Context: an optimization exercise on an open-source flow, tuned for small area. The choices shown serve that exercise and are no tape-out recipe.
Only simulation tests tie the RTL to the original design; equivalence was not proved.
Some runs may be left out. An edit can pass the tests and still lose a function that they never use.

## flow/design.v in outline (module list and top-level ports)
// module fir: 2762 lines
// module fa_cell: 4 lines
// module ha_cell: 4 lines
module fir(input clk, input rst, input wire signed [15:0] x, output reg signed [31:0] y);
  // ...
==> flow/run.sh <==
#!/bin/bash
# synth_recipe.tcl (not shown) runs the flow's synth.tcl, then flattens the netlist and writes it again
# the make line also repeats each setting of config.mk as NAME=value (left out here)
make -C /OpenROAD-flow-scripts/flow DESIGN_CONFIG=/design/flow/config.mk WORK_HOME=/design/flow/orfs CLKGATE_MAP_FILE= SYNTH_SCRIPT=/design/flow/synth_recipe.tcl finish
==> flow/config.mk <==
export PLATFORM = sky130hd
export DESIGN_NAME = fir
export DESIGN_NICKNAME = fir
export VERILOG_FILES = /design/flow/design.v
export SDC_FILE = /design/flow/constraint.sdc
export NUM_CORES = 4
export LEC_CHECK = 0
export CAP_MARGIN = 20
export CORE_MARGIN = 2
export CORE_UTILIZATION = 40
export SLEW_MARGIN = 20
export SYNTH_HIERARCHICAL = 1
export SYNTH_MINIMUM_KEEP_SIZE = 0
==> flow/constraint.sdc <==
create_clock -name core_clock -period 8.0 [get_ports {clk}]
set_input_delay 1.6000 -clock core_clock [delete_from_list [all_inputs] [get_ports {clk}]]
set_output_delay 1.6000 -clock core_clock [all_outputs]
set_load 0.01 [all_outputs]
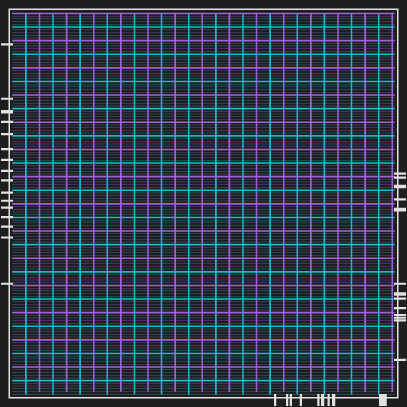
run_1/power_grid.png
Scale: 1 px per um. Pins as bars on the die edge.
[VSS] cyan
[VDD] purple
rows: 140
met5 straps: 28
met1 rails: 141
met4 straps: 28

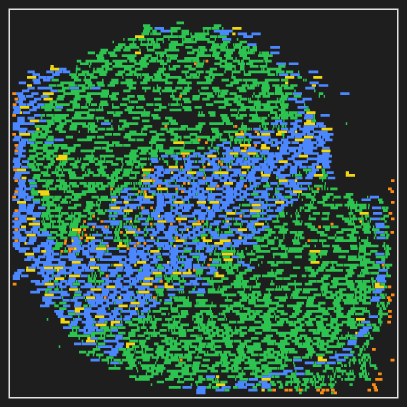
run_1/placement_by_type.png
Scale: 1 px per um.
[remaining buffers and delay cells] orange | cells: 124
[combinational and other logic] green | cells: 2,901
[clock drivers and dummy loads] yellow | cells: 189
[sequential cells] blue | cells: 1,043

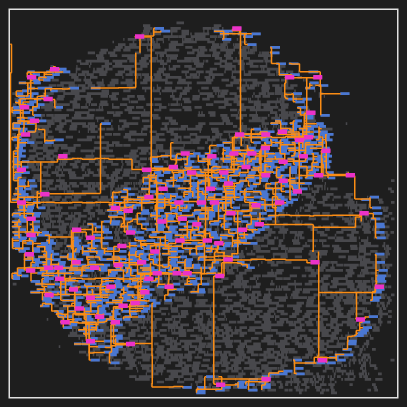
run_1/clk_routes.png
Scale: 1 px per um.
[clock drivers] magenta | count: 101
[clock wires] orange | length: 12,000 um
[flip-flops] blue | count: 1,043
routed clock nets: 102
Clock Skews: 0.0470 ns

==> results.sh, run 1 <==
export IMPL_nFlopsAndLatches=1043
export IMPL_hold_path_class="flip-flop to flip-flop"
export IMPL_cts_resized=0
export IMPL_dpl_cell_area_um2=61900
export IMPL_crit_path_cell_trace="nand2_1, inv_1, ha_1, inv_1, fa_1, fa_1, fa_1, fa_1, fa_1, fa_1, fa_1, fa_1, fa_1, fa_1, fa_1, fa_1, fa_1, inv_1"
export IMPL_start_util_pct=40.3
export IMPL_drtIter0Drc=2644
export IMPL_cts_sinks=1043
export IMPL_cp_slowest_stage_delay_ns=0.87
export IMPL_cpMostUsedCell="fa_1"
export IMPL_max_freq_mhz=131
export IMPL_io_buffer_count=49
export IMPL_rows=140
export IMPL_worstSetupPathType="flip-flop to flip-flop"
export IMPL_ys_async_sr_fraction_pct=14.1
export IMPL_diodes=0
export IMPL_syn_nets=5636
export IMPL_yosys_most_used_dff="dfxtp_1"
export IMPL_maxSlewHeadroom_pct=33.4
export IMPL_gp_congestion=1.01
export IMPL_core_um2=146000
export IMPL_wirelength_mm=188
export IMPL_buffer_area_share_pct=1.61
export IMPL_drive_gt1_share_pct=7.31
export IMPL_sh_seq_area_pct=33.0
export IMPL_hold_buffers=0
export IMPL_hold_ws_ns=0.307
export IMPL_vias_per_cell=4.92
export IMPL_multi_input_area_share_pct=52.6
export IMPL_setup_slack_ns=0.380
export IMPL_cpLargestDelayFamily="adder cells"
export IMPL_final_hold_viol_count=0
export IMPL_syn_inst=3991
export IMPL_fp_dieH_um=387
export IMPL_fillers=13000
export IMPL_r2r_cells=18
export IMPL_avgRoutedWirePerCell_um=30.5
export IMPL_ys_seq_area_share_pct=36.9
export IMPL_wl_met1_mm=78.4
export IMPL_slew_violations=0
export IMPL_use_met2_pct=42.6
export IMPL_syn_area_um2=58700
export IMPL_post_dp_hpwl_mm=169
export IMPL_drt_antenna_violating_nets=0
export IMPL_multiInputGateArea_um2=34500
export IMPL_cts_setup_buffers=0
export IMPL_nets=5816
export IMPL_crit_cells=18
export IMPL_cp_slowest_cell="dfrtp_1"
export IMPL_clock_area_share_pct=5.61
export IMPL_die_w_um=387
export IMPL_antenna_found_initial=4
export IMPL_pin_count=50
export IMPL_area_delta_synth_final_pct=11.8
export IMPL_cts_tree="yes"
export IMPL_yosys_warnings=7
export IMPL_synthTopCellsByCount="fa_1, dfxtp_1, inv_1"
export IMPL_grt_pass1_vias=34800
export IMPL_tns_ns=0
export IMPL_tapCellCount=1917
export IMPL_grt_first_pass_wirelength_mm=265
export IMPL_numCtsBuffers=101
export IMPL_drv_cap=0
export IMPL_overflow=0
export IMPL_yosys_cell_types_count=63
export IMPL_finalCriticalPeriod_ns=7.62
export IMPL_place_ws_ns=0.395
export IMPL_top_usage_layer="met2"
export IMPL_drc=0
export IMPL_fin_area_um2=65600
export IMPL_drt_pass1_iterations=7
export IMPL_vias=30300
export IMPL_clkbuf_count=123
export IMPL_multi_input_gates=2292
export IMPL_crit_buf_inv=3
export IMPL_status="finished clean"
export IMPL_yosys_area_top_type_share_pct=49.6
export IMPL_synth_area_mux_share_pct=0.0512
export IMPL_period_share_pct=95.2
export IMPL_rrSetupSlack_ns=0.38
export IMPL_grt_setup_unrepaired="no"
export IMPL_final_cells=6174
export IMPL_synth_most_common_cell="fa_1"
export IMPL_buffers=124
export IMPL_met2WireLength_mm=91.2
export IMPL_grt_total_usage_pct=26.0
export IMPL_largestClassByArea="multi-input gates"
export IMPL_worstSkewPairLatency_ns=0.74
export IMPL_synth_compound_area_share_pct=1.43
export IMPL_grt_max_degree=56
export IMPL_synth_xor_area_share_pct=0.478
export IMPL_use_met1_pct=35.1
export IMPL_yosysTopAreaCell="fa_1"
export IMPL_cp_max_fo=16
export IMPL_top_layer_used="met5"
export IMPL_yosys_top_cells_area="fa_1, dfxtp_1, dfrtp_1"
export IMPL_wl_met3_mm=11.0
export IMPL_whs_path_depth=0
export IMPL_inverters=609
export IMPL_synth_seq_cells=1043
export IMPL_cp_data_required_time_ns=8.59
export IMPL_ctsHtreeMaxLevel=3
export IMPL_cp_arrival_ns=8.21
export IMPL_synth_edf_count=0
export IMPL_critPathLaunchType="flip-flop"
export IMPL_tightest_slew_ns=1.00
export IMPL_yosys_area_share_simple_pct=3.63
export IMPL_crit_path_end_kind="flip-flop"
export IMPL_seqCellArea_um2=21700
export IMPL_synthAdderAreaFrac_pct=53.3
export IMPL_avgSynthCellArea_um2=14.7
export IMPL_root_buffer="clkbuf_16"
export IMPL_dieArea_um2=150000
## run 1: cells in the final DEF, fill, tap and decap left out, types with 3 or more instances in the layout
cell | Yosys | routed
fa_1 | 1452 | 1452
dfxtp_1 | 896 | 896
inv_1 | 609 | 609
nand2_1 | 395 | 395
ha_1 | 175 | 175
dfrtp_1 | 116 | 116
clkbuf_16 | 0 | 102
buf_4 | 0 | 75
clkdlybuf4s50_1 | 0 | 48
and2_1 | 47 | 47
a21oi_1 | 32 | 32
dfstp_2 | 31 | 31
nor2_1 | 26 | 26
o21ai_0 | 26 | 26
xnor2_1 | 21 | 21
clkinv_2 | 0 | 20
nand3_1 | 15 | 15
clkbuf_8 | 0 | 15
bufinv_16 | 0 | 12
xor2_1 | 11 | 11
a31oi_1 | 9 | 9
inv_6 | 0 | 9
a21o_1 | 8 | 8
nor3_1 | 7 | 7
clkinvlp_4 | 0 | 7
clkinv_16 | 0 | 6
clkinv_4 | 0 | 6
clkbuf_1 | 41 | 6
nand4_1 | 4 | 4
a211oi_1 | 4 | 4
mux2i_1 | 3 | 3
o21bai_1 | 3 | 3
nand2b_1 | 3 | 3
a21o_2 | 3 | 3
inv_8 | 0 | 3
run_1/worst_path.png
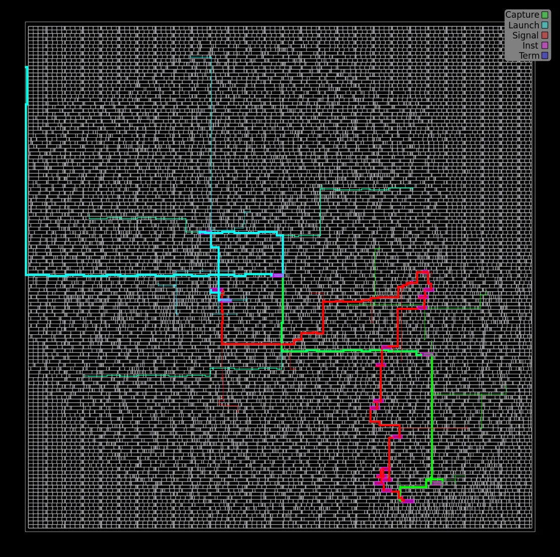

==> run 2: changes to the inputs <==
--- a/flow/config.mk
+++ b/flow/config.mk
@@ -9,4 +9,6 @@
 export CORE_MARGIN = 2
 export CORE_UTILIZATION = 40
+export CTS_BUF_LIST = sky130_fd_sc_hd__clkbuf_4 sky130_fd_sc_hd__clkbuf_8
+export GPL_TIMING_DRIVEN = 0
 export SLEW_MARGIN = 20
 export SYNTH_HIERARCHICAL = 1
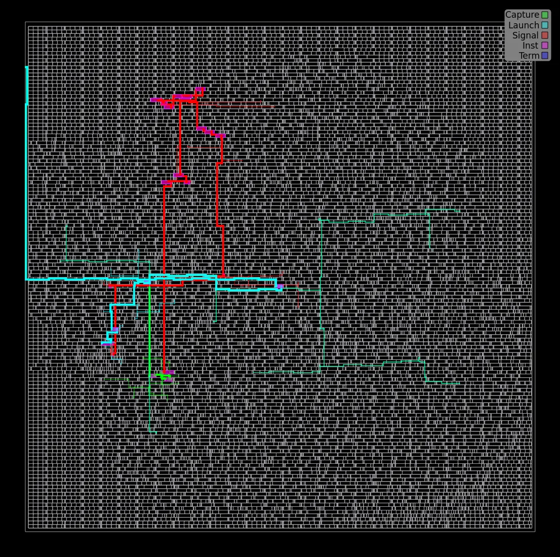
run_2/worst_path.png
minimum clock period: 7.91 ns
Setup WS post-layout: 0.0907 ns
setup tns final: 0 ns
Final Non-Filler Cells: 6,249
utilization after layout: 44.8%

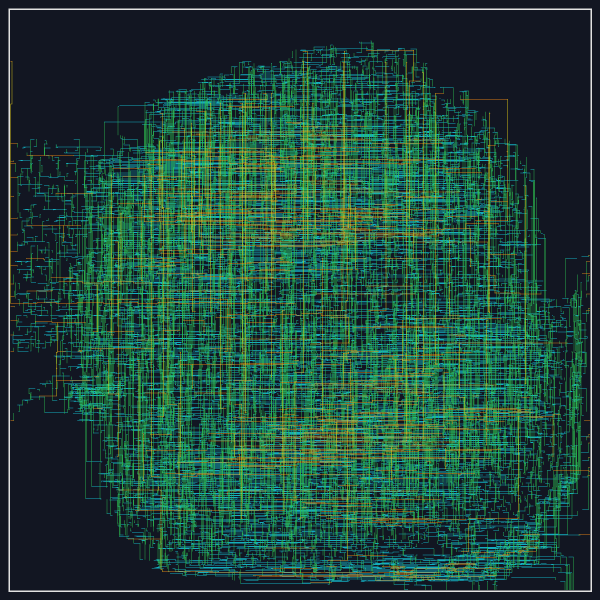
run_2/wires.png
Scale: 1.5 px per um.
[metal 2] green | wire length: 87.2 mm
[metal 3] orange | wire length: 13,000 um
[metal 4] yellow | wire length: 7,430 um
[metal 1] cyan | wire length: 74.8 mm

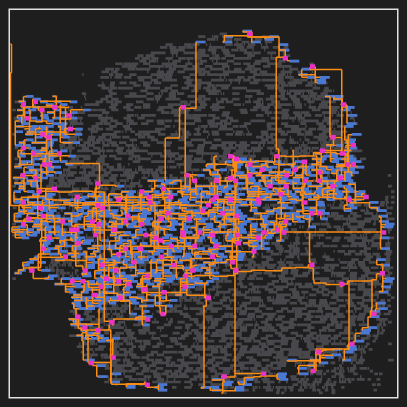
run_2/clk_routes.png
Scale: 1 px per um.
[clock drivers] magenta | count: 162
[clock wires] orange | length: 12,900 um
[flip-flops] blue | count: 1,043
routed clock nets: 163
Clock Skews: 0.0783 ns
Clock Latency Late Sink: 0.88 ns

==> run 2 against run 1 <==
  * Cell count is 1.2% higher
  * Flip-flop and latch count stayed put
  * Die area stayed put
  * Cell area is 0.53% lower
  * Clock skew is 0.031 ns higher
  * Register-to-register slack worse by 0.29 ns
  * Wire length is 3.0% lower
  * Largest cell class unchanged
  * Sequential share of layout area is 0.17 points higher
  * Synthesized cell count stayed put
  * Maximum frequency is 3.7% lower
==> results.sh, run 2 <==
export IMPL_synth_seq_cells=1043
export IMPL_fillers=13100
export IMPL_root_buffer="clkbuf_8"
export IMPL_post_dp_hpwl_mm=164
export IMPL_yosys_top_cells_area="fa_1, dfxtp_1, dfrtp_1"
export IMPL_ys_seq_area_share_pct=36.9
export IMPL_period_share_pct=98.9
export IMPL_cp_max_fo=10
export IMPL_crit_buf_inv=3
export IMPL_whs_path_depth=0
export IMPL_cts_clk_slew_worst_paths_ns=0.08
export IMPL_status="finished clean"
export IMPL_ctsHtreeMaxLevel=4
export IMPL_yosys_cell_types_count=63
export IMPL_core_um2=146000
export IMPL_hold_buffers=0
export IMPL_final_common_cell="fa_1"
export IMPL_grt_max_degree=80
export IMPL_cp_slowest_cell="fa_1"
export IMPL_grt_total_usage_pct=25.3
export IMPL_crit_cells=17
export IMPL_cp_slowest_stage_delay_ns=0.66
export IMPL_cts_sinks=1043
export IMPL_nets=5845
export IMPL_yosys_most_used_dff="dfxtp_1"
export IMPL_pin_count=50
export IMPL_place_ws_ns=-0.210
export IMPL_tightest_slew_ns=0.820
export IMPL_wirelength_mm=182
export IMPL_drt_pass1_iterations=6
export IMPL_dieArea_um2=150000
export IMPL_avgSynthCellArea_um2=14.7
export IMPL_drtIter0Drc=2507
export IMPL_vias=30500
export IMPL_synth_most_common_cell="fa_1"
export IMPL_r2r_cells=17
export IMPL_drv_cap=0
export IMPL_grtUsageMet3_pct=5.40
export IMPL_ys_async_sr_fraction_pct=14.1
export IMPL_vias_per_cell=4.88
export IMPL_use_met1_pct=33.8
export IMPL_yosys_warnings=7
export IMPL_grt_setup_unrepaired="no"
export IMPL_cpLargestDelayFamily="adder cells"
export IMPL_die_w_um=387
export IMPL_rrSetupSlack_ns=0.09
export IMPL_overflow=0
export IMPL_crit_path_cell_trace="clkbuf_1, clkbuf_2, nand2_1, fa_1, fa_1, fa_1, fa_1, inv_1, ha_1, fa_1, fa_1, fa_1, fa_1, fa_1, fa_1, ha_1, fa_1"
export IMPL_io_buffer_count=49
export IMPL_slew_violations=0
export IMPL_yosys_area_top_type_share_pct=49.6
export IMPL_yosysTopAreaCell="fa_1"
export IMPL_max_freq_mhz=126
export IMPL_use_met2_pct=40.8
export IMPL_synth_edf_count=0
export IMPL_gp_congestion=0.997
export IMPL_final_hold_viol_count=0
export IMPL_numCtsBuffers=162
export IMPL_cts_resized=7
export IMPL_cpMostUsedCell="fa_1"
export IMPL_antenna_found_initial=6
export IMPL_start_util_pct=40.3
export IMPL_cts_setup_buffers=0
export IMPL_worstSetupPathType="flip-flop to flip-flop"
export IMPL_maxSlewHeadroom_pct=45.3
export IMPL_crit_path_end_kind="flip-flop"
export IMPL_drive_gt1_share_pct=8.64
export IMPL_syn_inst=3991
export IMPL_final_cell_mix="fa_1, dfxtp_1, inv_1"
export IMPL_grt_pass1_vias=35200
export IMPL_setup_viol=0
export IMPL_rows=140
export IMPL_drc=0
export IMPL_hold_path_class="flip-flop to flip-flop"
export IMPL_placedCellCount=5958
export IMPL_cp_arrival_ns=8.61
export IMPL_dpl_cell_area_um2=61600
export IMPL_syn_nets=5636
export IMPL_cts_tree="yes"
export IMPL_synthTopCellsByCount="fa_1, dfxtp_1, inv_1"
export IMPL_clockBufferDepth=3
export IMPL_drt_antenna_violating_nets=0
export IMPL_critPathLaunchType="flip-flop"
export IMPL_grt_first_pass_wirelength_mm=259
export IMPL_top_usage_layer="met2"
export IMPL_avgRoutedWirePerCell_um=29.2
export IMPL_fin_area_um2=65300
export IMPL_cp_data_required_time_ns=8.71
export IMPL_hold_ws_ns=0.294
export IMPL_syn_area_um2=58700
export IMPL_area_delta_synth_final_pct=11.3
export IMPL_fp_dieH_um=387
## run 2: metal layers
layer / part of all wire (%) / vias up
met2: 48 / 1150
met5: 0 / -
met4: 4.1 / 0
met3: 7.1 / 235
met1: 41 / 16800
li1: - / 12300
## run 2: area by class of cell
cell class	count	area (um2)	area share [%]
Tap cell	1917	2400	3.68
Sequential cell	1043	21700	33.2
Buffer	42	185	0.284
Clock buffer	250	3170	4.85
Multi-Input combinational cell	2292	34600	52.9
Clock inverter	41	484	0.742
Timing Repair Buffer	50	523	0.801
Antenna cell	5	12.5	0.0192
Inverter	609	2290	3.50
## run 2: logic make-up after synthesis
group | Yosys count | synth area share (%)
multiplexers | 3 | 0.0512
adder cells (fa/ha/maj) | 1627 | 53.3
AO/OA/AOI/OAI | 120 | 1.43
flip-flops | 1043 | 36.9
XOR/XNOR | 32 | 0.478
AND/OR/NAND/NOR | 510 | 3.63
buffers and inverters | 656 | 4.21
run_2/placement_by_type.png
Scale: 1 px per um.
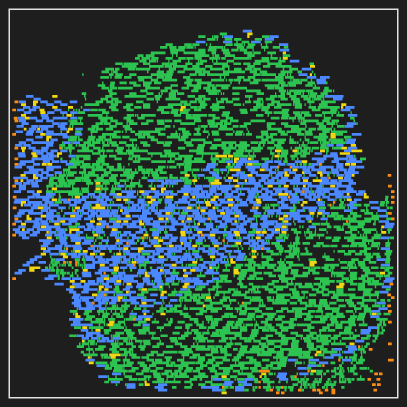

## Run 3: large edit since run 2, in outline
flow/design.v: 2771 -> 2237 lines; modules unchanged: 2
  fir: edited, 2762 -> 2228 lines
--- a/flow/config.mk
+++ b/flow/config.mk
@@ -8,6 +8,7 @@
 export CAP_MARGIN = 20
 export CORE_MARGIN = 2
-export CORE_UTILIZATION = 40
-export CTS_BUF_LIST = sky130_fd_sc_hd__clkbuf_4 sky130_fd_sc_hd__clkbuf_8
+export CORE_UTILIZATION = 70
+export CTS_CLUSTER_DIAMETER = 120
+export CTS_CLUSTER_SIZE = 24
 export GPL_TIMING_DRIVEN = 0
 export SLEW_MARGIN = 20
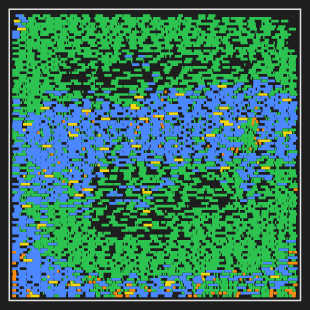
run_3/placement_by_type.png
Scale: 1 px per um.
[remaining buffers and delay cells] orange | cells: 110
[combinational and other logic] green | cells: 2,733
[sequential cells] blue | cells: 1,017
[clock drivers and dummy loads] yellow | cells: 77

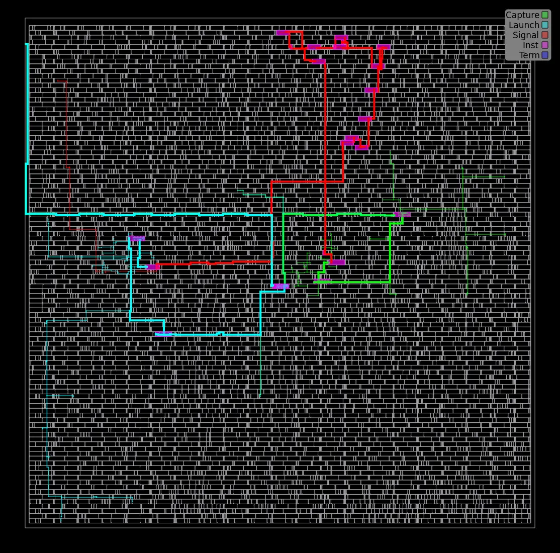
run_3/worst_path.png
Final Non-Filler Cells: 4,998
Setup WS post-layout: 0.894 ns
utilization after layout: 75.0%
minimum clock period: 7.11 ns

==> run 3 against run 2 <==
  * Highest routed layer unchanged
  * Die area is 44% lower
  * First-iteration DRC count is 50% higher
  * Global-route usage is 21 points higher
  * Synthesized area is 2.5% lower
  * Setup slack better by 0.80 ns
  * Wire length is 1.6% higher
  * Via count is 3.8% higher
  * Non-clock buffer count is 18 higher
  * Critical path depth is 2 lower
  * Synthesized cell count is 4.5% lower
==> results.sh, run 3 <==
export IMPL_status="finished clean"
export IMPL_met2WireLength_mm=83.2
export IMPL_cts_clk_slew_worst_paths_ns=0.09
export IMPL_critPathLaunchType="flip-flop"
export IMPL_root_buffer="clkbuf_16"
export IMPL_cpMostUsedCell="fa_1"
export IMPL_period_share_pct=88.8
export IMPL_fillers=4732
export IMPL_yosys_top_cells_area="fa_1, dfxtp_1, ha_1"
export IMPL_max_freq_mhz=141
export IMPL_drt_antenna_violating_nets=0
export IMPL_synthTopCellsByCount="fa_1, dfxtp_1, inv_1"
export IMPL_yosys_warnings=7
export IMPL_drtIter0Drc=3753
export IMPL_cp_slowest_stage_delay_ns=0.90
export IMPL_ctsHtreeMaxLevel=2
export IMPL_tns_ns=0
export IMPL_multi_input_area_share_pct=57.1
export IMPL_rows=104
export IMPL_area_delta_synth_final_pct=5.78
export IMPL_overflow=0
export IMPL_synth_edf_count=0
export IMPL_cts_resized=0
export IMPL_synth_most_common_cell="fa_1"
export IMPL_top_layer_used="met4"
export IMPL_top_usage_layer="met2"
export IMPL_buffers=110
export IMPL_cts_tree="yes"
export IMPL_drc=0
export IMPL_crit_path_end_kind="flip-flop"
export IMPL_drv_cap=0
export IMPL_start_util_pct=70.9
export IMPL_sh_seq_area_pct=34.8
export IMPL_dieArea_um2=84000
export IMPL_fp_dieH_um=290
export IMPL_hold_buffers=0
export IMPL_cp_data_required_time_ns=8.49
export IMPL_multiInputGateArea_um2=34600
export IMPL_avgRoutedWirePerCell_um=37.1
export IMPL_slew_violations=0
export IMPL_buffer_area_share_pct=1.23
export IMPL_final_common_cell="fa_1"
export IMPL_cts_setup_buffers=0
export IMPL_tapCellCount=1060
export IMPL_synth_seq_cells=1017
export IMPL_cts_sinks=1017
export IMPL_core_um2=80700
export IMPL_clock_area_share_pct=2.33
export IMPL_seqCellArea_um2=21100
export IMPL_syn_inst=3810
export IMPL_yosysTopAreaCell="fa_1"
export IMPL_cp_slowest_cell="dfxtp_1"
export IMPL_gp_congestion=1.05
export IMPL_yosys_most_used_dff="dfxtp_1"
export IMPL_antenna_found_initial=4
export IMPL_wl_met1_mm=66.4
export IMPL_ys_seq_area_share_pct=36.8
export IMPL_diodes=1
export IMPL_grt_total_usage_pct=46.5
export IMPL_grt_first_pass_wirelength_mm=264
export IMPL_final_cell_mix="fa_1, dfxtp_1, inv_1"
export IMPL_tightest_slew_ns=1.19
export IMPL_drive_gt1_share_pct=3.89
export IMPL_post_dp_hpwl_mm=161
export IMPL_inverters=369
export IMPL_nets=5545
export IMPL_syn_area_um2=57200
export IMPL_hold_ws_ns=0.317
export IMPL_maxSlewHeadroom_pct=20.4
export IMPL_hold_path_class="flip-flop to flip-flop"
export IMPL_use_met2_pct=69.3
export IMPL_rrSetupSlack_ns=0.89
export IMPL_pin_count=50
export IMPL_skew_ns=0.0541
export IMPL_final_hold_viol_count=0
export IMPL_vias_per_cell=6.34
export IMPL_crit_buf_inv=2
export IMPL_wl_met3_mm=23.7
export IMPL_avgSynthCellArea_um2=15.0
export IMPL_wirelength_mm=185
export IMPL_nFlopsAndLatches=1017
export IMPL_grt_max_degree=70
export IMPL_yosys_area_top_type_share_pct=50.8
export IMPL_whs_path_depth=0
export IMPL_worstSkewPairLatency_ns=0.66
export IMPL_cp_arrival_ns=7.60
export IMPL_crit_path_cell_trace="fa_1, fa_1, fa_1, fa_1, fa_1, fa_1, fa_1, fa_1, inv_1, fa_1, fa_1, fa_1, inv_1, fa_1, nor2_1"
export IMPL_syn_nets=5444
export IMPL_grt_pass1_vias=36600
export IMPL_cpLargestDelayFamily="adder cells"
export IMPL_worstSetupPathType="flip-flop to flip-flop"
export IMPL_grt_setup_unrepaired="no"
export IMPL_ys_async_sr_fraction_pct=11.9
export IMPL_yosys_cell_types_count=56
export IMPL_clkbuf_count=71
export IMPL_dpl_cell_area_um2=59100
export IMPL_largestClassByArea="multi-input gates"
export IMPL_clockBufferDepth=3
export IMPL_crit_cells=15
export IMPL_cp_max_fo=4
export IMPL_multi_input_gates=2364
export IMPL_r2r_cells=15
export IMPL_fin_area_um2=60500
export IMPL_setup_viol=0
export IMPL_drt_pass1_iterations=6
export IMPL_use_met1_pct=62.7
export IMPL_placedCellCount=4920
export IMPL_numCtsBuffers=49
export IMPL_vias=31700
export IMPL_io_buffer_count=49
export IMPL_grtUsageMet3_pct=15.4
export IMPL_die_w_um=290
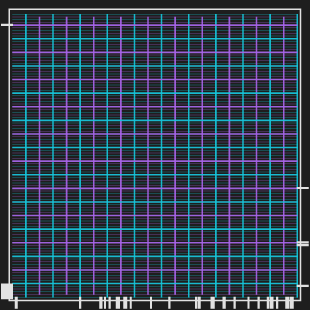
run_3/power_grid.png
Scale: 1 px per um. Pins as bars on the die edge.
[VDD] purple
[VSS] cyan
met1 rails: 105
met4 straps: 21
rows: 104
signal pins: 50

[run 3: cell types whose count changed after synthesis, sizes merged, moves of 10 or more]
| cell | previous run | this run |
|---|---|---|
| inv | 609 | 369 |
| nor2 | 26 | 257 |
| nand2 | 395 | 301 |
| dfrtp | 116 | 48 |
| and2 | 47 | 2 |
| dfstp | 31 | 73 |
| clkbuf | 42 | 57 |
| o21ai | 28 | 15 |
| ha | 175 | 165 |
[run 3: cell families after synthesis]
| kind of cell | after synthesis | share of synthesized area, % |
|---|---|---|
| muxes | 1 | 0.0197 |
| buffers and inverters | 429 | 2.82 |
| AOI/OAI and AO/OA | 109 | 1.28 |
| adders and majority gates | 1616 | 54.4 |
| and+or+nand+nor | 606 | 4.20 |
| DFF | 1017 | 36.8 |
| xor gates and xnor gates | 32 | 0.490 |
[run 3: through the flow]
| stage | utilization, % | setup WS [ns] |
|---|---|---|
| after floorplan | - | 1.62 |
| after CTS | 75.0 | 0.948 |
| final | 75.0 | 0.894 |
| after global routing | 75.0 | 0.753 |
| after detailed placement | 73.2 | 0.944 |
| after global placement | 73.2 | 0.802 |
run_3/wires.png
Scale: 2 px per um.
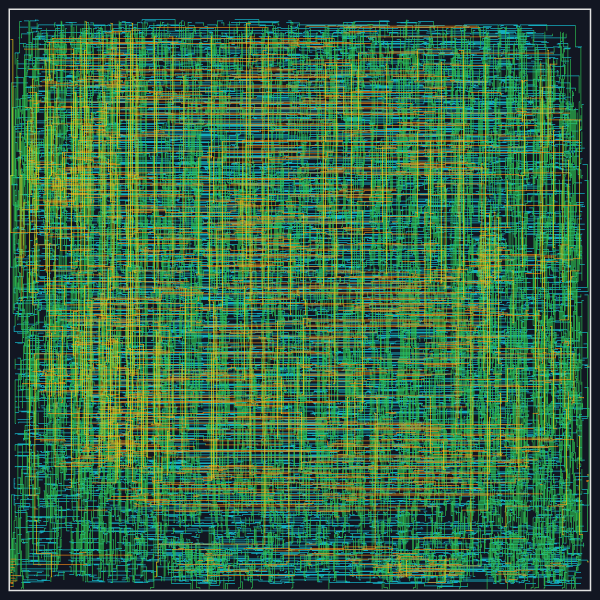

==> run 4: changes to the inputs <==
--- a/flow/config.mk
+++ b/flow/config.mk
@@ -8,8 +8,7 @@
 export CAP_MARGIN = 20
 export CORE_MARGIN = 2
-export CORE_UTILIZATION = 70
+export CORE_UTILIZATION = 60
 export CTS_CLUSTER_DIAMETER = 120
 export CTS_CLUSTER_SIZE = 24
-export GPL_TIMING_DRIVEN = 0
 export SLEW_MARGIN = 20
 export SYNTH_HIERARCHICAL = 1
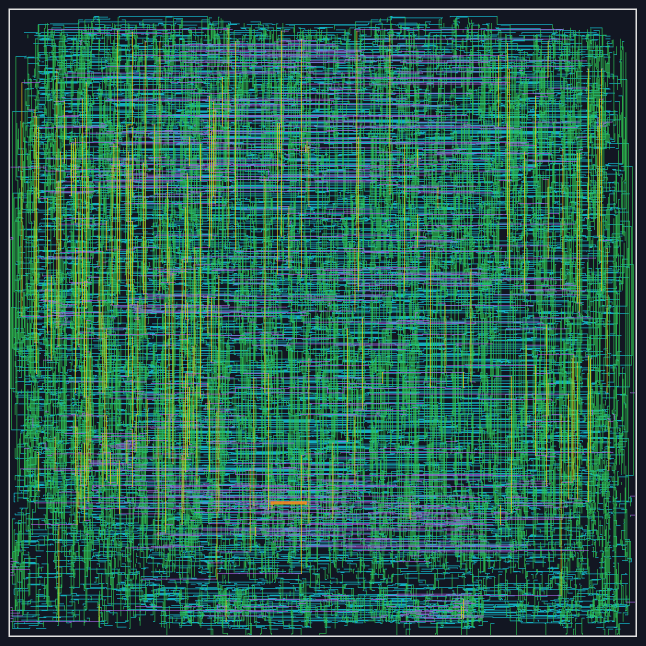
run_4/wires.png
Scale: 2 px per um.
[metal 1] cyan | wire length: 73.8 mm
[metal 4] yellow | wire length: 8,540 um
[metal 5] orange | wire length: 16.6 um
[metal 3] purple | wire length: 17,000 um
[metal 2] green | wire length: 87.9 mm
Wirelength per Cell: 36.1 um
DR vias: 30,300

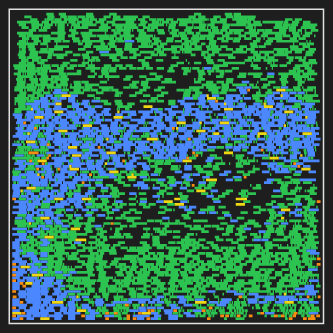
run_4/placement_by_type.png
Scale: 1 px per um.
[sequential cells] blue | cells: 1,017
[remaining buffers and delay cells] orange | cells: 79
[combinational and other logic] green | cells: 2,733
[clock drivers and dummy loads] yellow | cells: 85

==> run 4 against run 3 <==
  * Still clean on timing, DRC and antenna
  * Die area up 16%
  * Hold slack better by 0.0061 ns
  * Sequential share of layout area down 0.20 points
  * Highest routed layer is now met5
==> results.sh, run 4 <==
export IMPL_hold_path_class="flip-flop to flip-flop"
export IMPL_wirelength_mm=187
export IMPL_cp_max_fo=6
export IMPL_synth_edf_count=0
export IMPL_finalCoreUtilization_pct=64.3
export IMPL_crit_cells=16
export IMPL_cpMostUsedCell="fa_1"
export IMPL_place_ws_ns=1.11
export IMPL_drc=0
export IMPL_syn_inst=3810
export IMPL_root_buffer="clkbuf_16"
export IMPL_drive_gt1_share_pct=4.68
export IMPL_ys_seq_area_share_pct=36.8
export IMPL_synth_most_common_cell="fa_1"
export IMPL_cpLargestDelayFamily="adder cells"
export IMPL_skew_ns=0.0326
export IMPL_final_cells=5180
export IMPL_setup_viol=0
export IMPL_fin_area_um2=60900
export IMPL_grt_first_pass_wirelength_mm=265
export IMPL_gp_congestion=1.03
export IMPL_slew_violations=0
export IMPL_yosysTopAreaCell="fa_1"
export IMPL_setup_slack_ns=1.09
export IMPL_yosys_most_used_dff="dfxtp_1"
export IMPL_avgSynthCellArea_um2=15.0
export IMPL_worstSkewPairLatency_ns=0.68
export IMPL_crit_buf_inv=2
export IMPL_cp_slowest_stage_delay_ns=0.72
export IMPL_clockBufferDepth=3
export IMPL_cts_clk_slew_worst_paths_ns=0.11
export IMPL_status="finished clean"
export IMPL_fp_dieH_um=313
export IMPL_vias_per_cell=5.84
export IMPL_ys_async_sr_fraction_pct=11.9
export IMPL_yosys_area_top_type_share_pct=50.8
export IMPL_worstSetupPathType="flip-flop to flip-flop"
export IMPL_grt_total_usage_pct=40.3
export IMPL_whs_path_depth=0
export IMPL_start_util_pct=60.4
export IMPL_ctsHtreeMaxLevel=2
export IMPL_grt_setup_unrepaired="no"
export IMPL_tns_ns=0
export IMPL_cp_slowest_cell="dfxtp_1"
export IMPL_area_delta_synth_final_pct=6.40
export IMPL_syn_area_um2=57200
export IMPL_cts_setup_buffers=0
export IMPL_drt_pass1_iterations=8
export IMPL_crit_path_cell_trace="fa_1, fa_1, fa_1, fa_1, inv_1, fa_1, fa_1, fa_1, fa_1, fa_1, fa_1, fa_1, inv_1, fa_1, fa_1, nand2_1"
export IMPL_period_share_pct=86.3
export IMPL_post_dp_hpwl_mm=164
export IMPL_placedCellCount=5094
export IMPL_final_cell_mix="fa_1, dfxtp_1, inv_1"
export IMPL_yosys_warnings=7
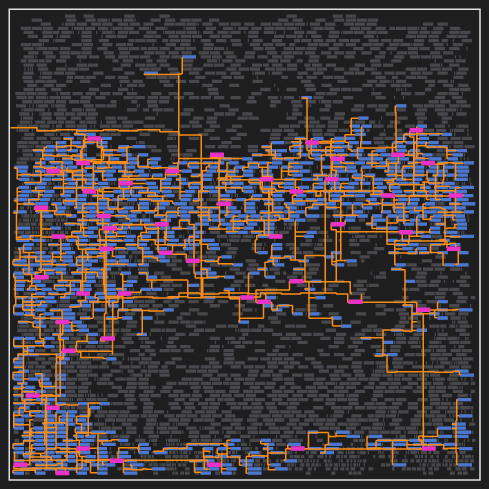
run_4/clk_routes.png
Scale: 1.5 px per um.
[clock drivers] magenta | count: 50
[flip-flops] blue | count: 1,017
[clock wires] orange | length: 9,770 um
flops lie: widely spread

## run 4: changes by cell type in the layout (fill, tap and decap cells not counted), sizes merged
cell,previous run,this run
bufinv,0,1
inv,372,374
buf,5,31
clkbuf,128,76
## run 4: per-layer routing
metal  track usage (%)  part of all wire [%]
met1              56.1                    39
met2              62.5                    47
met3              10.2                   9.1
met4              14.8                   4.6
met5                 0                0.0085
## run 4: final cells by class
| cell class | count | area, um2 |
|---|---|---|
| clock inverters | 9 | 174 |
| fillers | 6790 | 33900 |
| flip-flops and latches | 1017 | 21100 |
| multi-input cells | 2364 | 34600 |
| well taps | 1265 | 1580 |
| diodes | 1 | 2.50 |
| clock buffers | 76 | 1350 |
| inverters | 369 | 1390 |
| repair buffers | 79 | 733 |
## run 4: kinds of logic (layout without fill, tap and decap cells)
family                     Yosys count  in the layout  synth area share [%]
AOI/OAI and AO/OA                  109            109                  1.28
xor gates and xnor gates            32             32                 0.490
adders and majority gates         1616           1616                  54.4
buffers and inverters              429            533                  2.82
DFF                               1017           1017                  36.8
muxes                                1              1                0.0197
other                                0              1                     0
and+or+nand+nor                    606            606                  4.20
run_4/power_grid.png
Scale: 1 px per um. Pins as bars on the die edge.
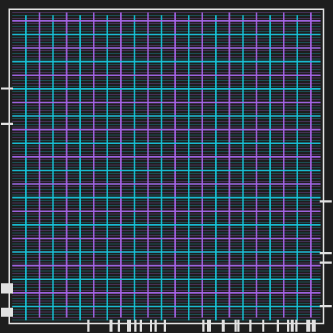

--- run 5: outline of the changes from run 4 ---
flow/design.v: 2237 -> 2232 lines; modules unchanged: 2
  fir: edited, 2228 -> 2223 lines
--- a/flow/config.mk
+++ b/flow/config.mk
@@ -8,5 +8,5 @@
 export CAP_MARGIN = 20
 export CORE_MARGIN = 2
-export CORE_UTILIZATION = 60
+export CORE_UTILIZATION = 70
 export CTS_CLUSTER_DIAMETER = 120
 export CTS_CLUSTER_SIZE = 24
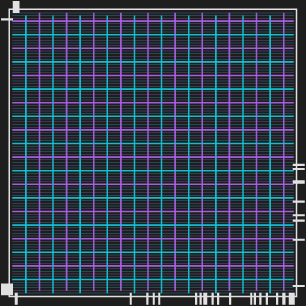
run_5/power_grid.png
Scale: 1 px per um. Pins as bars on the die edge.
[VDD] purple
[VSS] cyan
met4 straps: 20
rows: 103
met5 straps: 20
signal pins: 50

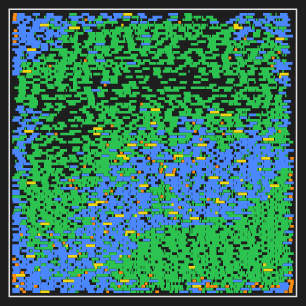
run_5/placement_by_type.png
Scale: 1 px per um.
[clock drivers and dummy loads] yellow | cells: 78
[sequential cells] blue | cells: 992
[combinational and other logic] green | cells: 2,637
[remaining buffers and delay cells] orange | cells: 123

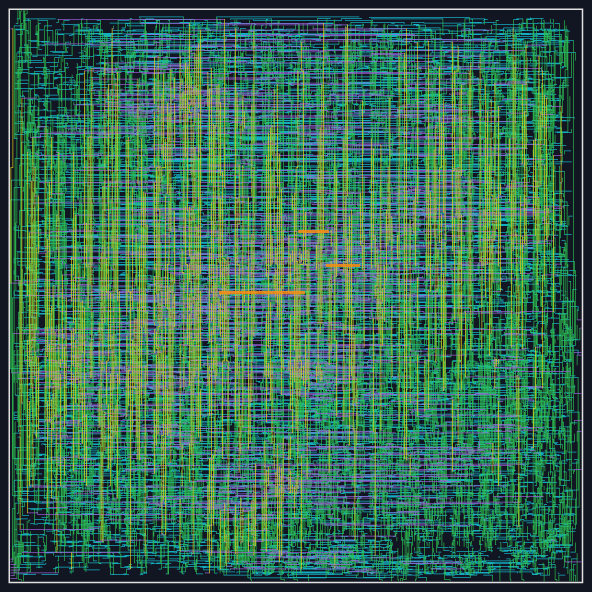
run_5/wires.png
Scale: 2 px per um.
[metal 1] cyan | wire length: 62.1 mm
[metal 4] yellow | wire length: 21.7 mm
[metal 5] orange | wire length: 70.8 um
[metal 2] green | wire length: 85.2 mm
[metal 3] purple | wire length: 27.4 mm
DR vias: 31,700
GRT Total Usage: 51.4%
final wirelength: 196 mm

==> run 5 against run 4 <==
  * Still clean
  * Core utilization increased by 11 points
  * Die area down 16%
  * Maximum frequency decreased by 11%
  * Wire length grew 4.9%
  * Critical endpoint is now y[30]
  * Largest cell class unchanged
==> results.sh, run 5 <==
export IMPL_grt_setup_unrepaired="no"
export IMPL_drive_gt1_share_pct=4.96
export IMPL_rrSetupSlack_ns=0.24
export IMPL_crit_cells=21
export IMPL_final_cell_mix="fa_1, dfxtp_1, inv_1"
export IMPL_synth_top_family_by_area="adder cells"
export IMPL_drc=0
export IMPL_max_freq_mhz=129
export IMPL_use_met1_pct=61.7
export IMPL_worstSetupPathType="flip-flop to flip-flop"
export IMPL_ctsHtreeMaxLevel=2
export IMPL_start_util_pct=70.5
export IMPL_io_buffer_count=49
export IMPL_place_ws_ns=0.460
export IMPL_crit_path_end_kind="flip-flop"
export IMPL_die_w_um=286
export IMPL_yosys_area_top_type_share_pct=51.7
export IMPL_ys_seq_area_share_pct=36.6
export IMPL_whs_path_depth=0
export IMPL_pin_count=50
export IMPL_dieArea_um2=81700
export IMPL_grt_max_degree=53
export IMPL_gp_congestion=1.17
export IMPL_tightest_slew_ns=1.13
export IMPL_cp_max_fo=5
export IMPL_hold_path_class="flip-flop to flip-flop"
export IMPL_grtUsageMet3_pct=20.6
export IMPL_cpMostUsedCell="fa_1"
export IMPL_vias_per_cell=6.49
export IMPL_cts_tree="yes"
export IMPL_drv_cap=0
export IMPL_numCtsBuffers=49
export IMPL_ys_async_sr_fraction_pct=9.68
export IMPL_drtIter0Drc=4022
export IMPL_yosys_top_cells_area="fa_1, dfxtp_1, ha_1"
export IMPL_synth_compound_area_share_pct=0.929
export IMPL_cts_setup_buffers=0
export IMPL_grt_pass1_vias=36200
export IMPL_final_cells=4887
export IMPL_met2WireLength_mm=85.2
export IMPL_cts_sinks=992
export IMPL_cp_arrival_ns=8.33
export IMPL_crit_path_cell_trace="inv_1, ha_1, fa_1, fa_1, fa_1, fa_1, fa_1, fa_1, fa_1, fa_1, inv_1, fa_1, fa_1, inv_1, ha_1, a21o_1, a21o_1, a21oi_1, a211oi_2, o21ai_0, nor3b_2"
export IMPL_cpLargestDelayFamily="adder cells"
export IMPL_dpl_cell_area_um2=57800
export IMPL_fillers=4653
export IMPL_nets=5406
export IMPL_syn_nets=5278
export IMPL_maxSlewHeadroom_pct=24.4
export IMPL_seqCellArea_um2=20400
export IMPL_worstSkewPairLatency_ns=0.68
export IMPL_drt_antenna_violating_nets=0
export IMPL_use_met2_pct=74.0
export IMPL_cts_clk_slew_worst_paths_ns=0.11
export IMPL_finalCoreUtilization_pct=75.2
export IMPL_setup_slack_ns=0.241
export IMPL_hold_ws_ns=0.317
export IMPL_setup_viol=0
export IMPL_yosysTopAreaCell="fa_1"
export IMPL_slew_violations=0
export IMPL_avgRoutedWirePerCell_um=40.2
export IMPL_status="finished clean"
export IMPL_yosys_warnings=7
export IMPL_cts_resized=0
export IMPL_hold_buffers=0
export IMPL_core_um2=78900
export IMPL_post_dp_hpwl_mm=168
export IMPL_cp_data_required_time_ns=8.57
export IMPL_synthTopCellsByCount="fa_1, dfxtp_1, inv_1"
export IMPL_synthAdderAreaFrac_pct=55.0
export IMPL_r2r_cells=21
export IMPL_multiInputGateArea_um2=33700
export IMPL_cp_slowest_cell="dfxtp_1"
export IMPL_final_hold_viol_count=0
export IMPL_crit_buf_inv=3
export IMPL_placedCellCount=4802
export IMPL_overflow=0
export IMPL_yosys_cell_types_count=48
export IMPL_synth_seq_cells=992
export IMPL_final_common_cell="fa_1"
export IMPL_fin_area_um2=59300
export IMPL_period_share_pct=97.0
export IMPL_area_delta_synth_final_pct=6.60
export IMPL_avgSynthCellArea_um2=15.1
export IMPL_synth_area_mux_share_pct=0.0450
export IMPL_top_usage_layer="met2"
export IMPL_tns_ns=0
export IMPL_yosys_area_share_simple_pct=4.17
export IMPL_finalCriticalPeriod_ns=7.76
export IMPL_fp_dieH_um=286
export IMPL_wl_met1_mm=62.1
export IMPL_synth_most_common_cell="fa_1"
export IMPL_synth_xor_area_share_pct=0.315
export IMPL_yosys_most_used_dff="dfxtp_1"
export IMPL_critPathLaunchType="flip-flop"
export IMPL_root_buffer="clkbuf_16"
export IMPL_wl_met3_mm=27.4
export IMPL_syn_inst=3675
export IMPL_rows=103
export IMPL_syn_area_um2=55600
export IMPL_grt_first_pass_wirelength_mm=277
export IMPL_cp_slowest_stage_delay_ns=0.66
export IMPL_drt_pass1_iterations=5
export IMPL_top_layer_used="met5"
export IMPL_clockBufferDepth=3
export IMPL_antenna_found_initial=12
export IMPL_skew_ns=0.0446
export IMPL_synth_edf_count=0
[run 5: cell count changes in the layout (fill, tap and decap cells not counted), moves of 12 or more]
cell	delta
a21oi_1	-13
buf_4	+45
dfrtp_1	+18
dfstp_2	-43
fa_1	-16
ha_1	-15
nand2_1	-31
xnor2_1	-12
[run 5: layout make-up]
cell class	instances	share of cell area (%)
well taps	1050	2.22
inverters	371	2.35
clock inverters	9	0.222
diodes	7	0.0296
flip-flops and latches	992	34.4
multi-input cells	2266	56.8
repair buffers	123	1.76
clock buffers	69	2.21
[run 5: logic make-up (layout without fill, tap and decap cells)]
| group | count (synthesis) | in the layout |
|---|---|---|
| adders and majority gates | 1585 | 1585 |
| DFF | 992 | 992 |
| AOI/OAI and AO/OA | 78 | 78 |
| other | 0 | 7 |
| muxes | 2 | 2 |
| buffers and inverters | 417 | 572 |
| xor gates and xnor gates | 20 | 20 |
| and+or+nand+nor | 581 | 581 |
run_5/clk_routes.png
Scale: 1.5 px per um.
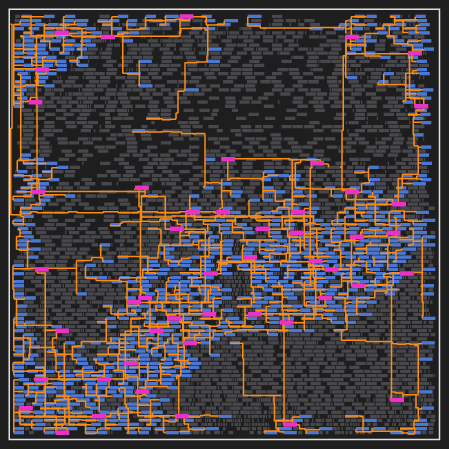

==> run 6: changes to the inputs <==
--- a/flow/config.mk
+++ b/flow/config.mk
@@ -8,7 +8,9 @@
 export CAP_MARGIN = 20
 export CORE_MARGIN = 2
-export CORE_UTILIZATION = 70
+export CORE_UTILIZATION = 60
 export CTS_CLUSTER_DIAMETER = 120
 export CTS_CLUSTER_SIZE = 24
+export GPL_TIMING_DRIVEN = 0
+export SETUP_SLACK_MARGIN = 0.1
 export SLEW_MARGIN = 20
 export SYNTH_HIERARCHICAL = 1
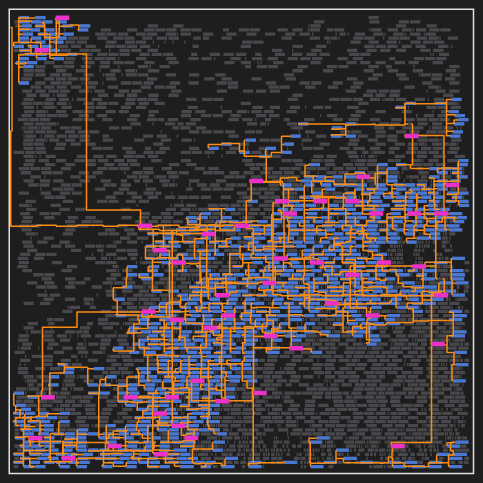
run_6/clk_routes.png
Scale: 1.5 px per um.
[clock drivers] magenta | count: 49
[clock wires] orange | length: 9,320 um
[flip-flops] blue | count: 992
routed clock nets: 50
Clock Skews: 0.0828 ns
Clock Latency Late Sink: 0.71 ns

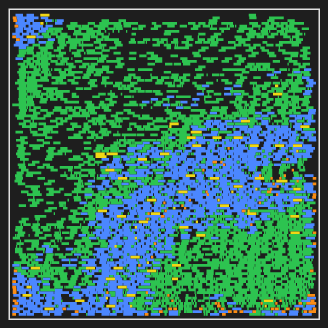
run_6/placement_by_type.png
Scale: 1 px per um.
[combinational and other logic] green | cells: 2,637
[clock drivers and dummy loads] yellow | cells: 74
[remaining buffers and delay cells] orange | cells: 96
[sequential cells] blue | cells: 992
Core ar.: 91,800 um2
design area: 59,200 um2
row cnt: 111
sequential portion of the cell area: 34.4%

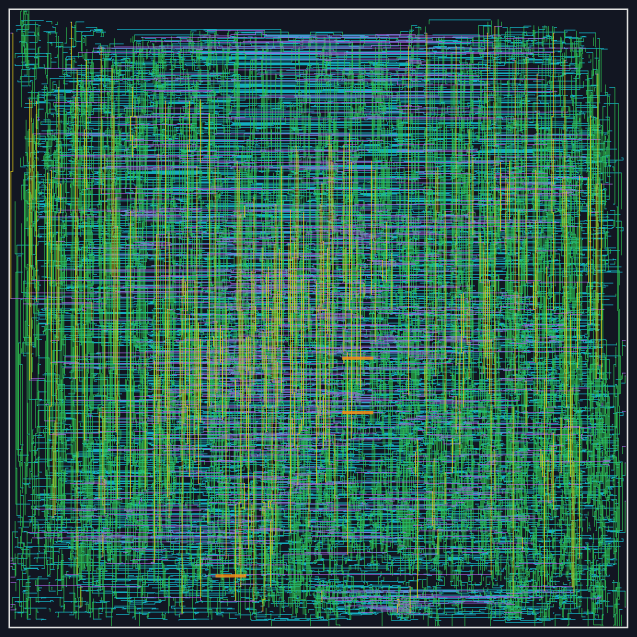
run_6/wires.png
Scale: 2 px per um.
[metal 2] green | wire length: 86.2 mm
[metal 4] yellow | wire length: 13,800 um
[metal 1] cyan | wire length: 71.1 mm
[metal 3] purple | wire length: 21.8 mm
[metal 5] orange | wire length: 41.4 um

==> run 6 against run 5 <==
  * Highest routed layer unchanged
  * Cell count grew 3.3%
  * Maximum frequency shrank 1.0%
  * Clock skew grew 0.038 ns
  * Hold slack lost 0.038 ns
  * Cell area shrank 0.11%
==> results.sh, run 6 <==
export IMPL_pin_count=50
export IMPL_synth_most_common_cell="fa_1"
export IMPL_ys_seq_area_share_pct=36.6
export IMPL_synthTopCellsByCount="fa_1, dfxtp_1, inv_1"
export IMPL_grt_first_pass_wirelength_mm=269
export IMPL_max_freq_mhz=128
export IMPL_grt_total_usage_pct=43.4
export IMPL_status="finished clean"
export IMPL_yosys_cell_types_count=48
export IMPL_drive_gt1_share_pct=3.79
export IMPL_setup_slack_ns=0.159
export IMPL_drt_antenna_violating_nets=0
export IMPL_syn_nets=5278
export IMPL_post_dp_hpwl_mm=170
export IMPL_worstSetupPathType="flip-flop to flip-flop"
export IMPL_cp_max_fo=7
export IMPL_drv_cap=0
export IMPL_grt_max_degree=52
export IMPL_synth_seq_cells=992
export IMPL_synth_edf_count=0
export IMPL_fp_dieH_um=308
export IMPL_syn_inst=3675
export IMPL_cpLargestDelayFamily="adder cells"
export IMPL_overflow=0
export IMPL_grt_setup_unrepaired="no"
export IMPL_synth_area_mux_share_pct=0.0450
export IMPL_synth_xor_area_share_pct=0.315
export IMPL_nets=5379
export IMPL_cp_slowest_cell="dfxtp_1"
export IMPL_yosys_area_share_simple_pct=4.17
export IMPL_grt_pass1_vias=34400
export IMPL_period_share_pct=98.0
export IMPL_root_buffer="clkbuf_16"
export IMPL_yosys_most_used_dff="dfxtp_1"
export IMPL_syn_area_um2=55600
export IMPL_vias=30100
export IMPL_io_buffer_count=49
export IMPL_avgSynthCellArea_um2=15.1
export IMPL_cpMostUsedCell="fa_1"
export IMPL_cp_arrival_ns=8.41
export IMPL_crit_path_cell_trace="fa_1, fa_1, fa_1, fa_1, fa_1, fa_1, fa_1, fa_1, fa_1, fa_1, fa_1, fa_1, fa_2, nor2_1"
export IMPL_setup_viol=0
export IMPL_maxSlewHeadroom_pct=21.8
export IMPL_drc=0
export IMPL_yosys_area_top_type_share_pct=51.7
export IMPL_crit_buf_inv=0
export IMPL_drtIter0Drc=3559
export IMPL_vias_per_cell=5.96
export IMPL_whs_path_depth=0
export IMPL_yosys_top_cells_area="fa_1, dfxtp_1, ha_1"
export IMPL_finalCriticalPeriod_ns=7.84
export IMPL_cp_slowest_stage_delay_ns=0.81
export IMPL_synth_compound_area_share_pct=0.929
export IMPL_yosys_warnings=7
export IMPL_cts_clk_slew_worst_paths_ns=0.09
export IMPL_yosysTopAreaCell="fa_1"
export IMPL_synth_top_family_by_area="adder cells"
export IMPL_crit_cells=14
export IMPL_numCtsBuffers=49
export IMPL_area_delta_synth_final_pct=6.48
export IMPL_cts_sinks=992
export IMPL_drt_pass1_iterations=7
export IMPL_die_w_um=308
export IMPL_tightest_slew_ns=1.17
export IMPL_hold_path_class="flip-flop to flip-flop"
export IMPL_avgRoutedWirePerCell_um=38.2
export IMPL_cts_tree="yes"
export IMPL_synthAdderAreaFrac_pct=55.0
export IMPL_place_ws_ns=-0.0296
export IMPL_slew_violations=0
export IMPL_wirelength_mm=193
export IMPL_ctsHtreeMaxLevel=2
export IMPL_cts_setup_buffers=0
export IMPL_ys_async_sr_fraction_pct=9.68
export IMPL_rrSetupSlack_ns=0.16
export IMPL_clockBufferDepth=3
export IMPL_gp_congestion=1.06
export IMPL_final_common_cell="fa_1"
export IMPL_dieArea_um2=95100
[run 6: layer usage]
metal	GRT usage, %	wire (um)	vias up
li1	-	-	11200
met5	0	41	-
met4	24.5	13800	6
met1	57.3	71100	16600
met2	64.2	86200	1858
met3	13.8	21800	474
[run 6: layout make-up]
type	instances	area, um2
diodes	6	15.0
plain buffers	46	195
clock buffers	66	1320
clock inverters	8	150
fillers	6404	32600
inverters	371	1390
multi-input cells	2266	33700
flip-flops and latches	992	20400
well taps	1243	1560
repair buffers	50	519
[run 6: through the flow]
stage	hold slack [ns]	setup TNS, ns	area (um2)	std cells
after floorplan	0.310	0	55600	3675
after global placement	0.310	0	57700	4967
after detailed placement	0.312	-0.0296	57700	4968
after CTS	0.268	0	59200	5042
after global routing	0.285	0	59200	5042
final	0.279	0	59200	5048
[run 6: timing repair]
item,4_1_cts,5_1_grt
gates resized for setup,5,13
hold buffers,0,0
setup endpoints to repair,2,11
run_6/power_grid.png
Scale: 1 px per um. Pins as bars on the die edge.
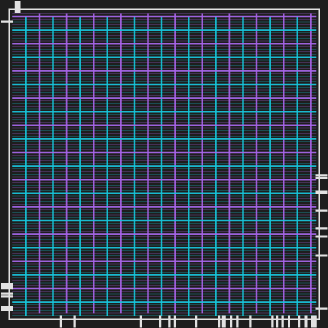

==> run 7: changes to the inputs <==
--- a/flow/design.v
+++ b/flow/design.v
@@ -95,14 +95,11 @@
 	wire [31:0] sa = {c3453, ~c3441, c3431, c3416, c3399, ~c3377, ~c3352, ~c3325, ~c3298, c3267, ~c3231, ~c3192, ~c3152, c3107, ~s3104, c3021, c2982, ~c2941, ~s2940, c2864, s2863, s2827, s2795, ~c2747, s2743, ~s2719, s2700, s2682, s2667, s2654, s2645, s2638};
 	wire [31:0] sb = {~s3457, s3452, ~s3440, s3430, s3415, s3398, ~s3376, ~s3351, ~s3324, ~s3297, s3266, ~s3230, ~s3191, ~s3151, s3106, s3065, s3020, s2981, 1'b0, ~s2902, 1'b0, 1'b0, 1'b0, s2770, ~s2746, s2721, 1'b0, 1'b0, 1'b0, 1'b0, 1'b0, 1'b0};
+	always @(posedge clk) begin
+		r0 <= {~(c2421 | vz), ~(c2409 & vnz), ~(c2392 & vnz), ~(c2367 | vz), ~(c2336 | vz), ~(c2296 & vnz), ~(c2242 & vnz), ~(c2188 & vnz), ~(c2126 | vz), ~(c2056 | vz), ~(c1974 | vz), ~(c1888 | vz), ~(c1797 & vnz), ~(c1703 | vz), ~(c1600 | vz), ~(c1500 & vnz), ~(s1499 | vz), ~(c1302 | vz), ~(s1301 | vz), ~(c1121 & vnz), ~(c1036 | vz), ~(s1035 & vnz), ~(s962 | vz), ~(s893 & vnz), ~(c789 & vnz), ~(c745 | vz), ~(s744 & vnz), ~(s703 & vnz), ~(s678 & vnz), ~(s657 | vz), ~(s641 | vz), ~(s629 & vnz)};
+		r1 <= {~(s2423 & vnz), ~(s2420 & vnz), ~(s2408 | vz), ~(s2391 & vnz), ~(s2366 & vnz), ~(s2335 & vnz), ~(s2295 | vz), ~(s2241 & vnz), ~(s2187 | vz), ~(s2125 & vnz), ~(s2055 & vnz), ~(s1973 & vnz), ~(s1887 & vnz), ~(s1796 | vz), ~(s1702 & vnz), ~(s1599 & vnz), 1'b0, ~(s1397 | vz), 1'b0, ~(s1203 | vz), ~(s1120 | vz), 1'b0, 1'b0, 1'b0, ~(s837 & vnz), ~(s788 | vz), 1'b0, ~(s707 | vz), ~(s681 | vz), ~(s659 & vnz), ~(s644 | vz), ~(s632 & vnz)};
+	end
 	always @(posedge clk or negedge rst) begin
-		if (!rst) begin
-			r0 <= 32'h670915b9;
-			r1 <= 32'hdd7b0085;
-			y <= 32'sd0;
-		end else begin
-			r0 <= {~(c2421 | vz), ~(c2409 & vnz), ~(c2392 & vnz), ~(c2367 | vz), ~(c2336 | vz), ~(c2296 & vnz), ~(c2242 & vnz), ~(c2188 & vnz), ~(c2126 | vz), ~(c2056 | vz), ~(c1974 | vz), ~(c1888 | vz), ~(c1797 & vnz), ~(c1703 | vz), ~(c1600 | vz), ~(c1500 & vnz), ~(s1499 | vz), ~(c1302 | vz), ~(s1301 | vz), ~(c1121 & vnz), ~(c1036 | vz), ~(s1035 & vnz), ~(s962 | vz), ~(s893 & vnz), ~(c789 & vnz), ~(c745 | vz), ~(s744 & vnz), ~(s703 & vnz), ~(s678 & vnz), ~(s657 | vz), ~(s641 | vz), ~(s629 & vnz)};
-			r1 <= {~(s2423 & vnz), ~(s2420 & vnz), ~(s2408 | vz), ~(s2391 & vnz), ~(s2366 & vnz), ~(s2335 & vnz), ~(s2295 | vz), ~(s2241 & vnz), ~(s2187 | vz), ~(s2125 & vnz), ~(s2055 & vnz), ~(s1973 & vnz), ~(s1887 & vnz), ~(s1796 | vz), ~(s1702 & vnz), ~(s1599 & vnz), 1'b0, ~(s1397 | vz), 1'b0, ~(s1203 | vz), ~(s1120 | vz), 1'b0, 1'b0, 1'b0, ~(s837 & vnz), ~(s788 | vz), 1'b0, ~(s707 | vz), ~(s681 | vz), ~(s659 & vnz), ~(s644 | vz), ~(s632 & vnz)};
-			y <= (sa + sb) & {32{vnz}};
-		end
+		if (!rst) y <= 32'sd0;
+		else y <= (sa + sb) & {32{vnz}};
 	end
 	wire s1, c2, s3, c4, s5, c6, s7, c8, s9, c10, s11, c12, s13, c14, s15, c16;
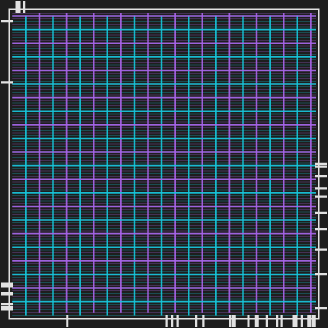
run_7/power_grid.png
Scale: 1 px per um. Pins as bars on the die edge.
[VSS] cyan
[VDD] purple
rows: 111
met1 rails: 112

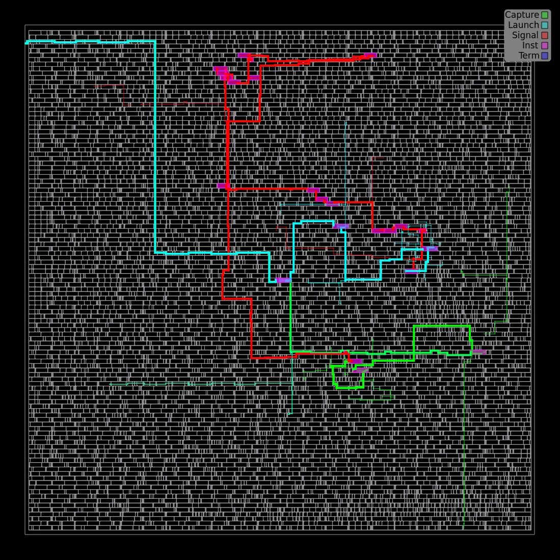
run_7/worst_path.png
Setup WS post-layout: 0.193 ns
Final Non-Filler Cells: 5,001

==> run 7 against run 6 <==
  * Still clean
  * Via count is 0.91% lower
  * Maximum frequency increased by 0.44%
  * Global-route usage down 1.2 points
==> results.sh, run 7 <==
export IMPL_status="finished clean"
export IMPL_rows=111
export IMPL_multiInputGateArea_um2=33800
export IMPL_overflow=0
export IMPL_period_share_pct=97.6
export IMPL_synth_edf_count=0
export IMPL_crit_cells=17
export IMPL_cp_slowest_stage_delay_ns=0.74
export IMPL_yosys_area_top_type_share_pct=51.8
export IMPL_cp_arrival_ns=8.35
export IMPL_final_hold_viol_count=0
export IMPL_clockBufferDepth=3
export IMPL_final_common_cell="fa_1"
export IMPL_max_freq_mhz=128
export IMPL_syn_area_um2=55400
export IMPL_tightest_slew_ns=1.16
export IMPL_buffers=103
export IMPL_cpMostUsedCell="fa_1"
export IMPL_rrSetupSlack_ns=0.19
export IMPL_synthTopCellsByCount="fa_1, dfxtp_1, inv_1"
export IMPL_clkbuf_count=54
export IMPL_drv_cap=0
export IMPL_clock_area_share_pct=2.40
export IMPL_r2r_cells=17
export IMPL_grt_setup_unrepaired="yes"
export IMPL_synth_most_common_cell="fa_1"
export IMPL_skew_ns=0.0711
export IMPL_yosys_area_share_simple_pct=4.41
export IMPL_pin_count=50
export IMPL_hold_ws_ns=0.314
export IMPL_synth_top_family_by_area="adder cells"
export IMPL_synth_xor_area_share_pct=0.253
export IMPL_synth_seq_cells=992
export IMPL_maxSlewHeadroom_pct=23.0
export IMPL_inverters=370
export IMPL_synth_area_mux_share_pct=0.0542
export IMPL_grt_first_pass_wirelength_mm=262
export IMPL_syn_nets=5305
export IMPL_ys_async_sr_fraction_pct=3.83
export IMPL_hold_path_class="flip-flop to flip-flop"
export IMPL_worstSetupPathType="flip-flop to flip-flop"
export IMPL_drt_pass1_iterations=7
export IMPL_multi_input_area_share_pct=57.4
export IMPL_crit_path_cell_trace="ha_1, fa_1, fa_1, fa_1, fa_1, fa_1, fa_1, fa_1, fa_1, fa_1, inv_1, fa_1, fa_1, fa_1, fa_1, fa_2, nor2_1"
export IMPL_yosys_warnings=7
export IMPL_antenna_found_initial=14
export IMPL_sh_seq_area_pct=34.0
export IMPL_crit_path_end_kind="flip-flop"
export IMPL_cts_clk_slew_worst_paths_ns=0.10
export IMPL_cts_resized=5
export IMPL_synthAdderAreaFrac_pct=55.2
export IMPL_place_ws_ns=0.0170
export IMPL_vias_per_cell=5.96
export IMPL_setup_viol=0
export IMPL_nFlopsAndLatches=992
export IMPL_syn_inst=3702
export IMPL_largestClassByArea="multi-input gates"
export IMPL_start_util_pct=60.5
export IMPL_post_dp_hpwl_mm=167
export IMPL_drtIter0Drc=3774
export IMPL_gp_congestion=1.05
export IMPL_yosys_cell_types_count=55
export IMPL_critPathLaunchType="flip-flop"
export IMPL_core_um2=91700
export IMPL_io_buffer_count=49
export IMPL_drt_antenna_violating_nets=0
export IMPL_yosys_most_used_dff="dfxtp_1"
export IMPL_finalCriticalPeriod_ns=7.81
export IMPL_final_cell_mix="fa_1, dfxtp_1, inv_1"
export IMPL_cts_sinks=992
export IMPL_area_delta_synth_final_pct=6.27
export IMPL_dieArea_um2=94800
export IMPL_cp_max_fo=4
export IMPL_cpLargestDelayFamily="adder cells"
export IMPL_nets=5405
export IMPL_ys_seq_area_share_pct=36.2
export IMPL_drive_gt1_share_pct=2.47
export IMPL_tapCellCount=1186
export IMPL_crit_buf_inv=1
export IMPL_drc=0
export IMPL_slew_violations=0
export IMPL_yosys_top_cells_area="fa_1, dfxtp_1, ha_1"
export IMPL_tns_ns=0
export IMPL_cts_setup_buffers=0
export IMPL_cp_slowest_cell="fa_1"
export IMPL_yosysTopAreaCell="fa_1"
export IMPL_cts_tree="yes"
export IMPL_multi_input_gates=2286
export IMPL_fillers=6565
export IMPL_hold_buffers=0
export IMPL_seqCellArea_um2=20100
export IMPL_grt_pass1_vias=33300
export IMPL_whs_path_depth=0
export IMPL_grt_max_degree=26
export IMPL_root_buffer="clkbuf_16"
export IMPL_synth_compound_area_share_pct=1.04
export IMPL_cp_data_required_time_ns=8.54
export IMPL_ctsHtreeMaxLevel=2
export IMPL_worstSkewPairLatency_ns=0.72
export IMPL_avgSynthCellArea_um2=15.0
export IMPL_die_w_um=308
export IMPL_fp_dieH_um=308
export IMPL_diodes=2
export IMPL_numCtsBuffers=49
export IMPL_buffer_area_share_pct=1.23
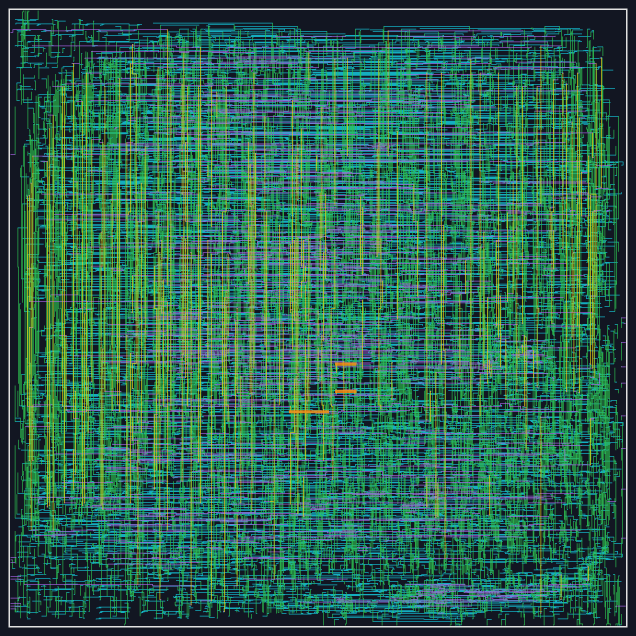
run_7/wires.png
Scale: 2 px per um.
[metal 1] cyan | wire length: 70.3 mm
[metal 3] purple | wire length: 19,800 um
[metal 4] yellow | wire length: 13,800 um
[metal 2] green | wire length: 83.2 mm
[metal 5] orange | wire length: 36.8 um
Wirelength per Cell: 37.4 um
final wirelength: 187 mm
GRT Total Usage: 42.1%
DR vias: 29,800

[run 7: changes by cell type in the layout (fill, tap and decap cells not counted), sizes merged, moves of 7 or more]
cell	before	now
dfrtp	66	38
buf	22	9
clkbuf	92	100
nand2	272	265
dfxtp	896	954
dfstp	30	0
[run 7: logic make-up after synthesis]
logic type      after synthesis
xor+xnor                     16
fa+ha+maj                  1585
simple gates                597
compound gates               85
mux                           3
buf+inv                     424
flops                       992
[run 7: through the flow]
stage          instances  util, %  cell area (um2)
6_report            5001     64.3            58900
5_1_grt             4999     64.3            58900
4_1_cts             5002     64.2            58900
3_5_place_dp        4940     62.7            57500
3_3_place_gp        4937     62.6            57400
2_1_floorplan       3702        -            55400
[run 7: layer usage]
metal  global-route usage [%]  part of all wire, %  vias to the layer above
met4                     24.0                  7.4                        6
li1                         -                    -                    11300
met5                        0                0.019                        -
met3                     11.3                   11                      417
met1                     57.3                   38                    16300
met2                     62.2                   44                     1756
run_7/clk_routes.png
Scale: 1.5 px per um.
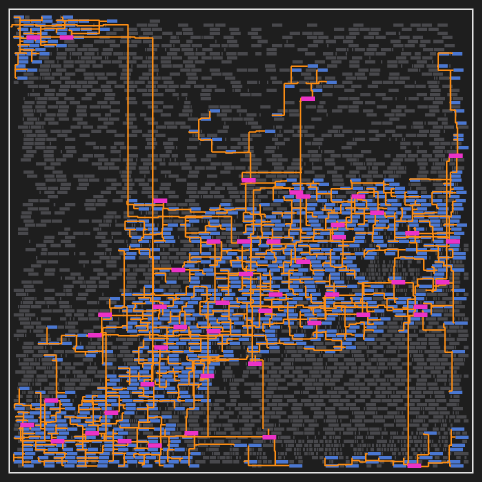

==> run 8: changes to the inputs <==
--- a/flow/config.mk
+++ b/flow/config.mk
@@ -9,6 +9,6 @@
 export CORE_MARGIN = 2
 export CORE_UTILIZATION = 60
-export CTS_CLUSTER_DIAMETER = 120
-export CTS_CLUSTER_SIZE = 24
+export CTS_CLUSTER_DIAMETER = 110
+export CTS_CLUSTER_SIZE = 28
 export GPL_TIMING_DRIVEN = 0
 export SETUP_SLACK_MARGIN = 0.1
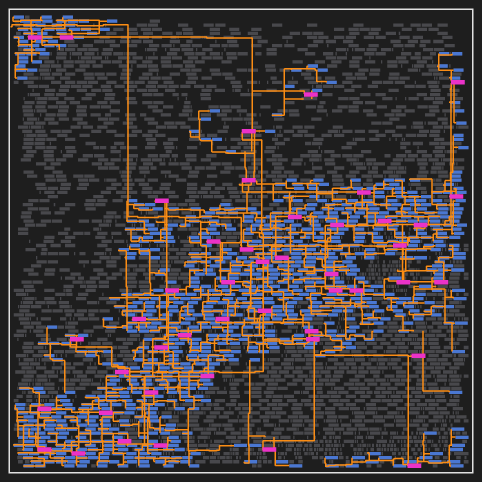
run_8/clk_routes.png
Scale: 1.5 px per um.
[clock wires] orange | length: 9,320 um
[flip-flops] blue | count: 992
[clock drivers] magenta | count: 45
routed clock nets: 46

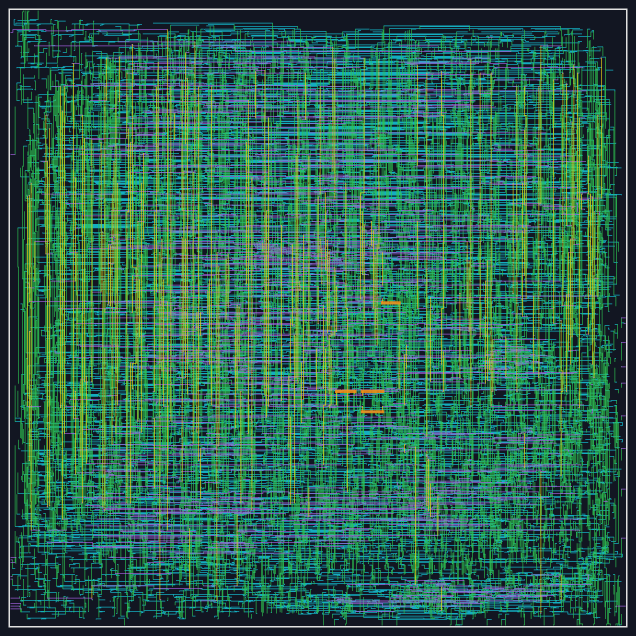
run_8/wires.png
Scale: 2 px per um.
[metal 3] purple | wire length: 20.1 mm
[metal 1] cyan | wire length: 70.3 mm
[metal 4] yellow | wire length: 13,500 um
[metal 2] green | wire length: 83.6 mm
[metal 5] orange | wire length: 37.7 um

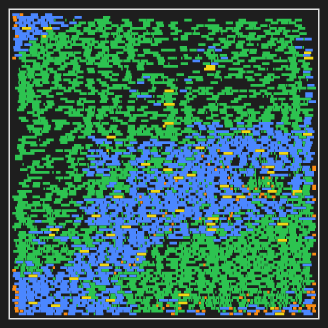
run_8/placement_by_type.png
Scale: 1 px per um.
[sequential cells] blue | cells: 992
[combinational and other logic] green | cells: 2,656
[clock drivers and dummy loads] yellow | cells: 60
[remaining buffers and delay cells] orange | cells: 103
utilization after layout: 64.2%
design area: 58,900 um2

==> run 8 against run 7 <==
  * Via count increased by 0.24%
  * Maximum frequency about the same
  * Still clean on timing, DRC and antenna
  * Critical path depth decreased by 2
  * Highest routed layer unchanged
==> results.sh, run 8 <==
export IMPL_hold_buffers=0
export IMPL_setup_slack_ns=0.196
export IMPL_yosys_area_top_type_share_pct=51.8
export IMPL_cpMostUsedCell="fa_1"
export IMPL_avgSynthCellArea_um2=15.0
export IMPL_grt_max_degree=30
export IMPL_final_cells=4999
export IMPL_whs_path_depth=0
export IMPL_critPathLaunchType="flip-flop"
export IMPL_period_share_pct=97.6
export IMPL_cts_sinks=992
export IMPL_drt_antenna_violating_nets=0
export IMPL_pin_count=50
export IMPL_yosys_area_share_simple_pct=4.41
export IMPL_tns_ns=0
export IMPL_synthTopCellsByCount="fa_1, dfxtp_1, inv_1"
export IMPL_tightest_slew_ns=1.21
export IMPL_syn_area_um2=55400
export IMPL_drt_pass1_iterations=5
export IMPL_grt_pass1_vias=33300
export IMPL_grt_setup_unrepaired="yes"
export IMPL_synth_edf_count=0
export IMPL_skew_ns=0.0490
export IMPL_final_hold_viol_count=0
export IMPL_cts_setup_buffers=0
export IMPL_r2r_cells=15
export IMPL_post_dp_hpwl_mm=167
export IMPL_numCtsBuffers=45
export IMPL_dieArea_um2=94800
export IMPL_multiInputGateArea_um2=33800
export IMPL_overflow=0
export IMPL_avgRoutedWirePerCell_um=37.5
export IMPL_yosys_cell_types_count=55
export IMPL_placedCellCount=4940
export IMPL_wirelength_mm=187
export IMPL_cts_resized=3
export IMPL_final_cell_mix="fa_1, dfxtp_1, inv_1"
export IMPL_crit_path_end_kind="flip-flop"
export IMPL_cts_tree="yes"
export IMPL_synth_top_family_by_area="adder cells"
export IMPL_cts_clk_slew_worst_paths_ns=0.11
export IMPL_grt_total_usage_pct=42.2
export IMPL_cp_slowest_cell="dfxtp_1"
export IMPL_dpl_cell_area_um2=57500
export IMPL_rrSetupSlack_ns=0.20
export IMPL_finalCriticalPeriod_ns=7.80
export IMPL_grt_first_pass_wirelength_mm=263
export IMPL_antenna_found_initial=15
export IMPL_cp_slowest_stage_delay_ns=0.85
export IMPL_clockBufferDepth=3
export IMPL_drc=0
export IMPL_fp_dieH_um=308
export IMPL_status="finished clean"
export IMPL_synthAdderAreaFrac_pct=55.2
export IMPL_core_um2=91700
export IMPL_maxSlewHeadroom_pct=19.1
export IMPL_yosysTopAreaCell="fa_1"
export IMPL_yosys_most_used_dff="dfxtp_1"
[run 8: cell counts after synthesis]
No cell type changed its count.
[run 8: area by class of cell]
class,count,share of cell area (%)
multi-input combinational,2286,57.5
antenna,2,0.00850
tap,1186,2.52
sequential,992,34.1
timing repair buffer,53,0.910
clock inverter,12,0.410
inverter,370,2.36
clock buffer,48,1.93
buffer,50,0.325
[run 8: metal layers]
| metal | global-route usage, % | wire length, um | vias up |
|---|---|---|---|
| li1 | - | - | 11300 |
| met1 | 57.4 | 70300 | 16300 |
| met2 | 62.8 | 83600 | 1830 |
| met3 | 11.4 | 20100 | 423 |
| met4 | 22.9 | 13500 | 8 |
| met5 | 0 | 37 | - |
[run 8: critical path, delay by kind of cell, from the launching register on]
kind / cells / cell delay (ns)
fa+ha+maj: 13 / 6.65
flops: 1 / 0.85
simple gates: 1 / 0.11
buf+inv: 1 / 0.05
run_8/worst_path.png
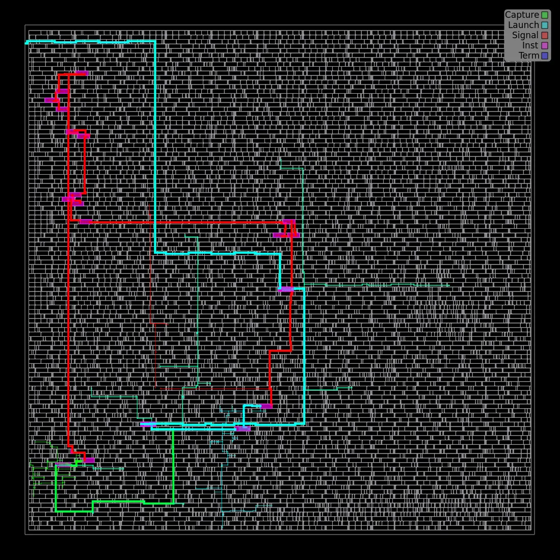

==> run 9: too many edits to list; what changed since run 8 <==
flow/design.v: 2229 -> 2179 lines; modules unchanged: 2
  fir: edited, 2220 -> 2170 lines
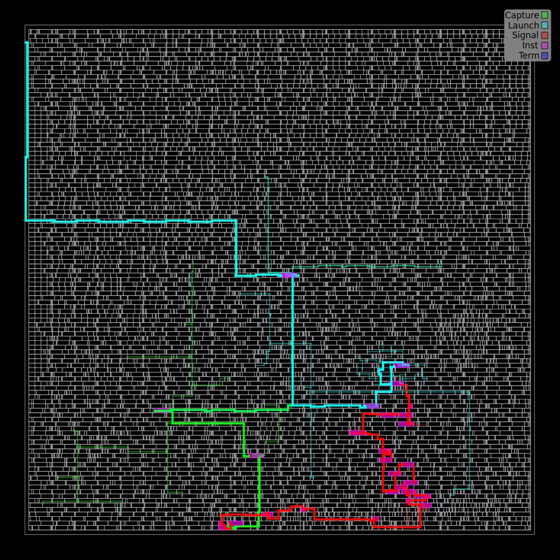
run_9/worst_path.png
utilization after layout: 64.8%
Setup WS post-layout: 0.0949 ns
Final Non-Filler Cells: 4,967
minimum clock period: 7.91 ns

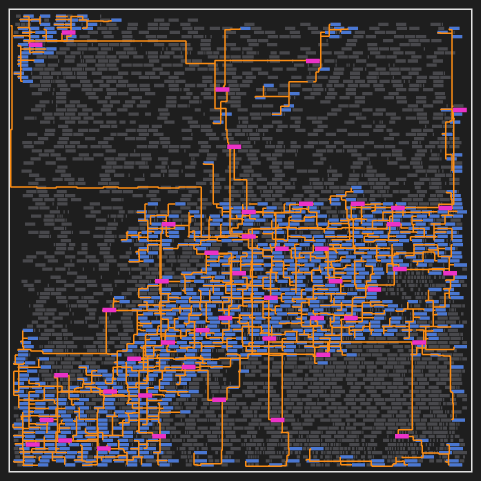
run_9/clk_routes.png
Scale: 1.5 px per um.
[clock drivers] magenta | count: 46
[flip-flops] blue | count: 992
[clock wires] orange | length: 9,310 um
routed clock nets: 47

==> run 9 against run 8 <==
  * Hold slack about the same
  * Wire length up 1.0%
  * Largest cell class unchanged
  * Clock-buffer cell count stayed put
  * Still clean
  * First-iteration DRC count rose by 0.44%
  * Setup slack got worse by 0.10 ns
  * Flip-flop and latch count stayed put
  * Global-route usage increased by 0.12 points
  * Synthesized cell count down 1.5%
  * Cell count is 0.64% lower
  * Highest routed layer unchanged
==> results.sh, run 9 <==
export IMPL_status="finished clean"
export IMPL_use_met1_pct=56.4
export IMPL_final_hold_viol_count=0
export IMPL_yosys_warnings=7
export IMPL_cp_data_required_time_ns=8.55
export IMPL_ys_async_sr_fraction_pct=3.83
export IMPL_die_w_um=307
export IMPL_skew_ns=0.0585
export IMPL_root_buffer="clkbuf_16"
export IMPL_met2WireLength_mm=84.7
export IMPL_multi_input_gates=2285
export IMPL_placedCellCount=4884
export IMPL_vias=29800
export IMPL_grtUsageMet3_pct=11.6
export IMPL_seqCellArea_um2=20100
export IMPL_area_delta_synth_final_pct=7.23
export IMPL_wl_met3_mm=19.9
export IMPL_cts_tree="yes"
export IMPL_inverters=318
export IMPL_synthTopCellsByCount="fa_1, dfxtp_1, inv_1"
export IMPL_avgSynthCellArea_um2=15.1
export IMPL_fp_dieH_um=307
export IMPL_clockBufferDepth=3
export IMPL_yosys_top_cells_area="fa_1, dfxtp_1, ha_1"
export IMPL_setup_viol=0
export IMPL_worstSetupPathType="flip-flop to flip-flop"
export IMPL_maxSlewHeadroom_pct=22.4
export IMPL_place_ws_ns=-0.372
export IMPL_overflow=0
export IMPL_clkbuf_count=48
export IMPL_period_share_pct=98.8
export IMPL_yosys_most_used_dff="dfxtp_1"
export IMPL_avgRoutedWirePerCell_um=38.1
export IMPL_yosys_area_top_type_share_pct=52.0
export IMPL_synth_edf_count=0
export IMPL_drt_pass1_iterations=5
export IMPL_fillers=6456
export IMPL_rrSetupSlack_ns=0.09
export IMPL_grt_max_degree=30
export IMPL_post_dp_hpwl_mm=167
export IMPL_cts_resized=31
export IMPL_cp_arrival_ns=8.45
export IMPL_ctsHtreeMaxLevel=2
export IMPL_sh_seq_area_pct=34.0
export IMPL_top_usage_layer="met2"
export IMPL_critPathLaunchType="flip-flop"
export IMPL_hold_path_class="flip-flop to flip-flop"
export IMPL_numCtsBuffers=46
export IMPL_vias_per_cell=6.00
export IMPL_multi_input_area_share_pct=57.6
export IMPL_grt_total_usage_pct=42.4
export IMPL_grt_first_pass_wirelength_mm=264
export IMPL_use_met2_pct=63.1
export IMPL_yosys_cell_types_count=53
export IMPL_largestClassByArea="multi-input gates"
export IMPL_tapCellCount=1186
export IMPL_final_common_cell="fa_1"
export IMPL_hold_ws_ns=0.327
export IMPL_rows=111
export IMPL_antenna_found_initial=12
export IMPL_nets=5368
export IMPL_grt_pass1_vias=33600
export IMPL_cts_clk_slew_worst_paths_ns=0.10
export IMPL_whs_path_depth=0
export IMPL_clock_area_share_pct=2.43
export IMPL_hold_buffers=0
export IMPL_dpl_cell_area_um2=57300
export IMPL_drc=0
export IMPL_fin_area_um2=59200
export IMPL_crit_path_end_kind="flip-flop"
export IMPL_final_cell_mix="fa_1, dfxtp_1, inv_1"
export IMPL_diodes=2
export IMPL_tightest_slew_ns=1.16
export IMPL_gp_congestion=1.07
export IMPL_drtIter0Drc=3199
export IMPL_drive_gt1_share_pct=5.40
export IMPL_max_freq_mhz=127
export IMPL_nFlopsAndLatches=992
export IMPL_wirelength_mm=189
export IMPL_pin_count=50
export IMPL_buffers=122
export IMPL_slew_violations=0
export IMPL_cp_max_fo=4
export IMPL_yosysTopAreaCell="fa_1"
export IMPL_start_util_pct=60.4
export IMPL_synth_most_common_cell="fa_1"
export IMPL_syn_nets=5249
export IMPL_wl_met1_mm=69.9
export IMPL_buffer_area_share_pct=1.48
export IMPL_core_um2=91400
export IMPL_cts_setup_buffers=3
export IMPL_cts_sinks=992
export IMPL_drt_antenna_violating_nets=0
export IMPL_grt_setup_unrepaired="yes"
export IMPL_io_buffer_count=49
export IMPL_drv_cap=0
export IMPL_syn_inst=3646
export IMPL_synth_seq_cells=992
export IMPL_tns_ns=0
export IMPL_worstSkewPairLatency_ns=0.70
export IMPL_dieArea_um2=94500
export IMPL_r2r_cells=23
export IMPL_multiInputGateArea_um2=34100
export IMPL_syn_area_um2=55200
export IMPL_top_layer_used="met5"
export IMPL_ys_seq_area_share_pct=36.3
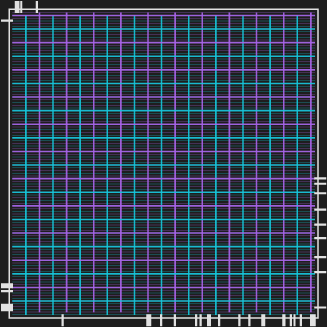
run_9/power_grid.png
Scale: 1 px per um. Pins as bars on the die edge.
[VDD] purple
[VSS] cyan
rows: 111
signal pins: 50

-- run 9: worst max-delay path, stage by stage (launching register included) --
cell      delay, ns
dfxtp_4        0.38
inv_4          0.04
ha_4           0.15
fa_2           0.39
fa_2           0.64
ha_4           0.23
fa_1           0.50
fa_1           0.57
fa_1           0.46
fa_1           0.55
fa_1           0.44
fa_2           0.35
fa_1           0.49
inv_1          0.05
fa_1           0.51
inv_2          0.04
ha_4           0.16
a21o_1         0.20
o21bai_4       0.19
a222oi_1       0.54
a21boi_1       0.23
o311ai_2       0.38
nand3_1        0.10
nor3b_2        0.17
-- run 9: kinds of logic (layout without fill, tap and decap cells) --
logic type	Yosys count	count (layout)	share of synthesized area [%]
AND/OR/NAND/NOR	592	592	4.31
multiplexers	1	1	0.0181
adder cells (fa/ha/maj)	1585	1585	55.4
other	0	2	0
flip-flops	992	992	36.3
XOR/XNOR	18	18	0.286
AO/OA/AOI/OAI	89	89	1.12
buffers and inverters	369	502	2.53
run_9/placement_by_type.png
Scale: 1 px per um.
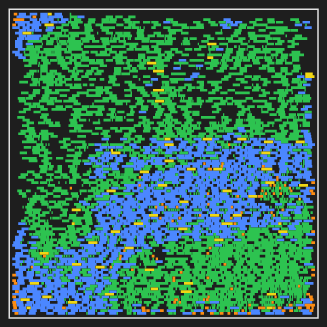

## Run 10: large edit since run 9, in outline
flow/design.v: 2179 -> 2192 lines; modules unchanged: 2
  fir: edited, 2170 -> 2183 lines
--- a/flow/config.mk
+++ b/flow/config.mk
@@ -8,9 +8,7 @@
 export CAP_MARGIN = 20
 export CORE_MARGIN = 2
-export CORE_UTILIZATION = 60
-export CTS_CLUSTER_DIAMETER = 110
-export CTS_CLUSTER_SIZE = 28
-export GPL_TIMING_DRIVEN = 0
-export SETUP_SLACK_MARGIN = 0.1
+export CORE_UTILIZATION = 70
+export CTS_CLUSTER_DIAMETER = 120
+export CTS_CLUSTER_SIZE = 24
 export SLEW_MARGIN = 20
 export SYNTH_HIERARCHICAL = 1
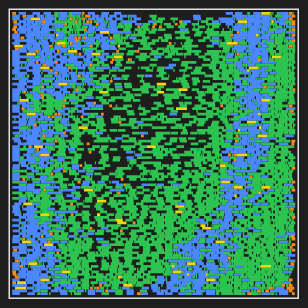
run_10/placement_by_type.png
Scale: 1 px per um.
[sequential cells] blue | cells: 992
[clock drivers and dummy loads] yellow | cells: 75
[remaining buffers and delay cells] orange | cells: 159
[combinational and other logic] green | cells: 2,664

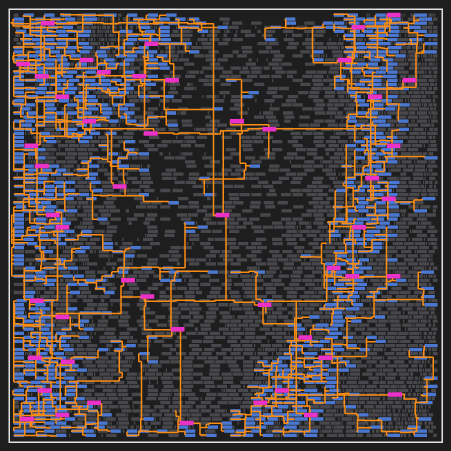
run_10/clk_routes.png
Scale: 1.5 px per um.
[clock drivers] magenta | count: 50
[clock wires] orange | length: 10,000 um
[flip-flops] blue | count: 992
routed clock nets: 51

==> run 10 against run 9 <==
  * Maximum frequency rose by 0.43%
  * Cell count fell by 0.14%
  * Clock-buffer cell count rose by 19
  * Critical endpoint unchanged
==> results.sh, run 10 <==
export IMPL_maxSlewHeadroom_pct=18.4
export IMPL_drive_gt1_share_pct=5.71
export IMPL_core_um2=80000
export IMPL_cp_slowest_stage_delay_ns=0.65
export IMPL_seqCellArea_um2=20400
export IMPL_crit_path_end_kind="flip-flop"
export IMPL_status="finished clean"
export IMPL_synthAdderAreaFrac_pct=55.3
export IMPL_yosys_top_cells_area="fa_1, dfxtp_1, ha_1"
export IMPL_drv_cap=0
export IMPL_cp_max_fo=6
export IMPL_drt_pass1_iterations=8
export IMPL_clock_area_share_pct=2.46
export IMPL_critPathLaunchType="flip-flop"
export IMPL_placedCellCount=4875
export IMPL_start_util_pct=70.4
export IMPL_max_freq_mhz=127
export IMPL_overflow=0
export IMPL_avgRoutedWirePerCell_um=42.7
export IMPL_final_cells=4960
export IMPL_yosys_most_used_dff="dfxtp_1"
export IMPL_grt_total_usage_pct=53.3
export IMPL_r2r_cells=20
export IMPL_final_cell_mix="fa_1, dfxtp_1, inv_1"
export IMPL_tightest_slew_ns=1.22
export IMPL_worstSkewPairLatency_ns=0.68
export IMPL_whs_path_depth=0
export IMPL_yosys_area_share_simple_pct=4.41
export IMPL_fp_dieH_um=288
export IMPL_dieArea_um2=82700
export IMPL_cpMostUsedCell="fa_1"
export IMPL_cp_arrival_ns=8.45
export IMPL_period_share_pct=98.4
export IMPL_cp_data_required_time_ns=8.58
export IMPL_syn_nets=5340
export IMPL_drt_antenna_violating_nets=0
export IMPL_finalCoreUtilization_pct=75.4
export IMPL_hold_path_class="flip-flop to flip-flop"
export IMPL_numCtsBuffers=50
export IMPL_grt_first_pass_wirelength_mm=288
export IMPL_synth_edf_count=0
export IMPL_buffers=159
export IMPL_grt_setup_unrepaired="no"
export IMPL_grt_pass1_vias=37300
export IMPL_syn_inst=3706
export IMPL_finalCriticalPeriod_ns=7.87
export IMPL_multi_input_area_share_pct=57.5
export IMPL_tapCellCount=1060
export IMPL_ys_async_sr_fraction_pct=9.68
export IMPL_cts_clk_slew_worst_paths_ns=0.12
export IMPL_synth_most_common_cell="fa_1"
export IMPL_post_dp_hpwl_mm=177
export IMPL_synthTopCellsByCount="fa_1, dfxtp_1, inv_1"
export IMPL_vias=33200
export IMPL_cts_tree="yes"
export IMPL_worstSetupPathType="flip-flop to flip-flop"
export IMPL_syn_area_um2=56300
export IMPL_clkbuf_count=67
export IMPL_crit_cells=20
export IMPL_avgSynthCellArea_um2=15.2
export IMPL_yosys_area_top_type_share_pct=51.8
export IMPL_grt_max_degree=67
export IMPL_antenna_found_initial=15
export IMPL_skew_ns=0.0404
export IMPL_buffer_area_share_pct=2.18
export IMPL_drc=0
export IMPL_sh_seq_area_pct=33.8
export IMPL_hold_buffers=0
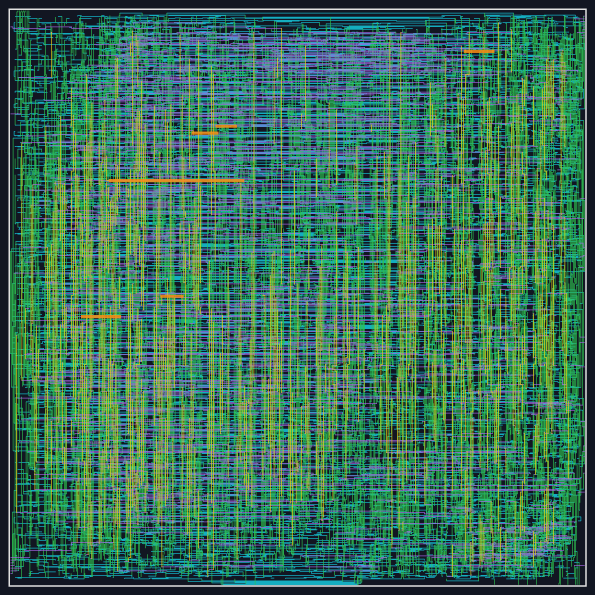
run_10/wires.png
Scale: 2 px per um.
[metal 3] purple | wire length: 30.3 mm
[metal 2] green | wire length: 91.9 mm
[metal 1] cyan | wire length: 69.4 mm
[metal 5] orange | wire length: 130 um
[metal 4] yellow | wire length: 20.2 mm

[run 10: cell count changes after synthesis, moves of 7 or more]
cell,delta
buf_2,-8
nor2_1,+9
dfxtp_1,-58
ha_1,+8
xor2_1,+7
dfrtp_1,+29
a21o_1,+11
clkbuf_1,+9
dfstp_2,+29
inv_1,-19
a21oi_1,+18
fa_1,+23
[run 10: layer usage]
layer / vias up / track usage, % / wire [um]
li1: 11600 / - / -
met1: 17600 / 64.7 / 69400
met2: 3059 / 77.9 / 91900
met3: 1047 / 22.1 / 30300
met4: 12 / 37.8 / 20200
met5: - / 0.581 / 129
[run 10: worst register-to-register path: cells and delay by family (launching register included)]
kind	cells	cell delay, ns
adders and majority gates	13	5.71
DFF	1	0.49
AOI/OAI and AO/OA	1	0.26
buffers and inverters	1	0.10
and+or+nand+nor	5	1.24
[run 10: timing repair]
item | CTS | global route
setup endpoints to repair | 0 | 1
hold endpoints to repair | 0 | 0
gates resized for setup | 0 | 1
[run 10: stage by stage]
step	cell area (um2)	setup WS [ns]
6_report	60300	0.129
3_5_place_dp	58800	0.278
3_3_place_gp	58800	0.335
2_1_floorplan	56300	0.907
4_1_cts	60300	0.187
5_1_grt	60300	0.0618

## afterwards: timing with drivers on the ports
No port has a modelled driver above. Below, the same layouts with a new extraction and two added sets of constraints. Step 1: set_driving_cell puts a clkbuf_16 on clk and a buf_2 on each other input, an assumption about the parent block. Step 2 moves the port delays by t, midway between the first and last clock arrival at a register: inputs arrive t later, outputs are due t later. That takes back most of the time a late clock gives input paths. a / b / c = no drivers / after step 1 / after step 2; a / b = the first two.
run | shift t [ns] | setup WS [ns] | clock arrival spread, ns | worst data-port slew with drivers (ns) | cell pins on the clock port's net
run 1 | 0.786 | 0.380 / 0.380 / 0.380 | 0.047 / 0.047 | 0.04 | 1
run 2 | 0.914 | 0.091 / 0.091 / 0.091 | 0.082 / 0.081 | 0.05 | 1
run 3 | 0.705 | 0.894 / 0.894 / 0.894 | 0.057 / 0.058 | 0.05 | 1
run 4 | 0.736 | 1.095 / 1.095 / 1.095 | 0.040 / 0.039 | 0.07 | 1
run 5 | 0.732 | 0.241 / 0.241 / 0.241 | 0.044 / 0.045 | 0.05 | 1
run 6 | 0.738 | 0.159 / 0.159 / 0.159 | 0.096 / 0.095 | 0.05 | 1
run 7 | 0.752 | 0.193 / 0.193 / 0.193 | 0.079 / 0.079 | 0.04 | 1
run 8 | 0.752 | 0.196 / 0.196 / 0.196 | 0.054 / 0.055 | 0.04 | 1
run 9 | 0.744 | 0.095 / 0.095 / 0.095 | 0.064 / 0.064 | 0.04 | 1
run 10 | 0.726 | 0.129 / 0.129 / 0.129 | 0.041 / 0.041 | 0.05 | 1
After both steps setup and hold are still met in every run listed.
